What follows belongs to an exercise in optimizing a design on an open flow for small area and a short achievable clock period; a production flow would make more cautious choices. Where RTL was checked, it was by simulation tests only, not by an equivalence proof against the original. The series may have gaps, and a smaller design here may also do less where the tests do not look. Only the layout flow was run in runs 2, 5 and 6; the RTL was not checked for function there.

==> design/flow/design.v <==
`timescale 1ns / 1ps
module max_norm_3_axes #(
        parameter int DATA_LEN  = 16,
        parameter int DATA_MSB  = 12
    )(
        input   logic [DATA_LEN-1:0]    i_data_x,
        input   logic [DATA_LEN-1:0]    i_data_y,
        input   logic [DATA_LEN-1:0]    i_data_z,
        output  logic [DATA_MSB-1:0]    o_data_max_norm
    );
    logic signed [DATA_LEN-1:0] sx, sy, sz;
    assign sx = signed'(i_data_x);
    assign sy = signed'(i_data_y);
    assign sz = signed'(i_data_z);
    logic [DATA_MSB-1:0] abs_x, abs_y, abs_z;
    assign abs_x = sx[DATA_LEN-1] ? DATA_MSB'(-sx[DATA_MSB-1:0]) : sx[DATA_MSB-1:0];
    assign abs_y = sy[DATA_LEN-1] ? DATA_MSB'(-sy[DATA_MSB-1:0]) : sy[DATA_MSB-1:0];
    assign abs_z = sz[DATA_LEN-1] ? DATA_MSB'(-sz[DATA_MSB-1:0]) : sz[DATA_MSB-1:0];
    logic [DATA_MSB-1:0] max_norm;
    always_comb begin
        max_norm = abs_x;
        if (abs_y > max_norm) max_norm = abs_y;
        if (abs_z > max_norm) max_norm = abs_z;
    end
    assign o_data_max_norm = max_norm;
endmodule
`timescale 1ns / 1ps
module crash_detection #(
        parameter int HISTORY_LEN = 16  
    )(
        input   logic           clk,
        input   logic           arst_n,
        input   logic           i_state_rst,
        input   logic           i_sensors_valid,
        input   logic [15:0]    i_gps,
        input   logic [15:0]    i_accel_z,
        input   logic [15:0]    i_accel_y,
        input   logic [15:0]    i_accel_x,
        input   logic [15:0]    i_gyro_z,
        input   logic [15:0]    i_gyro_y,
        input   logic [15:0]    i_gyro_x,
        input   logic [15:0]    i_delta,
        input   logic [31:0]    ireg_speed_threshold,
        input   logic [31:0]    ireg_non_fatal_accel_threshold,
        input   logic [31:0]    ireg_fatal_accel_threshold,
        input   logic [31:0]    ireg_angle_threshold,
        input   logic [31:0]    ireg_angle_in_motion_threshold,
        input   logic [31:0]    ireg_angular_speed_threshold,
        output  logic [1:0]     o_state,
        output  logic           o_non_fatal_intr,
        output  logic           o_fatal_intr
    );
    logic [11:0] accel_max_norm;
    logic [15:0] next_accel;
    max_norm_3_axes #(
        .DATA_LEN(16),
        .DATA_MSB(12)
    ) u_accel_max_norm (
        .i_data_x(i_accel_x),
        .i_data_y(i_accel_y),
        .i_data_z(i_accel_z),
        .o_data_max_norm(accel_max_norm)
    );
    assign next_accel = {4'b0, accel_max_norm};
    logic [15:0] gyro_max_norm;
    logic [15:0] next_gyro;
    max_norm_3_axes #(
        .DATA_LEN(16),
        .DATA_MSB(16)
    ) u_gyro_max_norm (
        .i_data_x(i_gyro_x),
        .i_data_y(i_gyro_y),
        .i_data_z(i_gyro_z),
        .o_data_max_norm(gyro_max_norm)
    );
    assign next_gyro = gyro_max_norm;
    logic [HISTORY_LEN:0][15:0] shift_gps;
    logic [HISTORY_LEN-1:0][15:0] shift_delta, shift_accel, shift_gyro;
    always_ff @(posedge clk or negedge arst_n) begin
        if (~arst_n) begin
            shift_gps       <= '0;
            shift_accel     <= '0;
            shift_gyro      <= '0;
            shift_delta     <= '0;
        end else if (i_state_rst) begin
            shift_gps       <= '0;
            shift_accel     <= '0;
            shift_gyro      <= '0;
            shift_delta     <= '0;
        end else if (i_sensors_valid) begin
            shift_gps       <= {shift_gps[HISTORY_LEN-1:0],i_gps};
            shift_accel     <= {shift_accel[HISTORY_LEN-1-1:0],next_accel};
            shift_gyro      <= {shift_gyro[HISTORY_LEN-1-1:0],next_gyro};
            shift_delta     <= {shift_delta[HISTORY_LEN-1-1:0],i_delta};
        end  
    end
    logic [HISTORY_LEN-1+3:0] accel_running_sum, gyro_running_sum, delta_running_sum;
    always_comb begin
        accel_running_sum = '0;
        gyro_running_sum = '0;
        delta_running_sum = '0;
        for (int i =0; i <= HISTORY_LEN-1; i++) begin
            accel_running_sum = accel_running_sum + shift_accel[i];
            gyro_running_sum = gyro_running_sum + shift_gyro[i];
            delta_running_sum = delta_running_sum + shift_delta[i];
        end
    end
    logic [HISTORY_LEN-1:0] avg_accel, avg_gyro;
    assign avg_accel = accel_running_sum >> $clog2(HISTORY_LEN);
    assign avg_gyro = gyro_running_sum >> $clog2(HISTORY_LEN);
    logic [15:0][HISTORY_LEN-1:0] inst_speeds;
    logic [HISTORY_LEN-1+3:0] speed_running_sum;
    logic [HISTORY_LEN-1:0] avg_speed;
    always_comb begin
        for (int i = 0; i < HISTORY_LEN; i++) begin
            if (shift_delta[i] > 0) begin
                inst_speeds[i] = (shift_gps[i] - shift_gps[i+1]) / shift_delta[i];
            end else begin
                inst_speeds[i] = '0;
            end
        end
    end
    always_comb begin
        speed_running_sum = '0;
        for (int i =0; i <= HISTORY_LEN-1; i++) begin
            speed_running_sum = speed_running_sum + inst_speeds[i];
        end
    end
    assign avg_speed = speed_running_sum >> $clog2(HISTORY_LEN);
    typedef enum logic [1:0] {
        SAFE                = 2'b00,
        NON_FATAL           = 2'b01,
        FATAL               = 2'b10
    } crash_state_t;
    crash_state_t state, state_next;
    always_ff @(posedge clk or negedge arst_n) begin
        if (~arst_n) begin
            state       <= SAFE;
        end else if (i_state_rst) begin
            state       <= SAFE;
        end else begin
            state       <= state_next;
        end
    end
    always_comb begin
        state_next = state;
        case(state)
            SAFE: begin
                state_next = SAFE;
                if ((avg_speed >= ireg_speed_threshold) && (
                    (avg_accel > ireg_fatal_accel_threshold) ||
                    (avg_gyro > ireg_angle_threshold)
                )) begin
                    state_next = FATAL;
                end else if ((avg_speed < ireg_speed_threshold) && (
                    (avg_accel > ireg_non_fatal_accel_threshold) ||
                    (avg_gyro > ireg_angle_threshold)
                )) begin
                    state_next = NON_FATAL;
                end
            end
            NON_FATAL: begin
                state_next = NON_FATAL;
                if (i_state_rst) state_next = SAFE;
            end
            FATAL: begin
                state_next = FATAL;
                if (i_state_rst) state_next = SAFE;
            end
            default: state_next = SAFE;
        endcase
    end
    assign o_state = state;
    assign o_non_fatal_intr = (state == NON_FATAL);
    assign o_fatal_intr = (state == FATAL);
endmodule
==> design/flow/run.sh <==
#!/bin/bash
# synth_recipe.tcl (not shown) runs the flow's synth.tcl, then flattens the netlist and writes it again
# the make line also repeats each setting of config.mk as NAME=value (left out here)
make -C /OpenROAD-flow-scripts/flow DESIGN_CONFIG=/design/flow/config.mk WORK_HOME=/design/flow/orfs CLKGATE_MAP_FILE= SYNTH_SCRIPT=/design/flow/synth_recipe.tcl finish
==> design/flow/config.mk <==
export PLATFORM = sky130hd
export DESIGN_NAME = crash_detection
export DESIGN_NICKNAME = crash_detection
export VERILOG_FILES = /design/flow/design.v
export SDC_FILE = /design/flow/constraint.sdc
export NUM_CORES = 4
export LEC_CHECK = 0
export CAP_MARGIN = 20
export CORE_MARGIN = 2
export CORE_UTILIZATION = 45
export PLACE_DENSITY = 0.6
export SLEW_MARGIN = 20
==> design/flow/constraint.sdc <==
create_clock -name core_clock -period 50.0 [get_ports {clk}]
set_input_delay 10.0000 -clock core_clock [delete_from_list [all_inputs] [get_ports {clk}]]
set_output_delay 10.0000 -clock core_clock [all_outputs]
set_load 0.01 [all_outputs]
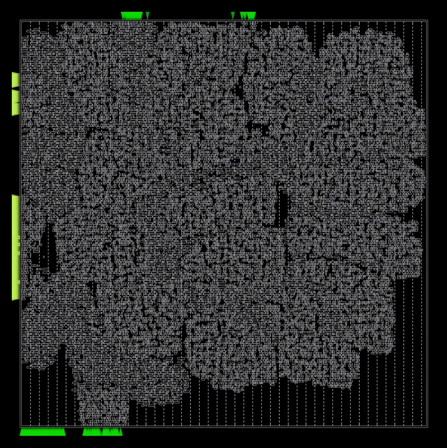
Fig. 1. Placed standard cells (run 1).
num tapcells: 5242
total core area: 0.3951 mm^2
sequential cells: 978

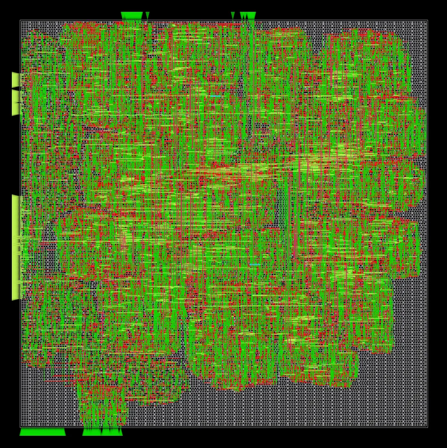
Fig. 2. Signal routing as the flow saved it (run 1).
DR WL met2: 249100 um
Post-Route WL: 542400 um
routed via count: 163000
GRT Total Usage: 26.29%

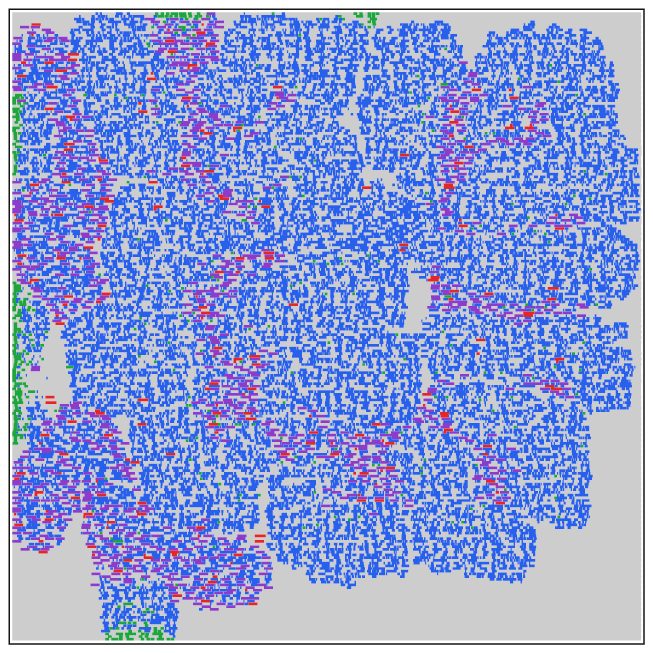
Fig. 3. Placement by cell class (run 1).
(1 px per um) Fill, decap, tap and diode cells in gray.
| class | color | cells | share of their area |
|---|---|---|---|
| clock drivers and dummy loads | red | 228 | 2.3% |
| combinational and other logic | blue | 20860 | 82% |
| remaining buffers and delay cells | green | 463 | 2.3% |
| sequential cells | purple | 978 | 13% |

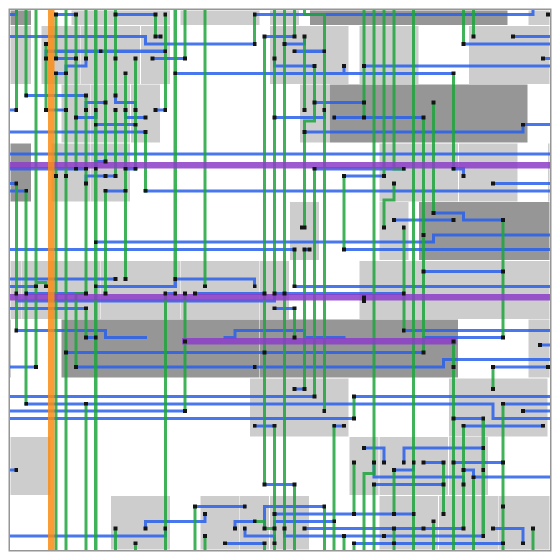
Fig. 4. A small window of the routed layout (run 1).
Region (304, 177) to (329, 202) um. Cells in gray, sequential cells in the stronger gray; small squares are vias.
| layer | color |
|---|---|
| metal 3 | purple |
| metal 4 | orange |
| metal 2 | green |
| metal 1 | blue |
cells with their middle in the window: 39
netlist names of flops here include: shift_gps (3), shift_delta (1)
most frequent: nor2_1 (7), mux2i_1 (5), dfrtp_1 (4)
sequential cells in the window: 4

==> flow_metrics.py, run 1 <==
metrics = {
    "setup_path": {
        "crit_cells": 161,
        "critPathRequiredTime_ps": 50780,
        "path_delay_family": "compound AO/OA/AOI/OAI gates",
        "rr_worst_depth": 161,
        "worst-path-buf-inv": 7,
        "endpoint": "state[0]",
        "r2r_end": "state[0]",
        "crit_path_max_incr_delay_ps": 830,
        "cp-end-kind": "flop",
        "cp_max_fo": 24,
        "rrSetupSlack_ps": 5660,
        "startpoint_type": "flop",
        "startpoint": "shift_gps[33]",
        "slowest_stage": "a221o_1",
    },
    "logic_synthesis": {
        "synth_mux_area_share_pct": 9.249,
        "yosysTopAreaCell": "ha_1",
        "synthCells": 22410,
        "syn-mean-instance-area_um2": 7.952,
        "synth_edf_count": 0,
        "netlist_area_mm2": 0.1782,
        "synthDistinctLibCells": 98,
        "yosysMostFrequentCell": "nor2_1",
        "yosysSeqAreaShare_pct": 13.73,
        "synthAdderAreaFrac_pct": 25.44,
        "ys_seq_elements": 978,
        "ys_warn_count": 3,
        "synthArstFlopShare_pct": 100.0,
        "synth.area.top_cells": "ha_1 (19%), dfrtp_1 (14%), fa_1 (6.9%), mux2i_1 (6.1%), nor2_1 (5.8%)",
        "synth_compound_area_share_pct": 21.89,
        "synth_common_cells": "nor2_1 (2758), ha_1 (2636), inv_1 (1694), nand2_1 (1574), a21oi_1 (1267)",
        "synth_simple_gate_area_share_pct": 19.03,
        "synthXorXnorAreaFrac_pct": 5.858,
        "synth_top_area_share_pct": 18.51,
        "synth_top_family_by_area": "adder cells",
    },
    "worst_hold_path": {
        "hp-start": "shift_gyro[255]",
        "holdPathStages": 2,
        "hold-path-endpoint": "shift_gyro[255]",
        "hold_path_class": "reg2reg",
    },
    "clocking": {
        "cts_resized": 0,
        "cts_root_buffer": "clkbuf_16",
        "clk_pin_slew_worst_paths_ps": 60,
        "cts_made_buffers": 125,
        "cts_hold_buf": 0,
        "cts_tree": "built",
        "cts-htree-levels": 3,
        "post_cts_buffers": 0,
        "cts_max_path_buffers": 4,
        "clk-insertion-delay-late_ps": 950,
    },
    "floorplanning": {
        "die_area_mm2": 0.4011,
        "start_util_pct": 45.10,
        "num_rows": 231,
        "die_w_um": 633.3,
        "die_h_um": 633.3,
        "ios": 328,
    },
    "route": {
        "drt-pass1-iter-count": 6,
        "highest_layer": "met5",
        "met3_length_um": 23790,
        "drt-initial-drc-count": 11390,
        "detail_route.wl_per_cell_um": 19.53,
        "drcViolationCount": 0,
        "antenna_left": 0,
        "wirelength_met1_um": 252200,
    },
    "sta": {
        "setup_slack_ps": 5661,
        "slew_violations": 0,
        "hold_violations": 0,
        "finalHoldWorstSlack_ps": 514.6,
        "finalSetupViolations": 0,
        "skew_ps": 63.14,
        "fin_setup_tns_ps": 0,
        "post-route-min-period_ps": 44340,
        "post-route-period-util_pct": 88.68,
        "worst_slew_pin_slew_ps": 1133,
        "relSlewSlack_pct": 23.74,
        "rsz0062_at_grt": "no",
    },
    "finish": {
        "layout_common_cells": "nor2_1 (2757), ha_1 (2636), inv_1 (1694), nand2_1 (1574), a21oi_1 (1264)",
        "buffers": 463,
        "final-seq-area_mm2": 0.02447,
        "multiInputGateArea_mm2": 0.1454,
        "regMostFlops": "shift_gps",
        "largest_reg_flops": 272,
        "clock_buffers": 174,
        "final_core_util_pct": 48.42,
        "antennaDiodeCount": 1,
        "layout.nonclk_buf_share_pct": 2.196,
        "final_common_cell": "nor2_1",
        "multi_input_area_share_pct": 76.02,
        "fin_nets": 26010,
        "sh_seq_area_pct": 12.79,
        "largest_class": "multi-input gates",
        "inv_count": 1698,
        "clkCellAreaFrac_pct": 2.228,
        "nMultiInputCombCells": 19160,
        "drive_gt1_share_pct": 5.770,
        "n_fill_cell": 39030,
    },
    "placed_design": {
        "pre_cts_ws_ps": 6470,
        "place_area_mm2": 0.1870,
        "dpl.cell_count": 27540,
        "dp_hpwl_um": 438100,
        "io_buffers": 254,
        "place.gp.congestion": 0.9494,
    },
    "grt": {
        "grt_max_degree": 196,
        "use_met2_pct": 44.18,
        "gr-usage-met3_pct": 2.206,
        "grt_antenna_before_repair": 5,
        "grt_first_pass_wirelength_um": 855400,
        "grt_overflow": 0,
        "top_usage_layer": "met2",
        "grt_pass1_vias": 154500,
        "use_met1_pct": 35.82,
    },
    "outcome": {
        "status": "no timing/DRC/antenna violations",
    },
    "run": {
        "drv_cap": 0,
    },
}
## Run 2: files that changed since run 1, shown whole
==> design/flow/design.v <==
`timescale 1ns / 1ps
module max_norm_3_axes #(
        parameter int DATA_LEN  = 16,
        parameter int DATA_MSB  = 12
    )(
        input   logic [DATA_LEN-1:0]    i_data_x,
        input   logic [DATA_LEN-1:0]    i_data_y,
        input   logic [DATA_LEN-1:0]    i_data_z,
        output  logic [DATA_MSB-1:0]    o_data_max_norm
    );
    logic [DATA_MSB-1:0] abs_x, abs_y, abs_z;
    assign abs_x = i_data_x[DATA_LEN-1] ? DATA_MSB'(-i_data_x[DATA_MSB-1:0]) : i_data_x[DATA_MSB-1:0];
    assign abs_y = i_data_y[DATA_LEN-1] ? DATA_MSB'(-i_data_y[DATA_MSB-1:0]) : i_data_y[DATA_MSB-1:0];
    assign abs_z = i_data_z[DATA_LEN-1] ? DATA_MSB'(-i_data_z[DATA_MSB-1:0]) : i_data_z[DATA_MSB-1:0];
    logic [DATA_MSB-1:0] max_xy;
    assign max_xy = (abs_y > abs_x) ? abs_y : abs_x;
    assign o_data_max_norm = (abs_z > max_xy) ? abs_z : max_xy;
endmodule
module div_row #(
        parameter int K = 1      
    )(
        input   logic [K-1:0]   i_rem,   
        input   logic [15:0]    i_div,
        output  logic           o_q,
        output  logic [K-1:0]   o_rem
    );
    logic [K:0] diff;
    assign diff = {1'b0, i_rem} - {1'b0, i_div[K-1:0]};
    generate
        if (K < 16) begin : g_part
            assign o_q = ~diff[K] & ~|i_div[15:K];
        end else begin : g_full
            assign o_q = ~diff[K];
        end
    endgenerate
    assign o_rem = o_q ? diff[K-1:0] : i_rem;
endmodule
`timescale 1ns / 1ps
module crash_detection #(
        parameter int HISTORY_LEN = 16,  
        parameter int NA = 4             
    )(
        input   logic           clk,
        input   logic           arst_n,
        input   logic           i_state_rst,
        input   logic           i_sensors_valid,
        input   logic [15:0]    i_gps,
        input   logic [15:0]    i_accel_z,
        input   logic [15:0]    i_accel_y,
        input   logic [15:0]    i_accel_x,
        input   logic [15:0]    i_gyro_z,
        input   logic [15:0]    i_gyro_y,
        input   logic [15:0]    i_gyro_x,
        input   logic [15:0]    i_delta,
        input   logic [31:0]    ireg_speed_threshold,
        input   logic [31:0]    ireg_non_fatal_accel_threshold,
        input   logic [31:0]    ireg_fatal_accel_threshold,
        input   logic [31:0]    ireg_angle_threshold,
        input   logic [31:0]    ireg_angle_in_motion_threshold,
        input   logic [31:0]    ireg_angular_speed_threshold,
        output  logic [1:0]     o_state,
        output  logic           o_non_fatal_intr,
        output  logic           o_fatal_intr
    );
    logic [4:0] cnt;
    always_ff @(posedge clk or negedge arst_n) begin
        if (~arst_n)                cnt <= '0;
        else if (i_state_rst)       cnt <= '0;
        else if (i_sensors_valid & ~cnt[4])    cnt <= cnt + 5'd1;
    end
    logic v0, v15;               
    assign v0  = |cnt;
    assign v15 = cnt[4];
    logic [11:0] acc_in;
    logic [15:0] gyr_in;
    max_norm_3_axes #(.DATA_LEN(16), .DATA_MSB(12)) u_accel_max_norm (
        .i_data_x(i_accel_x), .i_data_y(i_accel_y), .i_data_z(i_accel_z),
        .o_data_max_norm(acc_in)
    );
    max_norm_3_axes #(.DATA_LEN(16), .DATA_MSB(16)) u_gyro_max_norm (
        .i_data_x(i_gyro_x), .i_data_y(i_gyro_y), .i_data_z(i_gyro_z),
        .o_data_max_norm(gyr_in)
    );
    logic [15:0] gps0;
    always_ff @(posedge clk or negedge arst_n) begin
        if (~arst_n)                gps0 <= '0;
        else if (i_state_rst)       gps0 <= '0;
        else if (i_sensors_valid)   gps0 <= i_gps;
    end
    logic [15:0] dividend;
    assign dividend = i_gps - gps0;
    logic [15:0] qa;
    logic [15:0] rem_a [0:NA];
    assign rem_a[0] = '0;
    genvar j;
    generate
        for (j = 0; j < NA; j++) begin : g_rows_a
            logic [j:0] rin, rout;
            if (j == 0) begin : g_first
                assign rin = dividend[15];
            end else begin : g_next
                assign rin = {rem_a[j][j-1:0], dividend[15-j]};
            end
            div_row #(.K(j+1)) u_row (.i_rem(rin), .i_div(i_delta), .o_q(qa[15-j]), .o_rem(rout));
            assign rem_a[j+1] = 16'(rout);
        end
    endgenerate
    assign qa[15-NA:0] = '0;
    logic [NA-1:0]      p_q;         
    logic [NA-1:0]      p_rem;       
    logic [15-NA:0]     p_lo;        
    logic [15:0]        p_div;       
    logic               p_zero;      
    always_ff @(posedge clk) begin
        if (i_sensors_valid) begin
            p_q   <= qa[15:16-NA];
            p_rem <= rem_a[NA][NA-1:0];
            p_lo  <= dividend[15-NA:0];
            p_div <= i_delta;
        end
    end
    always_ff @(posedge clk or negedge arst_n) begin
        if (~arst_n)                p_zero <= 1'b1;
        else if (i_state_rst)       p_zero <= 1'b1;
        else if (i_sensors_valid)   p_zero <= ~|i_delta;
    end
    logic [15:0] qb;
    logic [15:0] rem_b [NA:16];
    assign rem_b[NA] = 16'(p_rem);
    generate
        for (j = NA; j < 16; j++) begin : g_rows_b
            logic [j:0] rin, rout;
            assign rin = {rem_b[j][j-1:0], p_lo[15-j]};
            div_row #(.K(j+1)) u_row (.i_rem(rin), .i_div(p_div), .o_q(qb[15-j]), .o_rem(rout));
            assign rem_b[j+1] = 16'(rout);
        end
    endgenerate
    logic [15:0] spd0;
    assign spd0 = p_zero ? 16'd0 : {p_q, qb[15-NA:0]};
    logic [15:0] h_spd [1:15];
    logic [11:0] h_acc [0:15];
    logic [15:0] h_gyr [0:15];
    always_ff @(posedge clk) begin
        if (i_sensors_valid) begin
            h_spd[1] <= spd0;
            h_acc[0] <= acc_in;
            h_gyr[0] <= gyr_in;
            for (int i = 2; i < 16; i++) h_spd[i] <= h_spd[i-1];
            for (int i = 1; i < 16; i++) begin
                h_acc[i] <= h_acc[i-1];
                h_gyr[i] <= h_gyr[i-1];
            end
        end
    end
    logic [11:0] acc0, acc15;
    logic [15:0] gyr0, gyr15, spd15;
    assign acc0  = v0  ? h_acc[0]  : 12'd0;
    assign gyr0  = v0  ? h_gyr[0]  : 16'd0;
    assign acc15 = v15 ? h_acc[15] : 12'd0;
    assign gyr15 = v15 ? h_gyr[15] : 16'd0;
    assign spd15 = v15 ? h_spd[15] : 16'd0;
    logic [18:0] s_acc, s_gyr, s_spd;
    always_ff @(posedge clk or negedge arst_n) begin
        if (~arst_n) begin
            s_acc <= '0;
            s_gyr <= '0;
            s_spd <= '0;
        end else if (i_state_rst) begin
            s_acc <= '0;
            s_gyr <= '0;
            s_spd <= '0;
        end else if (i_sensors_valid) begin
            s_acc <= s_acc + 19'(acc0) - 19'(acc15);
            s_gyr <= s_gyr + 19'(gyr0) - 19'(gyr15);
            s_spd <= s_spd + 19'(spd0) - 19'(spd15);
        end
    end
    logic [18:0] sum_acc, sum_gyr, sum_spd;
    assign sum_acc = s_acc + 19'(acc0);
    assign sum_gyr = s_gyr + 19'(gyr0);
    assign sum_spd = s_spd + 19'(spd0);
    logic [14:0] avg_accel, avg_gyro, avg_speed;
    assign avg_accel = sum_acc[18:4];
    assign avg_gyro  = sum_gyr[18:4];
    assign avg_speed = sum_spd[18:4];
    localparam logic [1:0] SAFE = 2'b00, NON_FATAL = 2'b01, FATAL = 2'b10;
    logic speed_hi, fatal_acc, nonfatal_acc, angle;
    assign speed_hi     = {17'd0, avg_speed} >= ireg_speed_threshold;
    assign fatal_acc    = {17'd0, avg_accel} >  ireg_fatal_accel_threshold;
    assign nonfatal_acc = {17'd0, avg_accel} >  ireg_non_fatal_accel_threshold;
    assign angle        = {17'd0, avg_gyro}  >  ireg_angle_threshold;
    logic [1:0] state, state_next;
    always_comb begin
        state_next = state;
        if (state == SAFE) begin
            if (speed_hi & (fatal_acc | angle))
                state_next = FATAL;
            else if (~speed_hi & (nonfatal_acc | angle))
                state_next = NON_FATAL;
        end
    end
    always_ff @(posedge clk or negedge arst_n) begin
        if (~arst_n)            state <= SAFE;
        else if (i_state_rst)   state <= SAFE;
        else                    state <= state_next;
    end
    assign o_state          = state;
    assign o_non_fatal_intr = state[0];
    assign o_fatal_intr     = state[1];
endmodule
==> run 2 against run 1 <==
Net effect:
- wire length fell by 83%
- non-clock buffer count down 183
- synthesized cell count down 84%
- first-iteration DRC count down 84%
- critical path type unchanged
- die area down 76%
- synthesized area decreased by 76%
- final area shrank 74%
- sequential cell count shrank 173
- sequential share of layout area grew 35 points
- via count is 83% lower
- worst hold slack worse by 120 ps
- critical path depth shrank 43
==> flow_metrics.py, run 2 <==
metrics = {
    "finish": {
        "final-seq-area_mm2": 0.02377,
        "inv_count": 229,
        "regMostFlops": "h_gyr",
        "drive_gt1_share_pct": 6.155,
        "final_cells": 5165,
        "largest_class": "registers",
        "multi_input_area_share_pct": 36.04,
        "layout_common_cells": "edfxtp_1 (724), ha_1 (361), nor2_1 (271), clkdlybuf4s50_1 (251), inv_1 (228)",
        "nMultiInputCombCells": 2426,
        "multiInputGateArea_mm2": 0.01790,
        "sh_seq_area_pct": 47.86,
        "fin_nets": 4534,
        "largest_reg_flops": 256,
        "clock_buffers": 103,
        "antennaDiodeCount": 1,
        "final_common_cell": "edfxtp_1",
        "buffers": 280,
        "layout.nonclk_buf_share_pct": 5.552,
    },
    "sta": {
        "worst_slew_pin_slew_ps": 1056,
        "fin_setup_tns_ps": 0,
        "post-route-period-util_pct": 65.21,
        "finalHoldWorstSlack_ps": 397.5,
        "setup_slack_ps": 17400,
        "skew_ps": 25.97,
        "finalSetupViolations": 0,
        "hold_violations": 0,
        "slew_violations": 0,
        "post-route-min-period_ps": 32600,
        "relSlewSlack_pct": 29.08,
    },
    "setup_path": {
        "endpoint": "s_spd[17]",
        "crit_path_max_incr_delay_ps": 760,
        "reg2reg_from": "p_div[1]",
        "path_delay_family": "compound AO/OA/AOI/OAI gates",
        "cp_max_fo": 16,
        "r2r_end": "s_spd[17]",
        "worst-path-buf-inv": 9,
        "startpoint_type": "flop",
        "startpoint": "p_div[1]",
        "cp-end-kind": "flop",
        "critPathRequiredTime_ps": 50550,
        "rrSetupSlack_ps": 17400,
        "crit_cells": 118,
        "rr_worst_depth": 118,
    },
    "placed_design": {
        "pre_cts_ws_ps": 17490,
        "dp_hpwl_um": 67990,
        "place_area_mm2": 0.04684,
        "io_buffers": 254,
    },
    "floorplanning": {
        "die_h_um": 312.3,
        "coreArea_mm2": 0.09459,
        "start_util_pct": 45.21,
        "die_area_mm2": 0.09752,
        "taps": 1265,
        "num_rows": 113,
        "die_w_um": 312.3,
    },
    "logic_synthesis": {
        "synthAdderAreaFrac_pct": 11.54,
        "syn-mean-instance-area_um2": 12.14,
        "yosysTopAreaCell": "edfxtp_1",
        "synth_edf_count": 724,
        "yosysMostFrequentCell": "edfxtp_1",
        "synth_top_family_by_area": "compound AO/OA/AOI/OAI gates",
        "synthXorXnorAreaFrac_pct": 4.977,
        "synth.area.top_cells": "edfxtp_1 (51%), ha_1 (11%), dfrtp_1 (4.7%), xnor2_1 (3.2%), nor2_1 (2.4%)",
        "synthCells": 3522,
        "synthArstFlopShare_pct": 10.06,
        "synth_compound_area_share_pct": 11.99,
        "ys_warn_count": 6,
        "synth_top_area_share_pct": 50.84,
        "synthDistinctLibCells": 87,
        "synth_mux_area_share_pct": 2.712,
        "ys_seq_elements": 805,
        "synth_simple_gate_area_share_pct": 10.59,
        "synth_common_cells": "edfxtp_1 (724), ha_1 (361), nor2_1 (272), inv_1 (229), nand2_1 (203)",
    },
    "grt": {
        "grt_overflow": 0,
        "top_usage_layer": "met2",
        "gr-usage-met3_pct": 3.079,
        "grt_pass1_vias": 26640,
        "grt_first_pass_wirelength_um": 144700,
        "grt_antenna_before_repair": 8,
        "use_met2_pct": 28.78,
        "use_met1_pct": 27.63,
    },
    "clocking": {
        "cts_max_path_buffers": 3,
        "cts_root_buffer": "clkbuf_16",
        "post_cts_buffers": 0,
        "cts_resized": 0,
        "clk-insertion-delay-late_ps": 660,
        "cts_hold_buf": 0,
        "cts-htree-levels": 3,
        "clk_pin_slew_worst_paths_ps": 60,
        "cts_made_buffers": 86,
        "cts_tree": "built",
    },
    "worst_hold_path": {
        "hold-path-endpoint": "h_spd[9][8]",
        "hold_path_class": "reg2reg",
        "hp-start": "h_spd[8][8]",
        "holdPathStages": 0,
    },
    "route": {
        "drt-initial-drc-count": 1877,
        "drt-pass1-iter-count": 5,
        "antenna_left": 0,
        "detail_route.wl_per_cell_um": 17.93,
        "wl_um": 92630,
        "highest_layer": "met5",
        "vias": 27620,
        "met3_length_um": 4834,
        "drcViolationCount": 0,
        "dr_wl_met2_um": 40680,
    },
    "outcome": {
        "status": "no timing/DRC/antenna violations",
    },
    "run": {
        "drv_cap": 0,
    },
}
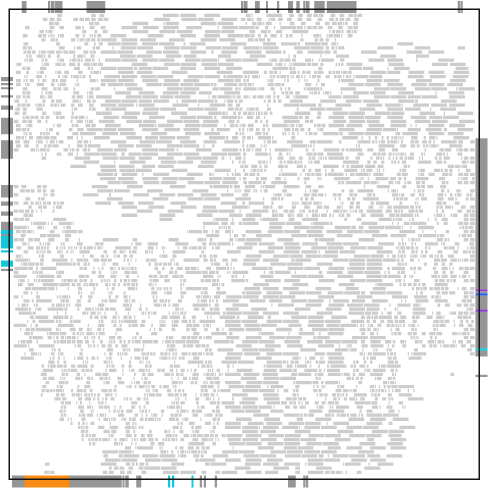
Fig. 5. Pin map (run 2).
(1.5 px per um) Pins as bars across the die edge, other pins in gray.
| port | color | pins | direction | edge |
|---|---|---|---|---|
| ireg_angle_in_motion_threshold | orange | 32 | input | south |
| i_gps | cyan | 16 | input | 12 west, 3 south, 1 east |
| o_state | purple | 2 | output | east |
| o_non_fatal_intr | blue | 1 | output | east |
all pins by edge: 108 east, 98 south, 70 north, 52 west

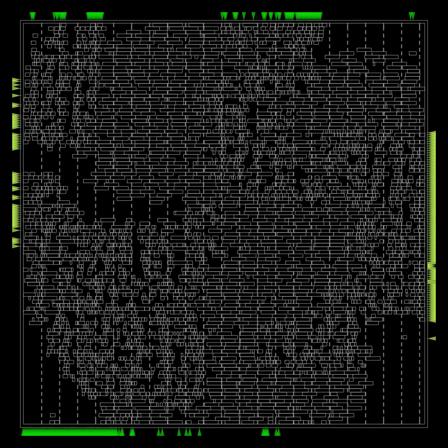
Fig. 6. Placed standard cells (run 2).
filler instances: 8102
sequential cells: 805
Finished Core Util: 52.51%

==> run 3: a larger rewrite; changed files in full <==
==> design/flow/design.v <==
`timescale 1ns / 1ps
module max_norm_3_axes #(
        parameter int DATA_LEN  = 16,
        parameter int DATA_MSB  = 12
    )(
        input   logic [DATA_LEN-1:0]    i_data_x,
        input   logic [DATA_LEN-1:0]    i_data_y,
        input   logic [DATA_LEN-1:0]    i_data_z,
        output  logic [DATA_MSB-1:0]    o_data_max_norm
    );
    localparam int N = DATA_MSB;
    logic [N-1:0] cx, cy, cz;
    logic nx, ny, nz;
    assign nx = i_data_x[DATA_LEN-1];
    assign ny = i_data_y[DATA_LEN-1];
    assign nz = i_data_z[DATA_LEN-1];
    assign cx = i_data_x[N-1:0] ^ {N{nx}};
    assign cy = i_data_y[N-1:0] ^ {N{ny}};
    assign cz = i_data_z[N-1:0] ^ {N{nz}};
    logic [N-1:0] abs_x, abs_y, abs_z;
    assign abs_x = cx + {{(N-1){1'b0}}, nx};
    assign abs_y = cy + {{(N-1){1'b0}}, ny};
    assign abs_z = cz + {{(N-1){1'b0}}, nz};
    logic wx, wy, wz;
    generate
        if (N < DATA_LEN) begin : g_wrap
            assign wx = nx & ~|i_data_x[N-1:0];
            assign wy = ny & ~|i_data_y[N-1:0];
            assign wz = nz & ~|i_data_z[N-1:0];
        end else begin : g_nowrap
            assign wx = 1'b0;
            assign wy = 1'b0;
            assign wz = 1'b0;
        end
    endgenerate
    function automatic logic gt(input logic [N-1:0] ca, input logic na, input logic wa,
                                input logic [N-1:0] cb, input logic nb, input logic wb);
        logic [N:0] t;
        t = {1'b0, ca} + {1'b0, ~cb} + {{N{1'b0}}, na & ~nb};
        gt = ~wa & (wb | t[N]);
    endfunction
    logic y_gt_x, z_gt_x, z_gt_y;
    assign y_gt_x = gt(cy, ny, wy, cx, nx, wx);
    assign z_gt_x = gt(cz, nz, wz, cx, nx, wx);
    assign z_gt_y = gt(cz, nz, wz, cy, ny, wy);
    logic sel_y, sel_z;
    assign sel_z = y_gt_x ? z_gt_y : z_gt_x;
    assign sel_y = y_gt_x & ~z_gt_y;
    assign o_data_max_norm = sel_z ? abs_z : (sel_y ? abs_y : abs_x);
endmodule
module div_step4 #(
        parameter int W = 2      
    )(
        input   logic [W-1:0]   i_rem,
        input   logic [15:0]    i_d1,    
        input   logic [15:0]    i_d3,    
        output  logic [1:0]     o_q,
        output  logic [W-1:0]   o_rem
    );
    logic fit1, fit2, fit3;
    assign fit1 = ({2'b0, i_d1} <  18'(1) << W);
    assign fit2 = ({2'b0, i_d1} <  18'(1) << (W-1));
    assign fit3 = ({2'b0, i_d1} <= 18'(((1 << W) - 1) / 3));
    logic [W:0] df1, df2, df3;
    assign df1 = {1'b0, i_rem} - {1'b0, i_d1[W-1:0]};
    assign df2 = {1'b0, i_rem} - {1'b0, i_d1[W-2:0], 1'b0};
    assign df3 = {1'b0, i_rem} - {1'b0, i_d3[W-1:0]};
    logic ge1, ge2, ge3;
    assign ge1 = fit1 & ~df1[W];
    assign ge2 = fit2 & ~df2[W];
    assign ge3 = fit3 & ~df3[W];
    assign o_q   = {ge2, ge3 | (ge1 & ~ge2)};
    assign o_rem = ge3 ? df3[W-1:0] : ge2 ? df2[W-1:0] : ge1 ? df1[W-1:0] : i_rem;
endmodule
`timescale 1ns / 1ps
module crash_detection #(
        parameter int HISTORY_LEN = 16,  
        parameter int NA = 2             
    )(
        input   logic           clk,
        input   logic           arst_n,
        input   logic           i_state_rst,
        input   logic           i_sensors_valid,
        input   logic [15:0]    i_gps,
        input   logic [15:0]    i_accel_z,
        input   logic [15:0]    i_accel_y,
        input   logic [15:0]    i_accel_x,
        input   logic [15:0]    i_gyro_z,
        input   logic [15:0]    i_gyro_y,
        input   logic [15:0]    i_gyro_x,
        input   logic [15:0]    i_delta,
        input   logic [31:0]    ireg_speed_threshold,
        input   logic [31:0]    ireg_non_fatal_accel_threshold,
        input   logic [31:0]    ireg_fatal_accel_threshold,
        input   logic [31:0]    ireg_angle_threshold,
        input   logic [31:0]    ireg_angle_in_motion_threshold,
        input   logic [31:0]    ireg_angular_speed_threshold,
        output  logic [1:0]     o_state,
        output  logic           o_non_fatal_intr,
        output  logic           o_fatal_intr
    );
    logic [4:0] cnt;
    always_ff @(posedge clk or negedge arst_n) begin
        if (~arst_n)                cnt <= '0;
        else if (i_state_rst)       cnt <= '0;
        else if (i_sensors_valid & ~cnt[4])    cnt <= cnt + 5'd1;
    end
    logic v0, v15;               
    assign v0  = |cnt;
    assign v15 = cnt[4];
    logic [11:0] acc_in;
    logic [15:0] gyr_in;
    max_norm_3_axes #(.DATA_LEN(16), .DATA_MSB(12)) u_accel_max_norm (
        .i_data_x(i_accel_x), .i_data_y(i_accel_y), .i_data_z(i_accel_z),
        .o_data_max_norm(acc_in)
    );
    max_norm_3_axes #(.DATA_LEN(16), .DATA_MSB(16)) u_gyro_max_norm (
        .i_data_x(i_gyro_x), .i_data_y(i_gyro_y), .i_data_z(i_gyro_z),
        .o_data_max_norm(gyr_in)
    );
    logic [15:0] gps0;
    always_ff @(posedge clk or negedge arst_n) begin
        if (~arst_n)                gps0 <= '0;
        else if (i_state_rst)       gps0 <= '0;
        else if (i_sensors_valid)   gps0 <= i_gps;
    end
    logic [15:0] dividend;
    assign dividend = i_gps - gps0;
    logic [17:0] d3_in;
    assign d3_in = {2'b0, i_delta} + {1'b0, i_delta, 1'b0};
    logic [15:0] qa;
    logic [15:0] rem_a [0:NA];
    assign rem_a[0] = '0;
    genvar j;
    generate
        for (j = 0; j < NA; j++) begin : g_steps_a
            logic [2*j+1:0] rin, rout;
            if (j == 0) begin : g_first
                assign rin = dividend[15:14];
            end else begin : g_next
                assign rin = {rem_a[j][2*j-1:0], dividend[15-2*j -: 2]};
            end
            div_step4 #(.W(2*j+2)) u_step (.i_rem(rin), .i_d1(i_delta), .i_d3(d3_in[15:0]),
                                           .o_q(qa[15-2*j -: 2]), .o_rem(rout));
            assign rem_a[j+1] = 16'(rout);
        end
    endgenerate
    assign qa[15-2*NA:0] = '0;
    logic [2*NA-1:0]    p_q;         
    logic [2*NA-1:0]    p_rem;       
    logic [15-2*NA:0]   p_lo;        
    logic [15:0]        p_div;       
    logic [15:0]        p_d3;        
    logic               p_zero;      
    always_ff @(posedge clk) begin
        if (i_sensors_valid) begin
            p_q   <= qa[15 -: 2*NA];
            p_rem <= rem_a[NA][2*NA-1:0];
            p_lo  <= dividend[15-2*NA:0];
            p_div <= i_delta;
            p_d3  <= d3_in[15:0];
        end
    end
    always_ff @(posedge clk or negedge arst_n) begin
        if (~arst_n)                p_zero <= 1'b1;
        else if (i_state_rst)       p_zero <= 1'b1;
        else if (i_sensors_valid)   p_zero <= ~|i_delta;
    end
    logic [15:0] qb;
    logic [15:0] rem_b [NA:8];
    assign rem_b[NA] = 16'(p_rem);
    generate
        for (j = NA; j < 8; j++) begin : g_steps_b
            logic [2*j+1:0] rin, rout;
            assign rin = {rem_b[j][2*j-1:0], p_lo[15-2*j -: 2]};
            div_step4 #(.W(2*j+2)) u_step (.i_rem(rin), .i_d1(p_div), .i_d3(p_d3),
                                           .o_q(qb[15-2*j -: 2]), .o_rem(rout));
            assign rem_b[j+1] = 16'(rout);
        end
    endgenerate
    logic [15:0] spd0;
    assign spd0 = p_zero ? 16'd0 : {p_q, qb[15-2*NA:0]};
    logic [15:0] h_spd [1:15];
    logic [11:0] h_acc [0:15];
    logic [15:0] h_gyr [0:15];
    always_ff @(posedge clk) begin
        if (i_sensors_valid) begin
            h_spd[1] <= spd0;
            h_acc[0] <= acc_in;
            h_gyr[0] <= gyr_in;
            for (int i = 2; i < 16; i++) h_spd[i] <= h_spd[i-1];
            for (int i = 1; i < 16; i++) begin
                h_acc[i] <= h_acc[i-1];
                h_gyr[i] <= h_gyr[i-1];
            end
        end
    end
    logic v1;                    
    assign v1 = |cnt[4:1];
    logic [11:0] acc0, acc15;
    logic [15:0] gyr0, gyr15, spd1, spd15;
    assign acc0  = v0  ? h_acc[0]  : 12'd0;
    assign gyr0  = v0  ? h_gyr[0]  : 16'd0;
    assign spd1  = v1  ? h_spd[1]  : 16'd0;
    assign acc15 = v15 ? h_acc[15] : 12'd0;
    assign gyr15 = v15 ? h_gyr[15] : 16'd0;
    assign spd15 = v15 ? h_spd[15] : 16'd0;
    logic [18:0] s_acc, s_gyr, s_spd;
    logic [18:0] sum_acc, sum_gyr, sum_spd1;
    assign sum_acc  = s_acc + 19'(acc0);
    assign sum_gyr  = s_gyr + 19'(gyr0);
    assign sum_spd1 = s_spd + 19'(spd1);      
    always_ff @(posedge clk or negedge arst_n) begin
        if (~arst_n) begin
            s_acc <= '0;
            s_gyr <= '0;
            s_spd <= '0;
        end else if (i_state_rst) begin
            s_acc <= '0;
            s_gyr <= '0;
            s_spd <= '0;
        end else if (i_sensors_valid) begin
            s_acc <= sum_acc  - 19'(acc15);
            s_gyr <= sum_gyr  - 19'(gyr15);
            s_spd <= sum_spd1 - 19'(spd15);
        end
    end
    logic [14:0] avg_accel, avg_gyro;
    assign avg_accel = sum_acc[18:4];
    assign avg_gyro  = sum_gyr[18:4];
    logic [15:0] q_full;
    assign q_full = {p_q, qb[15-2*NA:0]};
    logic [14:0] hi, hi1;
    logic        c4;
    assign hi  = sum_spd1[18:4] + 15'(q_full[15:4]);
    assign hi1 = hi + 15'd1;
    assign c4  = (5'(sum_spd1[3:0]) + 5'(q_full[3:0])) >> 4;
    logic spd_thr_small, ge_hi, ge_hi1, ge_s;
    assign spd_thr_small = ~|ireg_speed_threshold[31:15];
    assign ge_hi  = hi  >= ireg_speed_threshold[14:0];
    assign ge_hi1 = hi1 >= ireg_speed_threshold[14:0];
    assign ge_s   = sum_spd1[18:4] >= ireg_speed_threshold[14:0];    
    localparam logic [1:0] SAFE = 2'b00, NON_FATAL = 2'b01, FATAL = 2'b10;
    logic speed_hi, fatal_acc, nonfatal_acc, angle;
    assign speed_hi     = spd_thr_small & (p_zero ? ge_s : (c4 ? ge_hi1 : ge_hi));
    assign fatal_acc    = {17'd0, avg_accel} >  ireg_fatal_accel_threshold;
    assign nonfatal_acc = {17'd0, avg_accel} >  ireg_non_fatal_accel_threshold;
    assign angle        = {17'd0, avg_gyro}  >  ireg_angle_threshold;
    logic [1:0] state, state_next;
    always_comb begin
        state_next = state;
        if (state == SAFE) begin
            if (speed_hi & (fatal_acc | angle))
                state_next = FATAL;
            else if (~speed_hi & (nonfatal_acc | angle))
                state_next = NON_FATAL;
        end
    end
    always_ff @(posedge clk or negedge arst_n) begin
        if (~arst_n)            state <= SAFE;
        else if (i_state_rst)   state <= SAFE;
        else                    state <= state_next;
    end
    assign o_state          = state;
    assign o_non_fatal_intr = state[0];
    assign o_fatal_intr     = state[1];
endmodule
==> design/flow/config.mk <==
export PLATFORM = sky130hd
export DESIGN_NAME = crash_detection
export DESIGN_NICKNAME = crash_detection
export VERILOG_FILES = /design/flow/design.v
export SDC_FILE = /design/flow/constraint.sdc
export NUM_CORES = 4
export LEC_CHECK = 0
export CAP_MARGIN = 20
export CORE_MARGIN = 2
export CORE_UTILIZATION = 70
export PLACE_DENSITY = 0.75
export SLEW_MARGIN = 20
==> run 3 against run 2 <==
Net effect:
- synthesized cell count is 22% higher
- clock skew is 0.76 ps lower
==> flow_metrics.py, run 3 <==
metrics = {
    "clocking": {
        "cts_hold_buf": 0,
        "clk_pin_slew_worst_paths_ps": 60,
        "cts_resized": 0,
        "cts_root_buffer": "clkbuf_16",
        "cts_made_buffers": 82,
        "cts-htree-levels": 3,
    },
    "worst_hold_path": {
        "hold_path_class": "reg2reg",
        "holdPathStages": 0,
        "hp-start": "h_acc[4][2]",
    },
    "floorplanning": {
        "num_rows": 97,
        "die_h_um": 268.8,
        "coreArea_mm2": 0.06966,
        "taps": 940,
    },
    "route": {
        "dr_wl_met2_um": 56460,
        "drt-initial-drc-count": 3531,
        "drcViolationCount": 0,
        "highest_layer": "met5",
        "detail_route.wl_per_cell_um": 21.26,
        "vias": 35140,
        "wl_um": 119400,
        "antenna_left": 0,
    },
    "sta": {
        "finalHoldWorstSlack_ps": 400.0,
        "skew_ps": 25.21,
        "post-route-min-period_ps": 18910,
        "setup_slack_ps": 31090,
        "post-route-period-util_pct": 37.82,
        "finalSetupViolations": 0,
        "relSlewSlack_pct": 26.95,
    },
    "setup_path": {
        "crit_path_max_incr_delay_ps": 850,
        "endpoint": "state[1]",
        "reg2reg_from": "p_div[0]",
        "worst-path-buf-inv": 2,
        "cp-end-kind": "flop",
        "rr_worst_depth": 54,
        "crit_cells": 54,
        "path_delay_family": "compound AO/OA/AOI/OAI gates",
        "rrSetupSlack_ps": 31090,
        "cp_max_fo": 19,
        "critPathRequiredTime_ps": 50540,
    },
    "logic_synthesis": {
        "synth_edf_count": 739,
        "synth_top_area_share_pct": 45.22,
        "synthDistinctLibCells": 90,
        "synthCells": 4307,
        "ys_seq_elements": 820,
        "synthArstFlopShare_pct": 9.878,
        "synthAdderAreaFrac_pct": 14.59,
        "synth_compound_area_share_pct": 12.94,
        "synth_mux_area_share_pct": 2.228,
    },
    "finish": {
        "inv_count": 300,
        "multi_input_area_share_pct": 42.19,
        "clock_buffers": 103,
        "final_core_util_pct": 79.77,
        "largest_class": "registers",
        "sh_seq_area_pct": 43.58,
        "regMostFlops": "h_gyr",
        "fin_nets": 5482,
        "final-seq-area_mm2": 0.02422,
        "layout_common_cells": "edfxtp_1 (739), ha_1 (526), nor2_1 (339), inv_1 (299), xnor2_1 (255)",
        "multiInputGateArea_mm2": 0.02345,
        "nFlopsAndLatches": 820,
        "buffers": 284,
    },
    "grt": {
        "grt_antenna_before_repair": 3,
        "gr-usage-met3_pct": 5.781,
        "use_met2_pct": 54.26,
        "grt_pass1_vias": 34780,
        "top_usage_layer": "met2",
    },
    "placed_design": {
        "dp_hpwl_um": 83180,
        "place_area_mm2": 0.05273,
        "pre_cts_ws_ps": 31560,
    },
    "outcome": {
        "status": "no timing/DRC/antenna violations",
    },
}
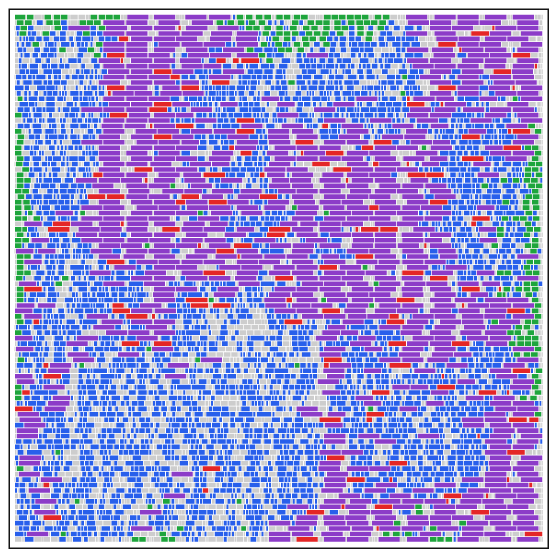
Fig. 7. Placement by cell class (run 3).
(2 px per um) Fill, decap, tap and diode cells in gray.
| class | color | cells | share of their area |
|---|---|---|---|
| sequential cells | purple | 820 | 45% |
| clock drivers and dummy loads | red | 152 | 5.2% |
| remaining buffers and delay cells | green | 284 | 5.1% |
| combinational and other logic | blue | 3415 | 45% |

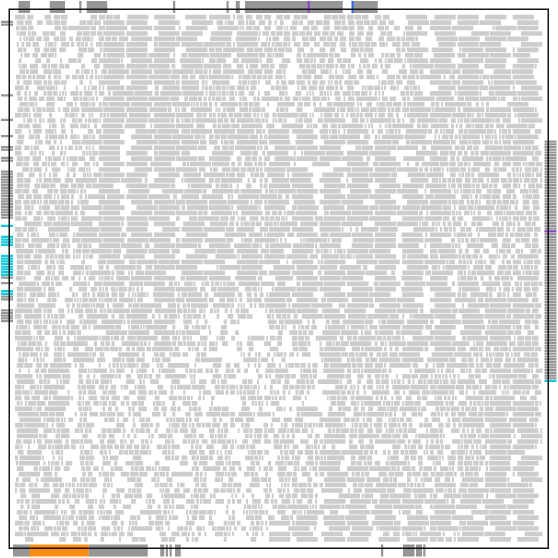
Fig. 8. Pin map (run 3).
(2 px per um) Pins as bars across the die edge, other pins in gray.
| port | color | pins | direction | edge |
|---|---|---|---|---|
| o_non_fatal_intr | blue | 1 | output | north |
| ireg_angle_in_motion_threshold | orange | 32 | input | south |
| i_gps | cyan | 16 | input | 15 west, 1 east |
| o_state | purple | 2 | output | 1 north, 1 east |
all pins by edge: 97 north, 91 south, 89 east, 51 west

==> inputs of run 4 (changes only) <==
--- a/design/flow/config.mk
+++ b/design/flow/config.mk
@@ -9,4 +9,4 @@
 export CORE_MARGIN = 2
-export CORE_UTILIZATION = 70
-export PLACE_DENSITY = 0.75
+export CORE_UTILIZATION = 45
+export PLACE_DENSITY = 0.6
 export SLEW_MARGIN = 20
==> run 4 against run 3 <==
Net effect:
- still clean
- first-iteration DRC count decreased by 33%
- synthesized area unchanged
- final area increased by 0.82%
- sequential share of layout area decreased by 0.35 points
- critical endpoint unchanged
- highest routed layer unchanged
==> flow_metrics.py, run 4 <==
metrics = {
    "setup_path": {
        "rr_worst_depth": 55,
        "path_delay_family": "compound AO/OA/AOI/OAI gates",
        "slowest_stage": "a211oi_1",
        "cp_common_cell": "ha_1",
        "cp_max_fo": 19,
        "startpoint": "p_div[3]",
        "r2r_end": "state[1]",
        "cp-end-kind": "flop",
        "crit_path_max_incr_delay_ps": 810,
        "reg2reg_from": "p_div[3]",
        "endpoint": "state[1]",
        "startpoint_type": "flop",
        "crit_cells": 55,
        "worst-path-buf-inv": 3,
        "cp_data_arrival_time_ps": 19250,
        "critPathRequiredTime_ps": 50550,
        "rrSetupSlack_ps": 31300,
    },
    "finish": {
        "final_common_cell": "edfxtp_1",
        "nFlopsAndLatches": 820,
        "n_fill_cell": 9537,
        "antennaDiodeCount": 2,
        "inv_count": 300,
        "largest_reg_flops": 256,
        "fin_nets": 5485,
        "buffers": 284,
        "final_core_util_pct": 51.61,
        "layout.nonclk_buf_share_pct": 4.962,
        "multiInputGateArea_mm2": 0.02345,
        "regMostFlops": "h_gyr",
        "clock_buffers": 108,
        "sh_seq_area_pct": 43.23,
        "nMultiInputCombCells": 3115,
        "largest_class": "registers",
        "final-seq-area_mm2": 0.02422,
        "final_cell_area_mm2": 0.05603,
        "clkCellAreaFrac_pct": 4.770,
        "layout_common_cells": "edfxtp_1 (739), ha_1 (526), nor2_1 (339), inv_1 (299), xnor2_1 (255)",
        "multi_input_area_share_pct": 41.86,
    },
    "clocking": {
        "cts_max_path_buffers": 3,
        "cts-htree-levels": 3,
        "numClockSinks": 820,
        "post_cts_buffers": 0,
        "cts_hold_buf": 0,
        "cts_tree": "built",
        "cts_root_buffer": "clkbuf_16",
        "cts_made_buffers": 85,
        "clk_pin_slew_worst_paths_ps": 60,
        "cts_resized": 0,
    },
    "logic_synthesis": {
        "synthAdderAreaFrac_pct": 14.59,
        "synth_mux_area_share_pct": 2.228,
        "yosysTopAreaCell": "edfxtp_1",
        "synth_edf_count": 739,
        "synth_top_area_share_pct": 45.22,
        "ys_seq_elements": 820,
        "syn_nets": 5186,
        "synth_compound_area_share_pct": 12.94,
        "synth.area.top_cells": "edfxtp_1 (45%), ha_1 (13%), xnor2_1 (4.6%), dfrtp_1 (4.1%), nor2_1 (2.6%)",
        "synthXorXnorAreaFrac_pct": 6.904,
        "yosysMostFrequentCell": "edfxtp_1",
        "synthCells": 4307,
        "synth_common_cells": "edfxtp_1 (739), ha_1 (526), nor2_1 (339), inv_1 (299), xnor2_1 (255)",
        "synthArstFlopShare_pct": 9.878,
        "synthDistinctLibCells": 90,
        "ys_warn_count": 8,
        "netlist_area_mm2": 0.04908,
    },
    "floorplanning": {
        "num_rows": 121,
        "taps": 1414,
        "start_util_pct": 45.21,
        "ios": 328,
        "die_h_um": 334.2,
        "die_area_mm2": 0.1117,
        "coreArea_mm2": 0.1086,
    },
    "sta": {
        "clock.fmax_ghz": 0.05347,
        "rsz0062_at_grt": "no",
        "relSlewSlack_pct": 28.00,
        "hold_violations": 0,
        "post-route-min-period_ps": 18700,
        "post-route-period-util_pct": 37.40,
        "finalHoldWorstSlack_ps": 403.1,
        "skew_ps": 30.01,
        "worst_slew_pin_slew_ps": 1069,
        "finalSetupViolations": 0,
        "setup_slack_ps": 31300,
        "fin_setup_tns_ps": 0,
    },
    "grt": {
        "top_usage_layer": "met2",
        "track_usage_pct": 20.34,
        "grt_pass1_vias": 32370,
        "use_met1_pct": 29.34,
        "use_met2_pct": 31.43,
        "grt_first_pass_wirelength_um": 178700,
        "gr-usage-met3_pct": 3.902,
        "grt_antenna_before_repair": 11,
    },
    "worst_hold_path": {
        "hold-path-endpoint": "h_spd[9][2]",
        "holdPathStages": 0,
        "hold_path_class": "reg2reg",
        "hp-start": "h_spd[8][2]",
    },
    "outcome": {
        "status": "no timing/DRC/antenna violations",
    },
    "route": {
        "highest_layer": "met5",
        "vias": 33410,
        "wirelength_met1_um": 55050,
        "dr_wl_met2_um": 50680,
        "drt-initial-drc-count": 2383,
        "wl_um": 114900,
        "detail_route.wl_per_cell_um": 18.86,
        "drt-pass1-iter-count": 5,
        "antenna_left": 0,
        "drcViolationCount": 0,
        "met3_length_um": 6476,
    },
    "placed_design": {
        "io_buffers": 254,
        "pre_cts_ws_ps": 31410,
        "place_area_mm2": 0.05334,
        "dp_hpwl_um": 85620,
    },
    "run": {
        "drv_cap": 0,
    },
}
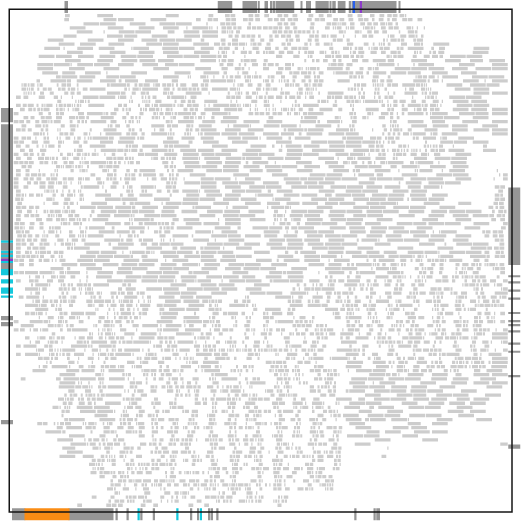
Fig. 9. Pin map (run 4).
(1.5 px per um) Pins as bars across the die edge, other pins in gray.
| port | color | pins | direction | edge |
|---|---|---|---|---|
| o_non_fatal_intr | blue | 1 | output | north |
| ireg_angle_in_motion_threshold | orange | 32 | input | south |
| o_state | purple | 2 | output | 1 west, 1 north |
| i_gps | cyan | 16 | input | 13 west, 3 south |
all pins by edge: 95 north, 93 west, 89 south, 51 east

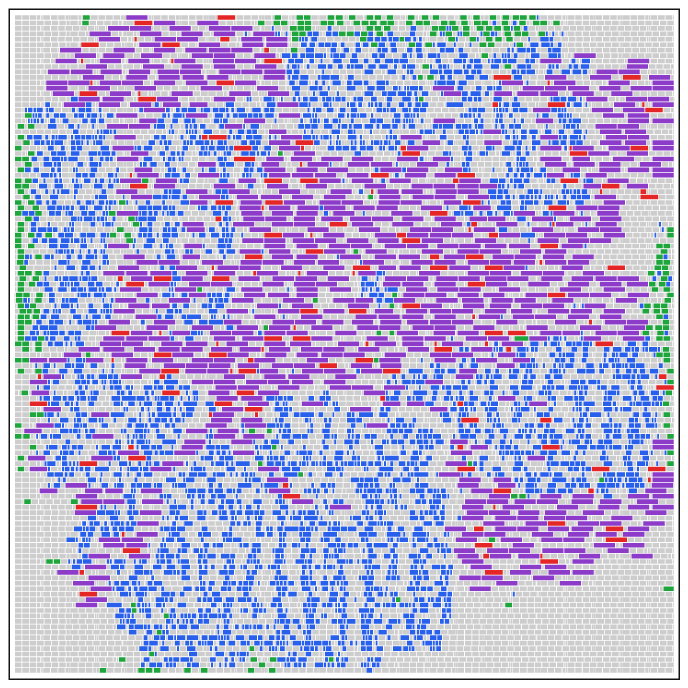
Fig. 10. Placement by cell class (run 4).
(2 px per um) Fill, decap, tap and diode cells in gray.
| class | color | cells | share of their area |
|---|---|---|---|
| remaining buffers and delay cells | green | 284 | 5.1% |
| combinational and other logic | blue | 3415 | 45% |
| sequential cells | purple | 820 | 45% |
| clock drivers and dummy loads | red | 156 | 4.9% |

==> inputs of run 5 (changes only) <==
--- a/design/flow/design.v
+++ b/design/flow/design.v
@@ -76,4 +76,3 @@
 module crash_detection #(
-        parameter int HISTORY_LEN = 16,  
-        parameter int NA = 2             
+        parameter int HISTORY_LEN = 16   
     )(
@@ -130,23 +129,8 @@
     assign d3_in = {2'b0, i_delta} + {1'b0, i_delta, 1'b0};
-    logic [15:0] qa;
-    logic [15:0] rem_a [0:NA];
-    assign rem_a[0] = '0;
-    genvar j;
-    generate
-        for (j = 0; j < NA; j++) begin : g_steps_a
-            logic [2*j+1:0] rin, rout;
-            if (j == 0) begin : g_first
-                assign rin = dividend[15:14];
-            end else begin : g_next
-                assign rin = {rem_a[j][2*j-1:0], dividend[15-2*j -: 2]};
-            end
-            div_step4 #(.W(2*j+2)) u_step (.i_rem(rin), .i_d1(i_delta), .i_d3(d3_in[15:0]),
-                                           .o_q(qa[15-2*j -: 2]), .o_rem(rout));
-            assign rem_a[j+1] = 16'(rout);
-        end
-    endgenerate
-    assign qa[15-2*NA:0] = '0;
-    logic [2*NA-1:0]    p_q;         
-    logic [2*NA-1:0]    p_rem;       
-    logic [15-2*NA:0]   p_lo;        
+    logic [1:0] q0_in, r0_in;
+    div_step4 #(.W(2)) u_step0 (.i_rem(dividend[15:14]), .i_d1(i_delta), .i_d3(d3_in[15:0]),
+                                .o_q(q0_in), .o_rem(r0_in));
+    logic [1:0]         p_q;         
+    logic [1:0]         p_rem;       
+    logic [13:0]        p_lo;        
     logic [15:0]        p_div;       
@@ -156,5 +140,5 @@
         if (i_sensors_valid) begin
-            p_q   <= qa[15 -: 2*NA];
-            p_rem <= rem_a[NA][2*NA-1:0];
-            p_lo  <= dividend[15-2*NA:0];
+            p_q   <= q0_in;
+            p_rem <= r0_in;
+            p_lo  <= dividend[13:0];
             p_div <= i_delta;
@@ -168,7 +152,10 @@
     end
-    logic [15:0] qb;
-    logic [15:0] rem_b [NA:8];
-    assign rem_b[NA] = 16'(p_rem);
+    logic [11:0] qhi;            
+    logic [11:0] r5;             
+    logic [15:0] rem_b [1:6];
+    assign rem_b[1] = 16'(p_rem);
+    assign qhi[11:10] = p_q;
+    genvar j;
     generate
-        for (j = NA; j < 8; j++) begin : g_steps_b
+        for (j = 1; j <= 5; j++) begin : g_steps_b
             logic [2*j+1:0] rin, rout;
@@ -176,3 +163,3 @@
             div_step4 #(.W(2*j+2)) u_step (.i_rem(rin), .i_d1(p_div), .i_d3(p_d3),
-                                           .o_q(qb[15-2*j -: 2]), .o_rem(rout));
+                                           .o_q(qhi[11-2*j -: 2]), .o_rem(rout));
             assign rem_b[j+1] = 16'(rout);
@@ -180,5 +167,33 @@
     endgenerate
-    logic [15:0] spd0;
-    assign spd0 = p_zero ? 16'd0 : {p_q, qb[15-2*NA:0]};
-    logic [15:0] h_spd [1:15];
+    assign r5 = rem_b[6][11:0];
+    logic [11:0]        p2_q;        
+    logic [11:0]        p2_rem;      
+    logic [3:0]         p2_lo;       
+    logic [15:0]        p2_div;      
+    logic               p2_zero;     
+    always_ff @(posedge clk) begin
+        if (i_sensors_valid) begin
+            p2_q   <= qhi;
+            p2_rem <= r5;
+            p2_lo  <= p_lo[3:0];
+            p2_div <= p_div;
+        end
+    end
+    always_ff @(posedge clk or negedge arst_n) begin
+        if (~arst_n)                p2_zero <= 1'b1;
+        else if (i_state_rst)       p2_zero <= 1'b1;
+        else if (i_sensors_valid)   p2_zero <= p_zero;
+    end
+    logic [15:0] p2_d3;
+    assign p2_d3 = p2_div + {p2_div[14:0], 1'b0};
+    logic [1:0]  q6, q7;
+    logic [13:0] r6;
+    logic [15:0] r7;
+    div_step4 #(.W(14)) u_step6 (.i_rem({p2_rem, p2_lo[3:2]}), .i_d1(p2_div), .i_d3(p2_d3),
+                                 .o_q(q6), .o_rem(r6));
+    div_step4 #(.W(16)) u_step7 (.i_rem({r6, p2_lo[1:0]}), .i_d1(p2_div), .i_d3(p2_d3),
+                                 .o_q(q7), .o_rem(r7));
+    logic [15:0] spd1;
+    assign spd1 = p2_zero ? 16'd0 : {p2_q, q6, q7};
+    logic [15:0] h_spd [2:15];
     logic [11:0] h_acc [0:15];
@@ -187,6 +202,6 @@
         if (i_sensors_valid) begin
-            h_spd[1] <= spd0;
+            h_spd[2] <= spd1;
             h_acc[0] <= acc_in;
             h_gyr[0] <= gyr_in;
-            for (int i = 2; i < 16; i++) h_spd[i] <= h_spd[i-1];
+            for (int i = 3; i < 16; i++) h_spd[i] <= h_spd[i-1];
             for (int i = 1; i < 16; i++) begin
@@ -197,9 +212,6 @@
     end
-    logic v1;                    
-    assign v1 = |cnt[4:1];
     logic [11:0] acc0, acc15;
-    logic [15:0] gyr0, gyr15, spd1, spd15;
+    logic [15:0] gyr0, gyr15, spd15;
     assign acc0  = v0  ? h_acc[0]  : 12'd0;
     assign gyr0  = v0  ? h_gyr[0]  : 16'd0;
-    assign spd1  = v1  ? h_spd[1]  : 16'd0;
     assign acc15 = v15 ? h_acc[15] : 12'd0;
@@ -230,17 +242,34 @@
     assign avg_gyro  = sum_gyr[18:4];
-    logic [15:0] q_full;
-    assign q_full = {p_q, qb[15-2*NA:0]};
-    logic [14:0] hi, hi1;
+    logic [14:0] thr;
+    logic        thr_small;
+    assign thr       = ireg_speed_threshold[14:0];
+    assign thr_small = ~|ireg_speed_threshold[31:15];
+    logic [3:0]  k;
+    logic [19:0] kd;
     logic        c4;
-    assign hi  = sum_spd1[18:4] + 15'(q_full[15:4]);
-    assign hi1 = hi + 15'd1;
-    assign c4  = (5'(sum_spd1[3:0]) + 5'(q_full[3:0])) >> 4;
-    logic spd_thr_small, ge_hi, ge_hi1, ge_s;
-    assign spd_thr_small = ~|ireg_speed_threshold[31:15];
-    assign ge_hi  = hi  >= ireg_speed_threshold[14:0];
-    assign ge_hi1 = hi1 >= ireg_speed_threshold[14:0];
-    assign ge_s   = sum_spd1[18:4] >= ireg_speed_threshold[14:0];    
+    assign k  = 4'd0 - sum_spd1[3:0];
+    assign kd = 20'(k) * 20'(p_div);
+    assign c4 = (|sum_spd1[3:0]) & ({4'd0, r5, p_lo[3:0]} >= kd);
+    function automatic logic hi_ge(input logic [14:0] sc, input logic [11:0] q,
+                                   input logic [14:0] t);
+        logic [16:0] bx, by, bz;
+        logic ge_x, lt_y, ge_z;
+        bx = {2'b0, t} - {2'b0, sc};
+        by = 17'h08000 - {2'b0, sc};
+        bz = {2'b0, t} + 17'h08000 - {2'b0, sc};
+        ge_x = bx[16] | (~|bx[15:12] & (q >= bx[11:0]));
+        lt_y = |by[16:12] | (q < by[11:0]);
+        ge_z = ~|bz[16:12] & (q >= bz[11:0]);
+        hi_ge = (ge_x & lt_y) | ge_z;
+    endfunction
+    logic [14:0] s_hi, s_hi1;
+    assign s_hi  = sum_spd1[18:4];
+    assign s_hi1 = s_hi + 15'd1;
+    logic ge_c0, ge_c1, ge_s;
+    assign ge_c0 = hi_ge(s_hi,  qhi, thr);
+    assign ge_c1 = hi_ge(s_hi1, qhi, thr);
+    assign ge_s  = s_hi >= thr;                  
     localparam logic [1:0] SAFE = 2'b00, NON_FATAL = 2'b01, FATAL = 2'b10;
     logic speed_hi, fatal_acc, nonfatal_acc, angle;
-    assign speed_hi     = spd_thr_small & (p_zero ? ge_s : (c4 ? ge_hi1 : ge_hi));
+    assign speed_hi     = thr_small & (p_zero ? ge_s : (c4 ? ge_c1 : ge_c0));
     assign fatal_acc    = {17'd0, avg_accel} >  ireg_fatal_accel_threshold;
==> run 5 against run 4 <==
Net effect:
- critical path type unchanged
- synthesized area is 7.7% higher
- critical endpoint unchanged
- worst setup slack improved by 1500 ps
- critical path depth rose by 2
- via count grew 7.8%
- global-route usage is 0.31 points lower
- synthesized cell count rose by 10%
==> flow_metrics.py, run 5 <==
metrics = {
    "logic_synthesis": {
        "synthCells": 4744,
        "ys_seq_elements": 843,
        "synth.area.top_cells": "edfxtp_1 (43%), ha_1 (14%), xnor2_1 (4.3%), dfrtp_1 (3.8%), inv_1 (2.8%)",
        "synthDistinctLibCells": 95,
        "yosysTopAreaCell": "edfxtp_1",
        "yosysSeqAreaShare_pct": 47.14,
        "netlist_area_mm2": 0.05283,
        "synth_edf_count": 761,
        "synth_top_family_by_area": "adder cells",
        "synthAdderAreaFrac_pct": 16.44,
        "ys_warn_count": 7,
        "synthXorXnorAreaFrac_pct": 6.543,
        "synth_compound_area_share_pct": 12.76,
        "synth_top_area_share_pct": 43.25,
        "synthFlopType": "edfxtp_1",
        "syn_nets": 5727,
        "synthArstFlopShare_pct": 9.727,
        "syn-mean-instance-area_um2": 11.14,
        "synth_simple_gate_area_share_pct": 11.28,
        "yosysMostFrequentCell": "edfxtp_1",
        "synth_mux_area_share_pct": 2.340,
        "synth_common_cells": "edfxtp_1 (761), ha_1 (600), inv_1 (398), nor2_1 (328), nand2_1 (303)",
    },
    "grt": {
        "grt_pass1_vias": 35260,
        "grt_first_pass_wirelength_um": 191300,
        "use_met1_pct": 29.09,
        "top_usage_layer": "met2",
        "track_usage_pct": 20.03,
        "use_met2_pct": 31.03,
        "gr-usage-met3_pct": 3.198,
        "grt_antenna_before_repair": 7,
        "grt_overflow": 0,
        "grt_max_degree": 191,
    },
    "finish": {
        "final_cell_area_mm2": 0.06038,
        "final_core_util_pct": 51.89,
        "largest_reg_flops": 256,
        "buffers": 286,
        "drive_gt1_share_pct": 5.134,
        "final_common_cell": "edfxtp_1",
        "nMultiInputCombCells": 3413,
        "clock_buffers": 108,
        "multiInputGateArea_mm2": 0.02609,
        "reg.largest.list": "h_gyr x256, h_spd x224, h_acc x192",
        "nFlopsAndLatches": 843,
        "regMostFlops": "h_gyr",
        "antennaDiodeCount": 2,
        "layout.nonclk_buf_share_pct": 4.646,
        "area_growth_pct": 14.28,
        "layout_common_cells": "edfxtp_1 (761), ha_1 (600), inv_1 (398), nor2_1 (328), nand2_1 (303)",
        "multi_input_area_share_pct": 43.22,
        "clkCellAreaFrac_pct": 5.193,
        "largest_class": "multi-input gates",
        "inv_count": 406,
        "fin_nets": 6026,
        "final_cells": 6649,
        "final-seq-area_mm2": 0.02491,
    },
    "clocking": {
        "cts_made_buffers": 93,
        "numClockSinks": 843,
        "cts-htree-levels": 3,
        "clk_pin_slew_worst_paths_ps": 70,
        "clk-insertion-delay-late_ps": 680,
        "cts_root_buffer": "clkbuf_16",
        "cts_resized": 0,
        "post_cts_buffers": 0,
        "cts_tree": "built",
        "cts_max_path_buffers": 3,
        "cts_hold_buf": 0,
    },
    "setup_path": {
        "startpoint_type": "flop",
        "cp-end-kind": "flop",
        "worst-path-buf-inv": 5,
        "cp_max_fo": 13,
        "crit_cells": 57,
        "cp_common_cell": "o21ai_0",
        "slowest_stage": "o21ai_1",
        "path_delay_family": "compound AO/OA/AOI/OAI gates",
        "reg2reg_from": "p_div[12]",
        "r2r_end": "state[1]",
        "rr_worst_depth": 57,
        "critPathRequiredTime_ps": 50560,
        "endpoint": "state[1]",
        "cp_data_arrival_time_ps": 17760,
        "crit_type": "reg2reg",
        "rrSetupSlack_ps": 32800,
        "startpoint": "p_div[12]",
        "crit_path_max_incr_delay_ps": 950,
    },
    "sta": {
        "hold_violations": 0,
        "post-route-period-util_pct": 34.40,
        "fin_setup_tns_ps": 0,
        "slew_violations": 0,
        "rsz0062_at_grt": "no",
        "clock.fmax_ghz": 0.05814,
        "skew_ps": 21.02,
        "finalSetupViolations": 0,
        "post-route-min-period_ps": 17200,
        "setup_slack_ps": 32800,
        "relSlewSlack_pct": 25.89,
        "finalHoldWorstSlack_ps": 403.2,
        "worst_slew_pin_slew_ps": 1104,
    },
    "placed_design": {
        "place.gp.congestion": 0.8991,
        "io_buffers": 254,
        "pre_cts_ws_ps": 32880,
        "dp_hpwl_um": 92580,
        "dpl.cell_count": 6471,
        "place_area_mm2": 0.05723,
    },
    "worst_hold_path": {
        "holdPathStages": 0,
        "hold-path-endpoint": "h_acc[9][8]",
        "hold_path_class": "reg2reg",
        "hp-start": "h_acc[8][8]",
    },
    "floorplanning": {
        "ios": 328,
        "die_h_um": 346.7,
        "die_area_mm2": 0.1202,
        "coreArea_mm2": 0.1164,
        "taps": 1524,
        "die_w_um": 346.7,
        "start_util_pct": 45.41,
        "num_rows": 125,
    },
    "route": {
        "drcViolationCount": 0,
        "antenna_left": 0,
        "vias": 36010,
        "detail_route.wl_per_cell_um": 18.30,
        "wirelength_met1_um": 58970,
        "highest_layer": "met5",
        "viasPerCell": 5.416,
        "wl_um": 121700,
        "drt-pass1-iter-count": 5,
        "drt-initial-drc-count": 2547,
        "dr_wl_met2_um": 53990,
        "met3_length_um": 5628,
    },
    "outcome": {
        "status": "no timing/DRC/antenna violations",
    },
    "run": {
        "drv_cap": 0,
    },
}
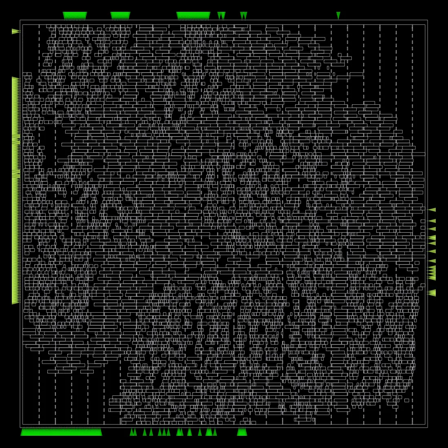
Fig. 11. Placed standard cells (run 5).
Seq/total area: 41.25%
filler instances: 10370

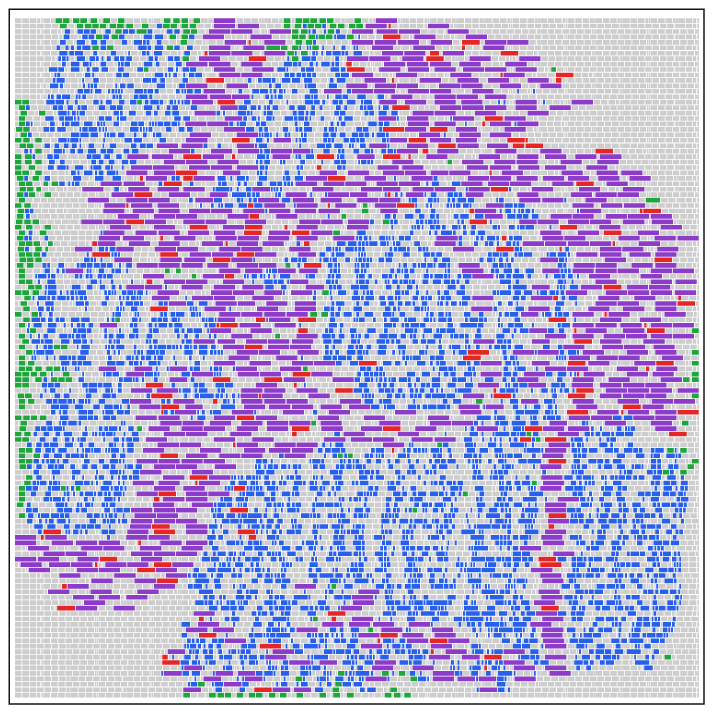
Fig. 12. Placement by cell class (run 5).
(2 px per um) Fill, decap, tap and diode cells in gray.
| class | color | cells | share of their area |
|---|---|---|---|
| sequential cells | purple | 843 | 43% |
| clock drivers and dummy loads | red | 175 | 5.4% |
| combinational and other logic | blue | 3819 | 47% |
| remaining buffers and delay cells | green | 286 | 4.8% |

==> inputs of run 6 (changes only) <==
--- a/design/flow/config.mk
+++ b/design/flow/config.mk
@@ -10,2 +10,3 @@
 export CORE_UTILIZATION = 45
+export CTS_BUF_LIST = sky130_fd_sc_hd__clkbuf_4
 export PLACE_DENSITY = 0.6
==> run 6 against run 5 <==
Net effect:
- still clean
- critical path depth stayed put
- synthesized area stayed put
- final area is 0.22% lower
- worst hold slack worse by 50 ps
- register-to-register slack worse by 110 ps
- first-iteration DRC count is 13% lower
- final cell count is 3.4% higher
==> flow_metrics.py, run 6 <==
metrics = {
    "sta": {
        "finalHoldWorstSlack_ps": 353.1,
        "setup_slack_ps": 32690,
        "rsz0062_at_grt": "no",
        "fin_setup_tns_ps": 0,
        "clock.fmax_ghz": 0.05778,
        "relSlewSlack_pct": 25.42,
        "slew_violations": 0,
        "finalSetupViolations": 0,
        "post-route-min-period_ps": 17310,
    },
    "route": {
        "wirelength_met1_um": 59230,
        "drt-pass1-iter-count": 5,
        "dr_wl_met2_um": 54950,
        "antenna_left": 0,
        "detail_route.wl_per_cell_um": 17.90,
        "highest_layer": "met5",
        "wl_um": 123100,
    },
    "worst_hold_path": {
        "hp-start": "h_spd[5][0]",
        "hold_path_class": "reg2reg",
        "hold-path-endpoint": "h_spd[6][0]",
    },
    "logic_synthesis": {
        "synth_edf_count": 761,
        "synthAdderAreaFrac_pct": 16.44,
        "synth_top_area_share_pct": 43.25,
        "synth.area.top_cells": "edfxtp_1 (43%), ha_1 (14%), xnor2_1 (4.3%), dfrtp_1 (3.8%), inv_1 (2.8%)",
        "synthFlopType": "edfxtp_1",
        "synth_top_family_by_area": "adder cells",
        "synth_simple_gate_area_share_pct": 11.28,
        "ys_seq_elements": 843,
        "syn-mean-instance-area_um2": 11.14,
        "synth_compound_area_share_pct": 12.76,
        "synthArstFlopShare_pct": 9.727,
        "netlist_area_mm2": 0.05283,
        "synthDistinctLibCells": 95,
    },
    "grt": {
        "track_usage_pct": 20.35,
        "grt_antenna_before_repair": 10,
        "use_met1_pct": 28.95,
        "grt_pass1_vias": 36370,
    },
    "finish": {
        "nFlopsAndLatches": 843,
        "inv_count": 406,
        "sh_seq_area_pct": 41.35,
        "antennaDiodeCount": 6,
        "clkCellAreaFrac_pct": 4.964,
        "multiInputGateArea_mm2": 0.02609,
        "fin_nets": 6153,
        "n_fill_cell": 10520,
        "largest_reg_flops": 256,
        "clock_buffers": 322,
        "buffers": 286,
        "final_common_cell": "edfxtp_1",
        "nMultiInputCombCells": 3413,
        "layout.nonclk_buf_share_pct": 4.656,
    },
    "setup_path": {
        "cp_common_cell": "o21ai_0",
        "cp-end-kind": "flop",
        "worst-path-buf-inv": 5,
        "cp_max_fo": 13,
        "endpoint": "state[1]",
        "crit_path_max_incr_delay_ps": 950,
        "crit_cells": 57,
        "rrSetupSlack_ps": 32690,
    },
    "run": {
        "drv_cap": 0,
    },
    "outcome": {
        "status": "no timing/DRC/antenna violations",
    },
    "floorplanning": {
        "num_rows": 125,
        "die_w_um": 346.7,
        "taps": 1524,
        "die_area_mm2": 0.1202,
        "start_util_pct": 45.41,
    },
    "clocking": {
        "clk-insertion-delay-late_ps": 1130,
        "cts_made_buffers": 220,
        "cts_hold_buf": 0,
        "clk_pin_slew_worst_paths_ps": 90,
        "cts_max_path_buffers": 3,
        "cts_tree": "built",
    },
    "placed_design": {
        "place_area_mm2": 0.05723,
        "place.gp.congestion": 0.8991,
        "dpl.cell_count": 6471,
        "io_buffers": 254,
        "dp_hpwl_um": 92580,
    },
}
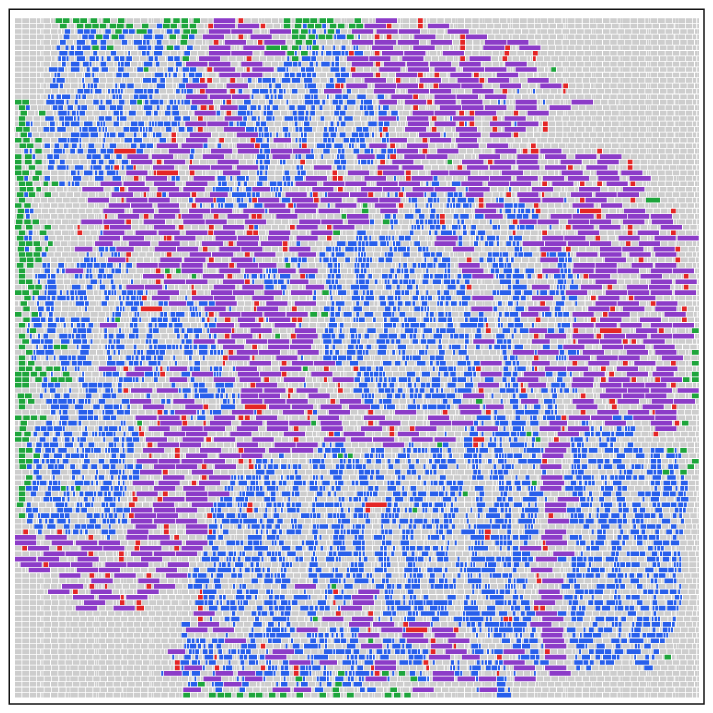
Fig. 13. Placement by cell class (run 6).
(2 px per um) Fill, decap, tap and diode cells in gray.
| class | color | cells | share of their area |
|---|---|---|---|
| sequential cells | purple | 843 | 43% |
| combinational and other logic | blue | 3819 | 47% |
| clock drivers and dummy loads | red | 397 | 5.1% |
| remaining buffers and delay cells | green | 286 | 4.8% |

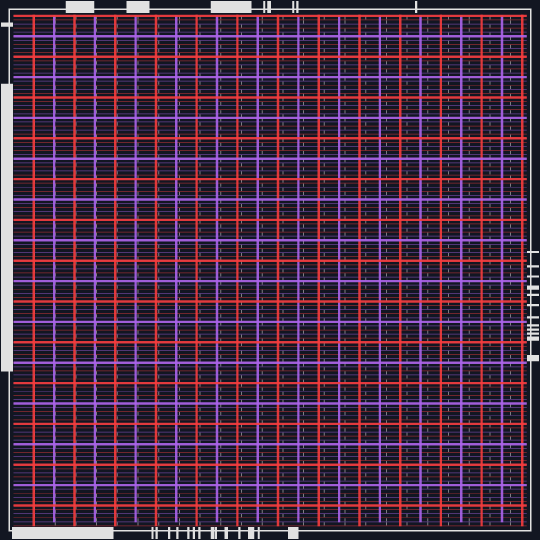
Fig. 14. Floorplan with the power grid (run 6).
(1.5 px per um) Pins as bars on the die edge. Tap cells in gray.
| net | color |
|---|---|
| VSS | red |
| VDD | purple |
met4 straps: 25
tap cells: 1524
met5 straps: 25
met1 rails: 126

==> inputs of run 7 (changes only) <==
--- a/design/flow/design.v
+++ b/design/flow/design.v
@@ -56,2 +56,3 @@
         input   logic [15:0]    i_d3,    
+        input   logic [3:1]     i_fit,
         output  logic [1:0]     o_q,
@@ -59,6 +60,2 @@
     );
-    logic fit1, fit2, fit3;
-    assign fit1 = ({2'b0, i_d1} <  18'(1) << W);
-    assign fit2 = ({2'b0, i_d1} <  18'(1) << (W-1));
-    assign fit3 = ({2'b0, i_d1} <= 18'(((1 << W) - 1) / 3));
     logic [W:0] df1, df2, df3;
@@ -68,5 +65,5 @@
     logic ge1, ge2, ge3;
-    assign ge1 = fit1 & ~df1[W];
-    assign ge2 = fit2 & ~df2[W];
-    assign ge3 = fit3 & ~df3[W];
+    assign ge1 = i_fit[1] & ~df1[W];
+    assign ge2 = i_fit[2] & ~df2[W];
+    assign ge3 = i_fit[3] & ~df3[W];
     assign o_q   = {ge2, ge3 | (ge1 & ~ge2)};
@@ -74,2 +71,28 @@
 endmodule
+module div_fit #(
+        parameter int W = 2
+    )(
+        input   logic [15:0]    i_d1,
+        output  logic [3:1]     o_fit
+    );
+    assign o_fit[1] = {2'b0, i_d1} <  18'(1) << W;
+    assign o_fit[2] = {2'b0, i_d1} <  18'(1) << (W-1);
+    assign o_fit[3] = {2'b0, i_d1} <= 18'(((1 << W) - 1) / 3);
+endmodule
+module div_first2 (
+        input   logic [3:0]     i_top,   
+        input   logic [15:0]    i_d1,    
+        input   logic [3:0]     i_d3,    
+        output  logic [3:0]     o_q,     
+        output  logic [3:0]     o_rem    
+    );
+    logic [1:0] r0;
+    logic [3:1] fit0, fit1;
+    div_fit #(.W(2)) u_fit0 (.i_d1(i_d1), .o_fit(fit0));
+    div_fit #(.W(4)) u_fit1 (.i_d1(i_d1), .o_fit(fit1));
+    div_step4 #(.W(2)) u_step0 (.i_rem(i_top[3:2]), .i_d1(i_d1), .i_d3({12'd0, i_d3}),
+                                .i_fit(fit0), .o_q(o_q[3:2]), .o_rem(r0));
+    div_step4 #(.W(4)) u_step1 (.i_rem({r0, i_top[1:0]}), .i_d1(i_d1), .i_d3({12'd0, i_d3}),
+                                .i_fit(fit1), .o_q(o_q[1:0]), .o_rem(o_rem));
+endmodule
 `timescale 1ns / 1ps
@@ -125,22 +148,36 @@
     end
-    logic [15:0] dividend;
-    assign dividend = i_gps - gps0;
+    logic [12:0] lo_diff;
+    logic        b12;
+    assign lo_diff = {1'b0, i_gps[11:0]} - {1'b0, gps0[11:0]};
+    assign b12     = lo_diff[12];
+    logic [3:0] top_nb, top_b;       
+    assign top_nb = i_gps[15:12] - gps0[15:12];
+    assign top_b  = i_gps[15:12] + ~gps0[15:12];
     logic [17:0] d3_in;
     assign d3_in = {2'b0, i_delta} + {1'b0, i_delta, 1'b0};
-    logic [1:0] q0_in, r0_in;
-    div_step4 #(.W(2)) u_step0 (.i_rem(dividend[15:14]), .i_d1(i_delta), .i_d3(d3_in[15:0]),
-                                .o_q(q0_in), .o_rem(r0_in));
-    logic [1:0]         p_q;         
-    logic [1:0]         p_rem;       
-    logic [13:0]        p_lo;        
+    logic [3:0] qa_nb, qa_b, ra_nb, ra_b;
+    div_first2 u_first_nb (.i_top(top_nb), .i_d1(i_delta), .i_d3(d3_in[3:0]), .o_q(qa_nb), .o_rem(ra_nb));
+    div_first2 u_first_b  (.i_top(top_b),  .i_d1(i_delta), .i_d3(d3_in[3:0]), .o_q(qa_b),  .o_rem(ra_b));
+    logic [3:0]         p_q;         
+    logic [3:0]         p_rem;       
+    logic [11:0]        p_lo;        
     logic [15:0]        p_div;       
-    logic [15:0]        p_d3;        
+    logic [17:0]        p_d3;        
+    logic [3:1]         p_fit [2:5]; 
     logic               p_zero;      
+    logic [3:1] fit_in [2:5];
+    genvar j;
+    generate
+        for (j = 2; j <= 5; j++) begin : g_fit_a
+            div_fit #(.W(2*j+2)) u_fit (.i_d1(i_delta), .o_fit(fit_in[j]));
+        end
+    endgenerate
     always_ff @(posedge clk) begin
         if (i_sensors_valid) begin
-            p_q   <= q0_in;
-            p_rem <= r0_in;
-            p_lo  <= dividend[13:0];
+            p_q   <= b12 ? qa_b : qa_nb;
+            p_rem <= b12 ? ra_b : ra_nb;
+            p_lo  <= lo_diff[11:0];
             p_div <= i_delta;
-            p_d3  <= d3_in[15:0];
+            p_d3  <= d3_in;
+            for (int i = 2; i <= 5; i++) p_fit[i] <= fit_in[i];
         end
@@ -154,12 +191,11 @@
     logic [11:0] r5;             
-    logic [15:0] rem_b [1:6];
-    assign rem_b[1] = 16'(p_rem);
-    assign qhi[11:10] = p_q;
-    genvar j;
+    logic [15:0] rem_b [2:6];
+    assign rem_b[2] = 16'(p_rem);
+    assign qhi[11:8] = p_q;
     generate
-        for (j = 1; j <= 5; j++) begin : g_steps_b
+        for (j = 2; j <= 5; j++) begin : g_steps_b
             logic [2*j+1:0] rin, rout;
             assign rin = {rem_b[j][2*j-1:0], p_lo[15-2*j -: 2]};
-            div_step4 #(.W(2*j+2)) u_step (.i_rem(rin), .i_d1(p_div), .i_d3(p_d3),
-                                           .o_q(qhi[11-2*j -: 2]), .o_rem(rout));
+            div_step4 #(.W(2*j+2)) u_step (.i_rem(rin), .i_d1(p_div), .i_d3(p_d3[15:0]),
+                                           .i_fit(p_fit[j]), .o_q(qhi[11-2*j -: 2]), .o_rem(rout));
             assign rem_b[j+1] = 16'(rout);
@@ -188,2 +224,5 @@
     assign p2_d3 = p2_div + {p2_div[14:0], 1'b0};
+    logic [3:1]  fit6, fit7;
+    div_fit #(.W(14)) u_fit6 (.i_d1(p2_div), .o_fit(fit6));
+    div_fit #(.W(16)) u_fit7 (.i_d1(p2_div), .o_fit(fit7));
     logic [1:0]  q6, q7;
@@ -192,5 +231,5 @@
     div_step4 #(.W(14)) u_step6 (.i_rem({p2_rem, p2_lo[3:2]}), .i_d1(p2_div), .i_d3(p2_d3),
-                                 .o_q(q6), .o_rem(r6));
+                                 .i_fit(fit6), .o_q(q6), .o_rem(r6));
     div_step4 #(.W(16)) u_step7 (.i_rem({r6, p2_lo[1:0]}), .i_d1(p2_div), .i_d3(p2_d3),
-                                 .o_q(q7), .o_rem(r7));
+                                 .i_fit(fit7), .o_q(q7), .o_rem(r7));
     logic [15:0] spd1;
@@ -247,6 +286,21 @@
     logic [3:0]  k;
+    logic [17:0] kd_lo, kd_hi;
     logic [19:0] kd;
     logic        c4;
-    assign k  = 4'd0 - sum_spd1[3:0];
-    assign kd = 20'(k) * 20'(p_div);
+    assign k = 4'd0 - sum_spd1[3:0];
+    always_comb begin
+        case (k[1:0])
+            2'd0: kd_lo = '0;
+            2'd1: kd_lo = {2'b0, p_div};
+            2'd2: kd_lo = {1'b0, p_div, 1'b0};
+            default: kd_lo = p_d3;
+        endcase
+        case (k[3:2])
+            2'd0: kd_hi = '0;
+            2'd1: kd_hi = {2'b0, p_div};
+            2'd2: kd_hi = {1'b0, p_div, 1'b0};
+            default: kd_hi = p_d3;
+        endcase
+    end
+    assign kd = {2'b0, kd_lo} + {kd_hi, 2'b0};
     assign c4 = (|sum_spd1[3:0]) & ({4'd0, r5, p_lo[3:0]} >= kd);
@@ -254,9 +308,10 @@
                                    input logic [14:0] t);
-        logic [16:0] bx, by, bz;
+        logic [16:0] bx, bz;
+        logic [14:0] nsc;
         logic ge_x, lt_y, ge_z;
         bx = {2'b0, t} - {2'b0, sc};
-        by = 17'h08000 - {2'b0, sc};
-        bz = {2'b0, t} + 17'h08000 - {2'b0, sc};
+        bz = {bx[16:15] + 2'd1, bx[14:0]};
+        nsc = ~sc;
         ge_x = bx[16] | (~|bx[15:12] & (q >= bx[11:0]));
-        lt_y = |by[16:12] | (q < by[11:0]);
+        lt_y = |nsc[14:12] | (q <= nsc[11:0]);
         ge_z = ~|bz[16:12] & (q >= bz[11:0]);
--- a/design/flow/config.mk
+++ b/design/flow/config.mk
@@ -10,3 +10,2 @@
 export CORE_UTILIZATION = 45
-export CTS_BUF_LIST = sky130_fd_sc_hd__clkbuf_4
 export PLACE_DENSITY = 0.6
==> run 7 against run 6 <==
Net effect:
- non-clock buffer count up 1
- register-to-register slack improved by 1600 ps
- die area increased by 2.0%
- final cell count is 1.1% lower
- still clean on timing, DRC and antenna
- sequential cell count is 20 higher
==> flow_metrics.py, run 7 <==
metrics = {
    "placed_design": {
        "dp_hpwl_um": 96750,
        "place_area_mm2": 0.05837,
        "place.gp.congestion": 0.9060,
        "io_buffers": 254,
        "dpl.cell_count": 6621,
    },
    "logic_synthesis": {
        "synth_compound_area_share_pct": 13.05,
        "synth_top_area_share_pct": 43.52,
        "synth_mux_area_share_pct": 2.882,
        "synth_edf_count": 781,
        "netlist_area_mm2": 0.05388,
        "syn-mean-instance-area_um2": 11.19,
        "synthFlopType": "edfxtp_1",
        "synth_top_family_by_area": "adder cells",
        "synthAdderAreaFrac_pct": 15.88,
        "yosysSeqAreaShare_pct": 47.34,
        "synthArstFlopShare_pct": 9.502,
        "ys_seq_elements": 863,
        "synth.area.top_cells": "edfxtp_1 (44%), ha_1 (14%), xnor2_1 (4.0%), dfrtp_1 (3.7%), a21oi_1 (2.8%)",
        "synthDistinctLibCells": 115,
        "synth_simple_gate_area_share_pct": 11.11,
    },
    "grt": {
        "grt_antenna_before_repair": 5,
        "grt_pass1_vias": 35740,
        "use_met1_pct": 30.13,
        "use_met2_pct": 31.12,
        "grt_overflow": 0,
        "track_usage_pct": 20.65,
    },
    "finish": {
        "clkCellAreaFrac_pct": 4.958,
        "layout.nonclk_buf_share_pct": 4.589,
        "clock_buffers": 127,
        "antennaDiodeCount": 2,
        "final_common_cell": "edfxtp_1",
        "area_growth_pct": 13.99,
        "multiInputGateArea_mm2": 0.02672,
        "nMultiInputCombCells": 3519,
        "fin_nets": 6100,
        "final_core_util_pct": 51.88,
        "largest_reg_flops": 256,
        "buffers": 287,
        "inv_count": 352,
        "layout_common_cells": "edfxtp_1 (781), ha_1 (620), nor2_1 (360), inv_1 (347), a21oi_1 (298)",
        "n_fill_cell": 10400,
        "multi_input_area_share_pct": 43.50,
        "final_cells": 6799,
        "nFlopsAndLatches": 863,
        "sh_seq_area_pct": 41.53,
    },
    "floorplanning": {
        "num_rows": 126,
        "die_area_mm2": 0.1225,
        "coreArea_mm2": 0.1184,
        "ios": 328,
        "die_w_um": 350.0,
        "die_h_um": 350.0,
        "start_util_pct": 45.51,
        "taps": 1600,
    },
    "sta": {
        "fin_setup_tns_ps": 0,
        "post-route-min-period_ps": 15710,
        "finalHoldWorstSlack_ps": 403.7,
        "clock.fmax_ghz": 0.06364,
        "slew_violations": 0,
        "setup_slack_ps": 34290,
        "relSlewSlack_pct": 27.95,
        "rsz0062_at_grt": "no",
        "finalSetupViolations": 0,
    },
    "route": {
        "wirelength_met1_um": 62030,
        "drcViolationCount": 0,
        "drt-pass1-iter-count": 6,
        "met3_length_um": 6475,
        "dr_wl_met2_um": 54980,
        "antenna_left": 0,
    },
    "setup_path": {
        "r2r_end": "state[0]",
        "crit_path_max_incr_delay_ps": 870,
        "cp_max_fo": 18,
        "cp-end-kind": "flop",
        "startpoint_type": "flop",
        "crit_cells": 55,
        "endpoint": "state[0]",
        "cp_data_arrival_time_ps": 16260,
        "worst-path-buf-inv": 6,
        "slowest_stage": "edfxtp_1",
        "critPathRequiredTime_ps": 50550,
        "rrSetupSlack_ps": 34290,
    },
    "clocking": {
        "cts_hold_buf": 0,
        "cts-htree-levels": 3,
        "cts_made_buffers": 94,
        "clk-insertion-delay-late_ps": 680,
        "cts_tree": "built",
        "clk_pin_slew_worst_paths_ps": 60,
        "cts_max_path_buffers": 3,
    },
    "run": {
        "drv_cap": 0,
    },
    "worst_hold_path": {
        "hold-path-endpoint": "h_acc[12][5]",
        "hold_path_class": "reg2reg",
        "hp-start": "h_acc[11][5]",
    },
    "outcome": {
        "status": "no timing/DRC/antenna violations",
    },
}
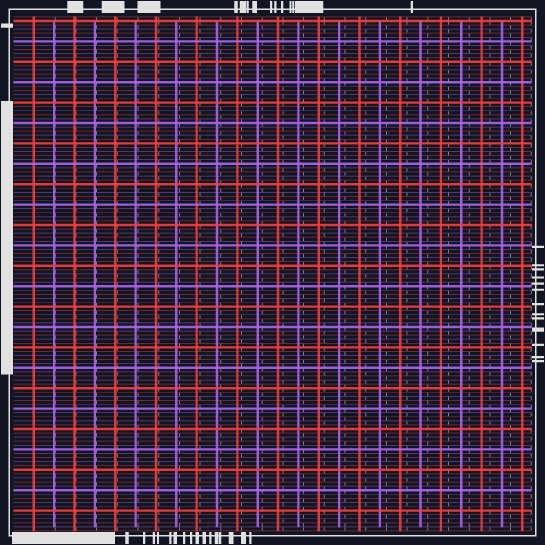
Fig. 15. Floorplan with the power grid (run 7).
(1.5 px per um) Pins as bars on the die edge. Tap cells in gray.
| net | color |
|---|---|
| VDD | purple |
| VSS | red |
tap cells: 1600
signal pins: 328
rows: 126
met5 straps: 25
met1 rails: 127

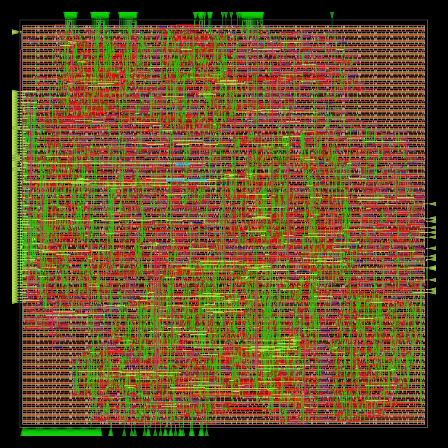
Fig. 16. Signal routing as the flow saved it (run 7).
Routed WL per cell: 18.78 um
Post-Route WL: 127700 um
DR top layer: met5

==> inputs of run 8 (changes only) <==
==> design/flow/flow/run.sh (new file) <==
#!/bin/bash
# The standard layout, with timing repair asked to leave 35 ns of setup
# slack at the design's 50 ns clock, so that it works on the paths that set
# the achieved period. Clock, constraints and synthesis are unchanged.
set -o pipefail
bash standard.sh SETUP_SLACK_MARGIN=35 finish 2>&1 | tee standard_run.log
==> design/flow/standard.sh (new file) <==
#!/bin/bash
# synth_recipe.tcl (not shown) runs the flow's synth.tcl, then flattens the netlist and writes it again
# the make line also repeats each setting of config.mk as NAME=value (left out here)
make -C /OpenROAD-flow-scripts/flow DESIGN_CONFIG=/design/flow/config.mk WORK_HOME=/design/flow/orfs CLKGATE_MAP_FILE= SYNTH_SCRIPT=/design/flow/synth_recipe.tcl "${@:-finish}"
removed: design/flow/run.sh
==> run 8 against run 7 <==
Net effect:
- critical path type is now in2reg
- worst setup slack gained 1000 ps
- non-clock buffer count grew 11
==> flow_metrics.py, run 8 <==
metrics = {
    "clocking": {
        "cts_max_path_buffers": 3,
        "cts_root_buffer": "clkbuf_16",
        "cts_made_buffers": 94,
        "clk-insertion-delay-late_ps": 680,
        "numClockSinks": 863,
        "cts_hold_buf": 0,
        "cts-htree-levels": 3,
        "cts_tree": "built",
        "clk_pin_slew_worst_paths_ps": 60,
    },
    "setup_path": {
        "critPathRequiredTime_ps": 50420,
        "reg2reg_from": "p_div[1]",
        "cp_max_fo": 10,
        "rr_worst_depth": 56,
        "slowest_stage": "clkdlybuf4s50_1",
        "rrSetupSlack_ps": 35980,
        "r2r_end": "state[0]",
        "worst-path-buf-inv": 2,
        "cp-end-kind": "flop",
        "crit_path_max_incr_delay_ps": 760,
        "endpoint": "p_rem[0]",
        "cp_data_arrival_time_ps": 15090,
        "crit_cells": 16,
        "crit_type": "in2reg",
        "startpoint_type": "input port",
    },
    "placed_design": {
        "pre_cts_ws_ps": 34310,
        "place_area_mm2": 0.05837,
        "dpl.cell_count": 6621,
        "io_buffers": 254,
        "dp_hpwl_um": 96750,
        "place.gp.congestion": 0.9060,
    },
    "grt": {
        "grt_antenna_before_repair": 5,
        "use_met1_pct": 30.13,
        "track_usage_pct": 20.67,
        "use_met2_pct": 31.17,
        "grt_first_pass_wirelength_um": 197800,
        "grt_pass1_vias": 35740,
        "gr-usage-met3_pct": 3.409,
        "grt_overflow": 0,
        "top_usage_layer": "met2",
    },
    "route": {
        "drt-pass1-iter-count": 6,
        "antenna_left": 0,
        "wl_um": 128000,
        "detail_route.wl_per_cell_um": 18.79,
        "highest_layer": "met5",
        "wirelength_met1_um": 61740,
        "drcViolationCount": 0,
        "met3_length_um": 6692,
        "viasPerCell": 5.403,
        "dr_wl_met2_um": 55230,
    },
    "sta": {
        "fin_setup_tns_ps": 0,
        "slew_violations": 0,
        "finalSetupViolations": 0,
        "skew_ps": 27.66,
        "rsz0062_at_grt": "yes",
        "finalHoldWorstSlack_ps": 403.3,
        "clock.fmax_ghz": 0.06814,
        "setup_slack_ps": 35320,
        "relSlewSlack_pct": 29.09,
        "post-route-min-period_ps": 14680,
        "hold_violations": 0,
    },
    "finish": {
        "buffers": 298,
        "n_fill_cell": 10390,
        "reg.largest.list": "h_gyr x256, h_spd x224, h_acc x192",
        "layout_common_cells": "edfxtp_1 (781), ha_1 (620), nor2_1 (359), inv_1 (344), a21oi_1 (297)",
        "final_core_util_pct": 52.02,
        "antennaDiodeCount": 3,
        "clock_buffers": 127,
        "nMultiInputCombCells": 3519,
        "largest_class": "multi-input gates",
        "inv_count": 352,
        "fin_nets": 6111,
        "layout.nonclk_buf_share_pct": 4.711,
        "final_cells": 6811,
        "clkCellAreaFrac_pct": 4.945,
        "area_growth_pct": 14.29,
        "multiInputGateArea_mm2": 0.02679,
        "multi_input_area_share_pct": 43.50,
        "sh_seq_area_pct": 41.42,
        "nFlopsAndLatches": 863,
        "final_common_cell": "edfxtp_1",
        "regMostFlops": "h_gyr",
        "largest_reg_flops": 256,
    },
    "logic_synthesis": {
        "synth_top_family_by_area": "adder cells",
        "ys_seq_elements": 863,
        "synthDistinctLibCells": 115,
        "synth_top_area_share_pct": 43.52,
        "synth_simple_gate_area_share_pct": 11.11,
        "synth.area.top_cells": "edfxtp_1 (44%), ha_1 (14%), xnor2_1 (4.0%), dfrtp_1 (3.7%), a21oi_1 (2.8%)",
        "synth_mux_area_share_pct": 2.882,
        "synth_compound_area_share_pct": 13.05,
        "synthAdderAreaFrac_pct": 15.88,
        "synthArstFlopShare_pct": 9.502,
        "syn-mean-instance-area_um2": 11.19,
        "yosysTopAreaCell": "edfxtp_1",
        "synth_edf_count": 781,
        "synthXorXnorAreaFrac_pct": 6.625,
        "yosysSeqAreaShare_pct": 47.34,
        "synthFlopType": "edfxtp_1",
        "netlist_area_mm2": 0.05388,
        "syn_nets": 5800,
    },
    "worst_hold_path": {
        "hold_path_class": "reg2reg",
        "hold-path-endpoint": "h_acc[12][5]",
        "hp-start": "h_acc[11][5]",
    },
    "floorplanning": {
        "num_rows": 126,
        "ios": 328,
        "die_h_um": 350.0,
        "taps": 1600,
        "coreArea_mm2": 0.1184,
        "die_w_um": 350.0,
        "start_util_pct": 45.51,
        "die_area_mm2": 0.1225,
    },
    "outcome": {
        "status": "no timing/DRC/antenna violations",
    },
    "run": {
        "drv_cap": 0,
    },
}
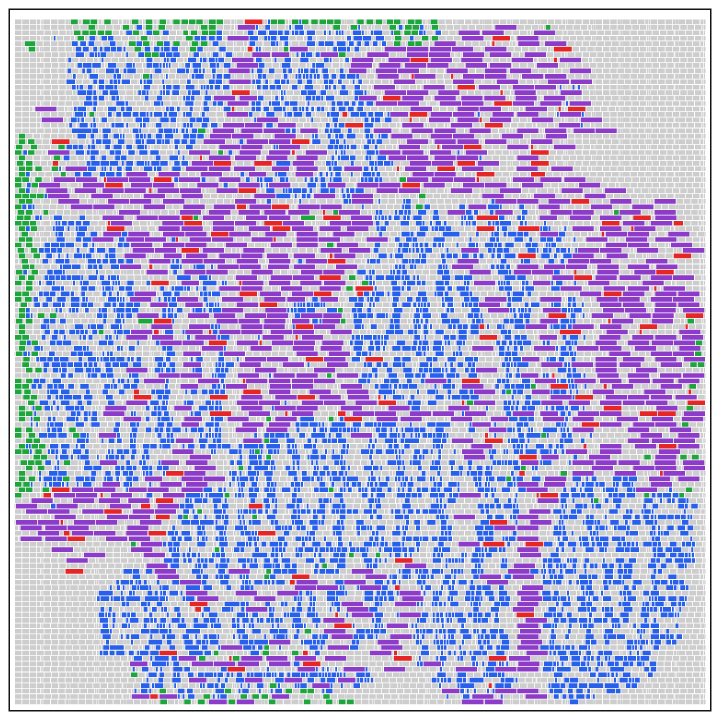
Fig. 17. Placement by cell class (run 8).
(2 px per um) Fill, decap, tap and diode cells in gray.
| class | color | cells | share of their area |
|---|---|---|---|
| sequential cells | purple | 863 | 43% |
| remaining buffers and delay cells | green | 298 | 4.9% |
| clock drivers and dummy loads | red | 176 | 5.1% |
| combinational and other logic | blue | 3871 | 47% |

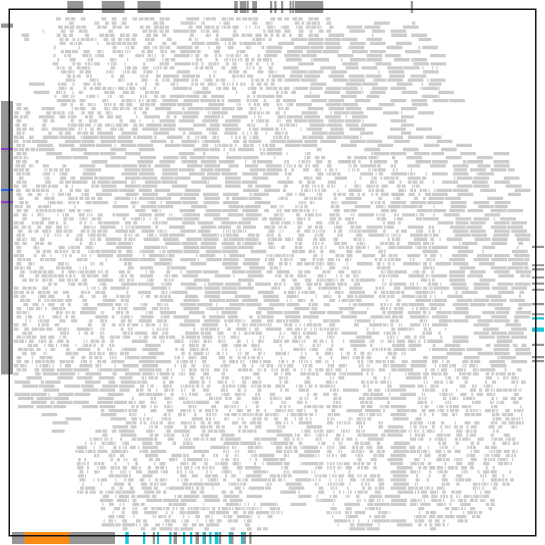
Fig. 18. Pin map (run 8).
(1.5 px per um) Pins as bars across the die edge, other pins in gray.
| port | color | pins | direction | edge |
|---|---|---|---|---|
| o_state | purple | 2 | output | west |
| ireg_angle_in_motion_threshold | orange | 32 | input | south |
| o_non_fatal_intr | blue | 1 | output | west |
| i_gps | cyan | 16 | input | 13 south, 3 east |

==> inputs of run 9 (changes only) <==
==> design/flow/flow/run.sh (replaced) <==
#!/bin/bash
# The standard layout, with timing repair asked to leave 38 ns of setup
# slack at the design's 50 ns clock, so that it works on the paths that set
# the achieved period. Clock, constraints and synthesis are unchanged.
set -o pipefail
bash standard.sh SETUP_SLACK_MARGIN=38 finish 2>&1 | tee standard_run.log
==> run 9 against run 8 <==
Net effect:
- still clean on timing, DRC and antenna
- via count is 3.1% higher
- fmax is 12% higher
- utilization is 3.8 points higher
==> flow_metrics.py, run 9 <==
metrics = {
    "logic_synthesis": {
        "yosysSeqAreaShare_pct": 47.34,
        "synth_compound_area_share_pct": 13.05,
        "ys_seq_elements": 863,
        "syn_nets": 5800,
        "synth_top_area_share_pct": 43.52,
        "synth_edf_count": 781,
        "synth_mux_area_share_pct": 2.882,
        "synth_simple_gate_area_share_pct": 11.11,
        "synth_top_family_by_area": "adder cells",
        "synth.area.top_cells": "edfxtp_1 (44%), ha_1 (14%), xnor2_1 (4.0%), dfrtp_1 (3.7%), a21oi_1 (2.8%)",
        "yosysTopAreaCell": "edfxtp_1",
        "synthAdderAreaFrac_pct": 15.88,
        "synthArstFlopShare_pct": 9.502,
    },
    "floorplanning": {
        "coreArea_mm2": 0.1184,
        "ios": 328,
        "taps": 1600,
        "die_w_um": 350.0,
        "die_area_mm2": 0.1225,
        "start_util_pct": 45.51,
    },
    "route": {
        "detail_route.wl_per_cell_um": 19.03,
        "antenna_left": 0,
        "drt-pass1-iter-count": 5,
        "dr_wl_met2_um": 59600,
        "drcViolationCount": 0,
    },
    "setup_path": {
        "r2r_end": "state[0]",
        "worst-path-buf-inv": 5,
        "crit_cells": 20,
        "critPathRequiredTime_ps": 50430,
        "rr_worst_depth": 55,
        "startpoint_type": "input port",
        "slowest_stage": "fa_2",
        "crit_path_max_incr_delay_ps": 350,
        "cp-end-kind": "flop",
        "cp_max_fo": 5,
        "crit_type": "in2reg",
        "cp_data_arrival_time_ps": 13540,
    },
    "grt": {
        "gr-usage-met3_pct": 3.218,
        "grt_overflow": 0,
        "top_usage_layer": "met2",
        "grt_first_pass_wirelength_um": 205800,
        "use_met2_pct": 33.46,
        "grt_pass1_vias": 36970,
        "use_met1_pct": 31.05,
        "grt_antenna_before_repair": 6,
    },
    "clocking": {
        "cts_root_buffer": "clkbuf_16",
        "numClockSinks": 863,
        "cts_tree": "built",
        "cts_max_path_buffers": 3,
        "cts_hold_buf": 0,
        "clk_pin_slew_worst_paths_ps": 60,
        "clk-insertion-delay-late_ps": 690,
    },
    "finish": {
        "final_core_util_pct": 55.77,
        "regMostFlops": "h_gyr",
        "antennaDiodeCount": 1,
        "multiInputGateArea_mm2": 0.02910,
        "reg.largest.list": "h_gyr x256, h_spd x224, h_acc x192",
        "final_cells": 6985,
        "final_common_cell": "edfxtp_1",
        "clkCellAreaFrac_pct": 4.887,
        "layout.nonclk_buf_share_pct": 7.239,
        "clock_buffers": 115,
        "multi_input_area_share_pct": 44.07,
        "n_fill_cell": 10020,
        "nMultiInputCombCells": 3520,
        "layout_common_cells": "edfxtp_1 (781), ha_1 (575), nor2_1 (348), inv_1 (315), nand2_1 (281)",
        "largest_class": "multi-input gates",
        "largest_reg_flops": 256,
        "sh_seq_area_pct": 38.63,
        "inv_count": 352,
    },
    "placed_design": {
        "dpl.cell_count": 6625,
        "place_area_mm2": 0.05901,
        "pre_cts_ws_ps": 34450,
        "place.gp.congestion": 0.8973,
        "dp_hpwl_um": 96170,
    },
    "sta": {
        "relSlewSlack_pct": 40.05,
        "slew_violations": 0,
        "finalHoldWorstSlack_ps": 396.1,
        "skew_ps": 36.79,
        "clock.fmax_ghz": 0.07624,
        "hold_violations": 0,
        "finalSetupViolations": 0,
        "rsz0062_at_grt": "yes",
        "fin_setup_tns_ps": 0,
        "post-route-min-period_ps": 13120,
        "setup_slack_ps": 36880,
    },
    "outcome": {
        "status": "no timing/DRC/antenna violations",
    },
    "worst_hold_path": {
        "hold-path-endpoint": "h_acc[3][5]",
        "hold_path_class": "reg2reg",
    },
}
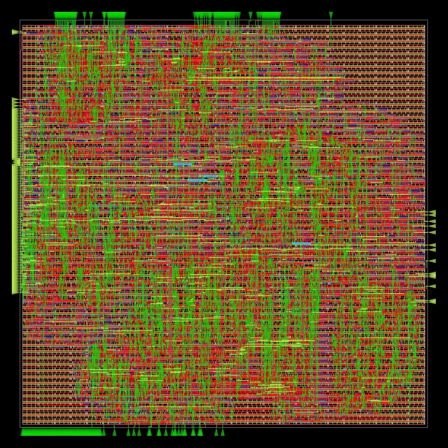
Fig. 19. Signal routing as the flow saved it (run 9).
GRT Total Usage: 21.40%
Met3 Routed Length: 6122 um
met1 WL: 63900 um
routed via count: 37950

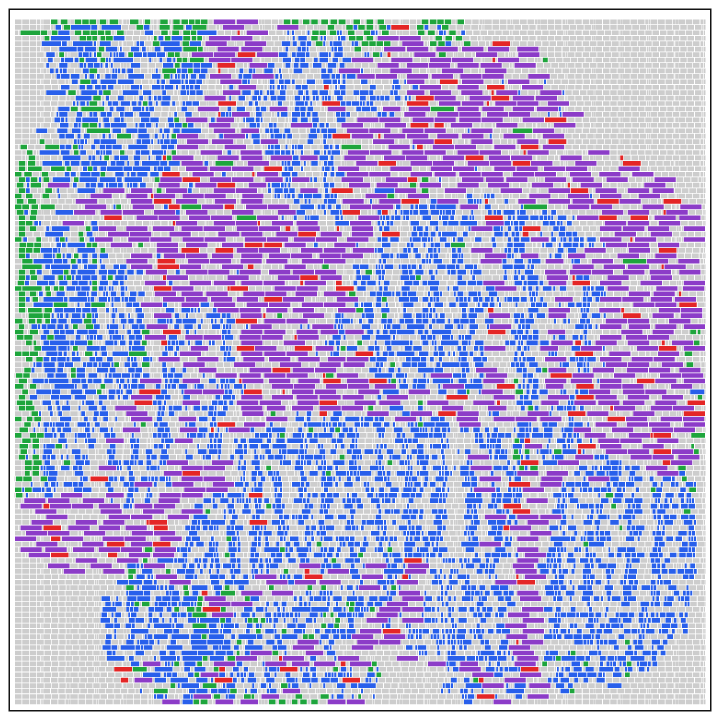
Fig. 20. Placement by cell class (run 9).
(2 px per um) Fill, decap, tap and diode cells in gray.
| class | color | cells | share of their area |
|---|---|---|---|
| clock drivers and dummy loads | red | 179 | 5.0% |
| remaining buffers and delay cells | green | 470 | 7.5% |
| combinational and other logic | blue | 3872 | 48% |
| sequential cells | purple | 863 | 40% |

==> inputs of run 10 (changes only) <==
==> design/flow/flow/run.sh (replaced) <==
#!/bin/bash
# The standard layout, with timing repair asked to leave 36.5 ns of setup
# slack at the design's 50 ns clock, so that it works on the paths that set
# the achieved period. Clock, constraints and synthesis are unchanged.
set -o pipefail
bash standard.sh SETUP_SLACK_MARGIN=36.5 finish 2>&1 | tee standard_run.log
==> run 10 against run 9 <==
Net effect:
- still clean
- clock skew down 3.8 ps
- synthesized area unchanged
- final area down 5.1%
- largest cell class unchanged
==> flow_metrics.py, run 10 <==
metrics = {
    "finish": {
        "n_fill_cell": 10350,
        "nMultiInputCombCells": 3519,
        "final-seq-area_mm2": 0.02551,
        "reg.largest.list": "h_gyr x256, h_spd x224, h_acc x192",
        "clkCellAreaFrac_pct": 5.299,
        "drive_gt1_share_pct": 8.387,
        "nFlopsAndLatches": 863,
        "sh_seq_area_pct": 40.71,
        "final_cell_area_mm2": 0.06266,
        "clock_buffers": 113,
        "antennaDiodeCount": 2,
        "multi_input_area_share_pct": 43.56,
        "final_common_cell": "edfxtp_1",
        "final_cells": 6848,
        "inv_count": 352,
        "layout.nonclk_buf_share_pct": 5.068,
        "area_growth_pct": 16.29,
        "largest_reg_flops": 256,
        "final_core_util_pct": 52.93,
        "layout_common_cells": "edfxtp_1 (781), ha_1 (610), nor2_1 (353), inv_1 (335), nand2_1 (285)",
        "buffers": 337,
        "regMostFlops": "h_gyr",
        "largest_class": "multi-input gates",
        "multiInputGateArea_mm2": 0.02729,
    },
    "logic_synthesis": {
        "yosysSeqAreaShare_pct": 47.34,
        "synthCells": 4817,
        "synthAdderAreaFrac_pct": 15.88,
        "synthArstFlopShare_pct": 9.502,
        "synthFlopType": "edfxtp_1",
        "yosysMostFrequentCell": "edfxtp_1",
        "netlist_area_mm2": 0.05388,
        "synth_top_area_share_pct": 43.52,
        "yosysTopAreaCell": "edfxtp_1",
        "synth_edf_count": 781,
        "synth.area.top_cells": "edfxtp_1 (44%), ha_1 (14%), xnor2_1 (4.0%), dfrtp_1 (3.7%), a21oi_1 (2.8%)",
        "syn-mean-instance-area_um2": 11.19,
        "synth_common_cells": "edfxtp_1 (781), ha_1 (620), nor2_1 (360), inv_1 (347), a21oi_1 (299)",
        "ys_seq_elements": 863,
        "synth_compound_area_share_pct": 13.05,
        "synth_mux_area_share_pct": 2.882,
        "synth_top_family_by_area": "adder cells",
        "synth_simple_gate_area_share_pct": 11.11,
        "synthDistinctLibCells": 115,
        "syn_nets": 5800,
    },
    "route": {
        "drcViolationCount": 0,
        "wirelength_met1_um": 63140,
        "viasPerCell": 5.433,
        "drt-initial-drc-count": 2374,
        "vias": 37200,
        "dr_wl_met2_um": 57780,
        "antenna_left": 0,
        "highest_layer": "met5",
        "met3_length_um": 5795,
        "wl_um": 130000,
        "drt-pass1-iter-count": 5,
        "detail_route.wl_per_cell_um": 18.98,
    },
    "clocking": {
        "cts_tree": "built",
        "cts_max_path_buffers": 3,
        "clk_pin_slew_worst_paths_ps": 60,
        "clk-insertion-delay-late_ps": 690,
        "cts-htree-levels": 3,
        "numClockSinks": 863,
        "cts_hold_buf": 0,
        "cts_made_buffers": 94,
        "cts_resized": 78,
        "cts_root_buffer": "clkbuf_16",
        "post_cts_buffers": 25,
    },
    "sta": {
        "finalHoldWorstSlack_ps": 401.6,
        "slew_violations": 0,
        "post-route-period-util_pct": 26.80,
        "skew_ps": 33.00,
        "relSlewSlack_pct": 28.59,
        "setup_slack_ps": 36600,
        "post-route-min-period_ps": 13400,
        "clock.fmax_ghz": 0.07463,
        "fin_setup_tns_ps": 0,
        "hold_violations": 0,
        "finalSetupViolations": 0,
        "worst_slew_pin_slew_ps": 1060,
        "rsz0062_at_grt": "no",
    },
    "setup_path": {
        "crit_path_max_incr_delay_ps": 500,
        "cp_max_fo": 4,
        "cp_cell_sequence": "clkdlybuf4s50_1 -> ha_2 -> xnor2_2 -> ha_2 -> fa_2 -> or2_4 -> o22ai_4 -> mux2i_4 -> buf_6 -> ha_4 -> nor2b_1 -> o21a_1 -> o21bai_4 -> a21boi_4 -> mux2i_1 -> mux2_2",
        "rr_worst_depth": 51,
        "critPathRequiredTime_ps": 50430,
        "cp_common_cell": "ha_2",
        "slowest_stage": "clkdlybuf4s50_1",
        "path_delay_family": "adder cells",
        "crit_cells": 16,
        "r2r_end": "state[0]",
        "cp_data_arrival_time_ps": 13830,
        "reg2reg_from": "p_div[1]",
        "startpoint": "i_gps[14]",
        "cp-end-kind": "flop",
        "rrSetupSlack_ps": 37230,
        "worst-path-buf-inv": 2,
        "startpoint_type": "input port",
        "crit_type": "in2reg",
        "endpoint": "p_rem[0]",
    },
    "placed_design": {
        "io_buffers": 254,
        "place_area_mm2": 0.05842,
        "dp_hpwl_um": 97940,
        "dpl.cell_count": 6620,
        "place.gp.congestion": 0.9518,
        "pre_cts_ws_ps": 34350,
    },
    "floorplanning": {
        "coreArea_mm2": 0.1184,
        "die_h_um": 350.0,
        "die_area_mm2": 0.1225,
        "num_rows": 126,
        "die_w_um": 350.0,
        "ios": 328,
        "start_util_pct": 45.51,
        "taps": 1600,
    },
    "grt": {
        "track_usage_pct": 21.10,
        "use_met1_pct": 30.78,
        "use_met2_pct": 33.10,
        "grt_pass1_vias": 36320,
        "top_usage_layer": "met2",
        "gr-usage-met3_pct": 2.693,
        "grt_max_degree": 160,
        "grt_first_pass_wirelength_um": 202500,
        "grt_antenna_before_repair": 8,
        "grt_overflow": 0,
    },
    "worst_hold_path": {
        "hold-path-endpoint": "h_spd[15][3]",
        "holdPathStages": 0,
        "hold_path_class": "reg2reg",
    },
    "outcome": {
        "status": "no timing/DRC/antenna violations",
    },
}
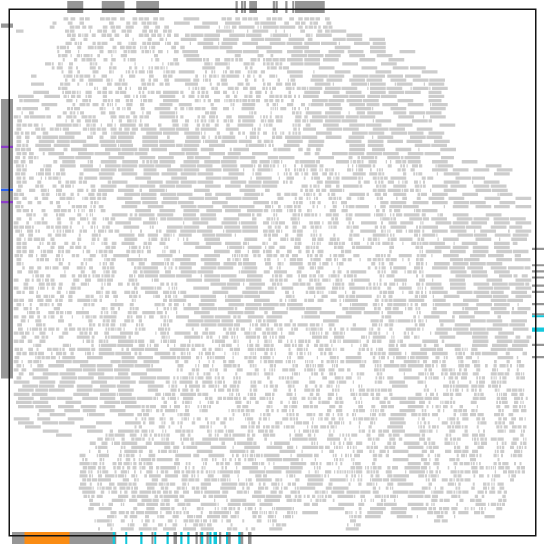
Fig. 21. Pin map (run 10).
(1.5 px per um) Pins as bars across the die edge, other pins in gray.
| port | color | pins | direction | edge |
|---|---|---|---|---|
| i_gps | cyan | 16 | input | 13 south, 3 east |
| ireg_angle_in_motion_threshold | orange | 32 | input | south |
| o_non_fatal_intr | blue | 1 | output | west |
| o_state | purple | 2 | output | west |

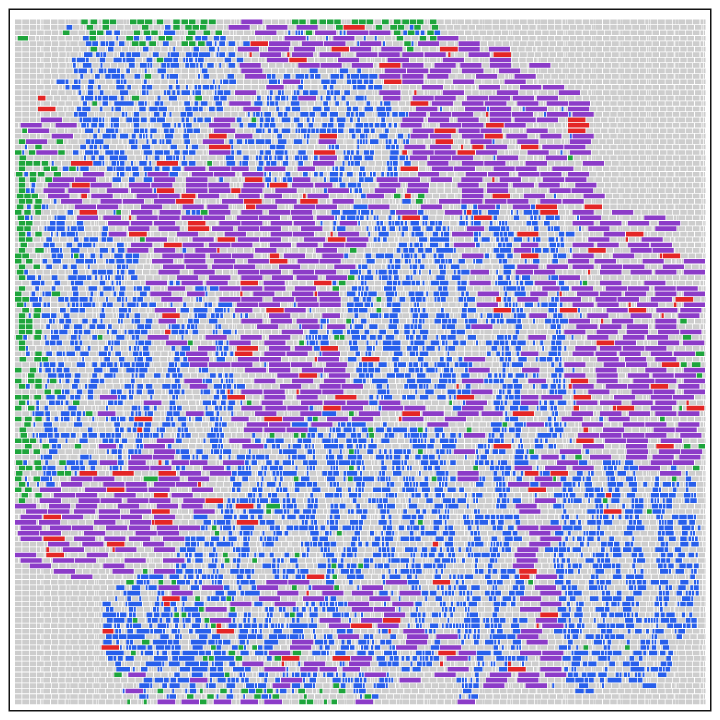
Fig. 22. Placement by cell class (run 10).
(2 px per um) Fill, decap, tap and diode cells in gray.
| class | color | cells | share of their area |
|---|---|---|---|
| clock drivers and dummy loads | red | 175 | 5.5% |
| remaining buffers and delay cells | green | 337 | 5.2% |
| combinational and other logic | blue | 3871 | 47% |
| sequential cells | purple | 863 | 42% |

==> inputs of run 11 (changes only) <==
==> design/flow/flow/run.sh (replaced) <==
#!/bin/bash
# The standard layout with two changes to how it is made:
#  - timing repair is asked to leave 38 ns of setup slack at the design's
#    50 ns clock, so that it works on the paths that set the achieved period;
#  - the port buffers that the standard flow inserts are buf_4 cells.
# Clock, constraints and synthesis are unchanged.
set -o pipefail
bash standard.sh SETUP_SLACK_MARGIN=38 "BUFFER_PORTS_ARGS=-buffer_cell sky130_fd_sc_hd__buf_4" finish 2>&1 | tee standard_run.log
==> run 11 against run 10 <==
Net effect:
- still clean on timing, DRC and antenna
- synthesized area unchanged
- count of clock-buffer cells in the layout increased by 4
- utilization increased by 1.6 points
- register-to-register slack improved by 410 ps
- critical endpoint is now p_rem[2]
- largest cell class unchanged
==> flow_metrics.py, run 11 <==
metrics = {
    "floorplanning": {
        "start_util_pct": 45.51,
        "num_rows": 126,
        "die_w_um": 350.0,
        "die_area_mm2": 0.1225,
        "taps": 1600,
        "ios": 328,
        "die_h_um": 350.0,
    },
    "logic_synthesis": {
        "synthCells": 4817,
        "synth_edf_count": 781,
        "syn-mean-instance-area_um2": 11.19,
        "ys_seq_elements": 863,
        "synth_top_family_by_area": "adder cells",
        "yosysMostFrequentCell": "edfxtp_1",
        "synthFlopType": "edfxtp_1",
        "synth.area.top_cells": "edfxtp_1 (44%), ha_1 (14%), xnor2_1 (4.0%), dfrtp_1 (3.7%), a21oi_1 (2.8%)",
        "synth_compound_area_share_pct": 13.05,
        "synthDistinctLibCells": 115,
        "synth_top_area_share_pct": 43.52,
        "yosysSeqAreaShare_pct": 47.34,
    },
    "worst_hold_path": {
        "hold_path_class": "reg2reg",
        "hold-path-endpoint": "h_spd[4][1]",
    },
    "clocking": {
        "cts_made_buffers": 94,
        "numClockSinks": 863,
        "cts_hold_buf": 0,
        "cts-htree-levels": 3,
        "cts_resized": 222,
        "clk_pin_slew_worst_paths_ps": 70,
        "cts_tree": "built",
        "clk-insertion-delay-late_ps": 670,
        "cts_root_buffer": "clkbuf_16",
    },
    "finish": {
        "clock_buffers": 117,
        "antennaDiodeCount": 0,
        "final_common_cell": "edfxtp_1",
        "drive_gt1_share_pct": 17.46,
        "nFlopsAndLatches": 863,
        "final-seq-area_mm2": 0.02551,
        "largest_class": "multi-input gates",
        "multiInputGateArea_mm2": 0.02867,
        "final_cell_area_mm2": 0.06458,
        "reg.largest.list": "h_gyr x256, h_spd x224, h_acc x192",
        "final_cells": 6945,
        "layout_common_cells": "edfxtp_1 (781), ha_1 (586), buf_4 (383), nor2_1 (353), inv_1 (316)",
        "n_fill_cell": 10080,
        "layout.nonclk_buf_share_pct": 6.027,
        "final_core_util_pct": 54.55,
        "buffers": 435,
        "area_growth_pct": 19.85,
    },
    "grt": {
        "grt_antenna_before_repair": 6,
        "gr-usage-met3_pct": 3.149,
        "use_met2_pct": 33.19,
        "grt_first_pass_wirelength_um": 202300,
        "top_usage_layer": "met2",
        "use_met1_pct": 30.44,
        "grt_pass1_vias": 36570,
        "grt_max_degree": 103,
    },
    "sta": {
        "setup_slack_ps": 36860,
        "finalHoldWorstSlack_ps": 409.2,
        "worst_slew_pin_slew_ps": 1148,
        "rsz0062_at_grt": "yes",
        "skew_ps": 26.08,
        "post-route-min-period_ps": 13140,
        "post-route-period-util_pct": 26.28,
        "fin_setup_tns_ps": 0,
    },
    "setup_path": {
        "cp_cell_sequence": "buf_12 -> inv_12 -> ha_4 -> inv_2 -> fa_2 -> xnor2_2 -> ha_2 -> fa_2 -> or2_4 -> o22ai_4 -> mux2i_4 -> buf_12 -> ha_4 -> a21o_1 -> a21oi_2 -> nor2_4 -> buf_4 -> o21ai_1 -> mux2i_1 -> a21oi_1 -> a22oi_2",
        "cp_data_arrival_time_ps": 13540,
        "reg2reg_from": "p_div[1]",
        "critPathRequiredTime_ps": 50400,
        "slowest_stage": "fa_2",
        "crit_path_max_incr_delay_ps": 350,
        "startpoint": "i_gps[12]",
        "crit_type": "in2reg",
        "rrSetupSlack_ps": 37640,
        "r2r_end": "state[0]",
        "cp-end-kind": "flop",
        "crit_cells": 21,
        "rr_worst_depth": 54,
    },
    "placed_design": {
        "dp_hpwl_um": 96260,
        "io_buffers": 254,
        "dpl.cell_count": 6619,
        "place.gp.congestion": 0.9234,
    },
    "route": {
        "viasPerCell": 5.412,
        "highest_layer": "met5",
        "drt-pass1-iter-count": 7,
        "wl_um": 131100,
    },
    "outcome": {
        "status": "no timing/DRC/antenna violations",
    },
}
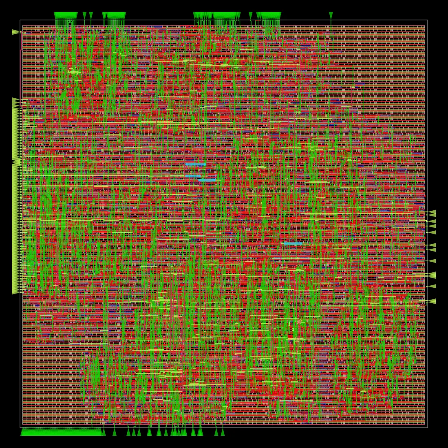
Fig. 23. Signal routing as the flow saved it (run 11).
met1 WL: 63360 um
GRT Total Usage: 21.05%
Routed WL per cell: 18.88 um

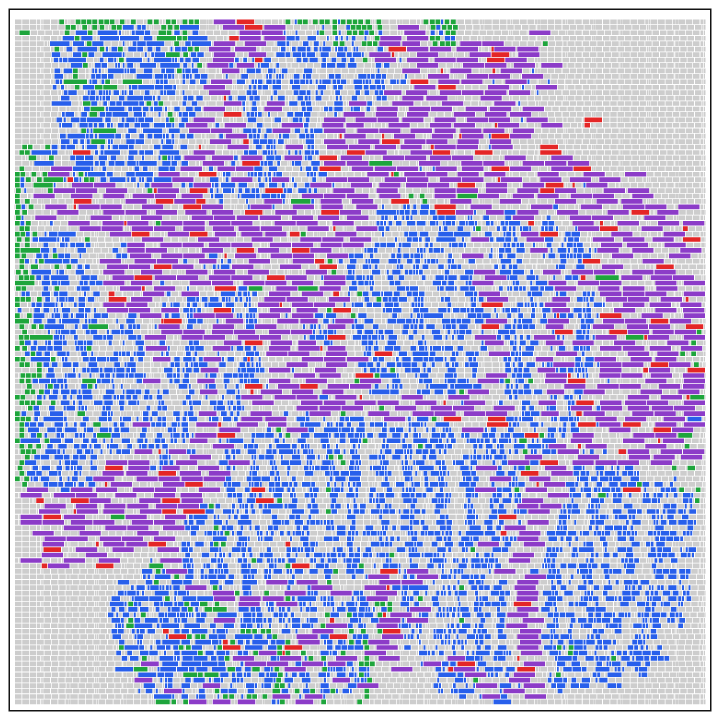
Fig. 24. Placement by cell class (run 11).
(2 px per um) Fill, decap, tap and diode cells in gray.
| class | color | cells | share of their area |
|---|---|---|---|
| combinational and other logic | blue | 3871 | 48% |
| clock drivers and dummy loads | red | 176 | 5.0% |
| remaining buffers and delay cells | green | 435 | 6.2% |
| sequential cells | purple | 863 | 41% |

-- afterwards: timing with drivers on the ports --
The results above use ideal ports. As a check the final layouts listed here were re-extracted and re-timed, cells and wires unchanged.
Step 1 assumes that a clkbuf_16 drives the clock port and a buf_2 every other input.
Step 2 moves the port delays by t, midway between the first and last clock arrival at a register: inputs arrive t later, outputs are due t later. That takes back most of the time a late clock gives input paths.
Three values: ideal, step 1, step 2; two values: the first two.
run | shift t [ns] | setup slack, ns | clock arrival spread, ns | worst register clock-pin slew, ns | worst slew at a driven data input, ns
run 1 | 1.009 | 5.661 / 5.661 / 5.661 | 0.112 / 0.112 | 0.08 / 0.08 | 0.10
run 2 | 0.715 | 17.396 / 17.396 / 17.396 | 0.030 / 0.030 | 0.06 / 0.06 | 0.13
run 3 | 0.690 | 31.091 / 31.091 / 31.091 | 0.028 / 0.028 | 0.07 / 0.07 | 0.08
run 4 | 0.708 | 31.298 / 31.298 / 31.298 | 0.033 / 0.033 | 0.07 / 0.07 | 0.20
run 5 | 0.746 | 32.800 / 32.800 / 32.800 | 0.024 / 0.024 | 0.07 / 0.07 | 0.18
run 6 | 1.156 | 32.692 / 32.692 / 32.692 | 0.131 / 0.131 | 0.09 / 0.09 | 0.19
run 7 | 0.743 | 34.286 / 34.286 / 34.286 | 0.031 / 0.030 | 0.06 / 0.06 | 0.21
run 8 | 0.744 | 35.323 / 35.370 / 34.627 | 0.031 / 0.031 | 0.06 / 0.06 | 0.21
run 9 | 0.746 | 36.884 / 36.867 / 36.121 | 0.038 / 0.038 | 0.07 / 0.07 | 0.18
run 10 | 0.754 | 36.600 / 36.630 / 35.876 | 0.034 / 0.035 | 0.07 / 0.07 | 0.19
run 11 | 0.742 | 36.862 / 36.896 / 36.155 | 0.037 / 0.037 | 0.07 / 0.07 | 0.17
After both steps every run listed still meets setup and hold. The setup slack of run 9, which loses most, moves by -0.017 ns with the drivers and by -0.763 ns with both steps.
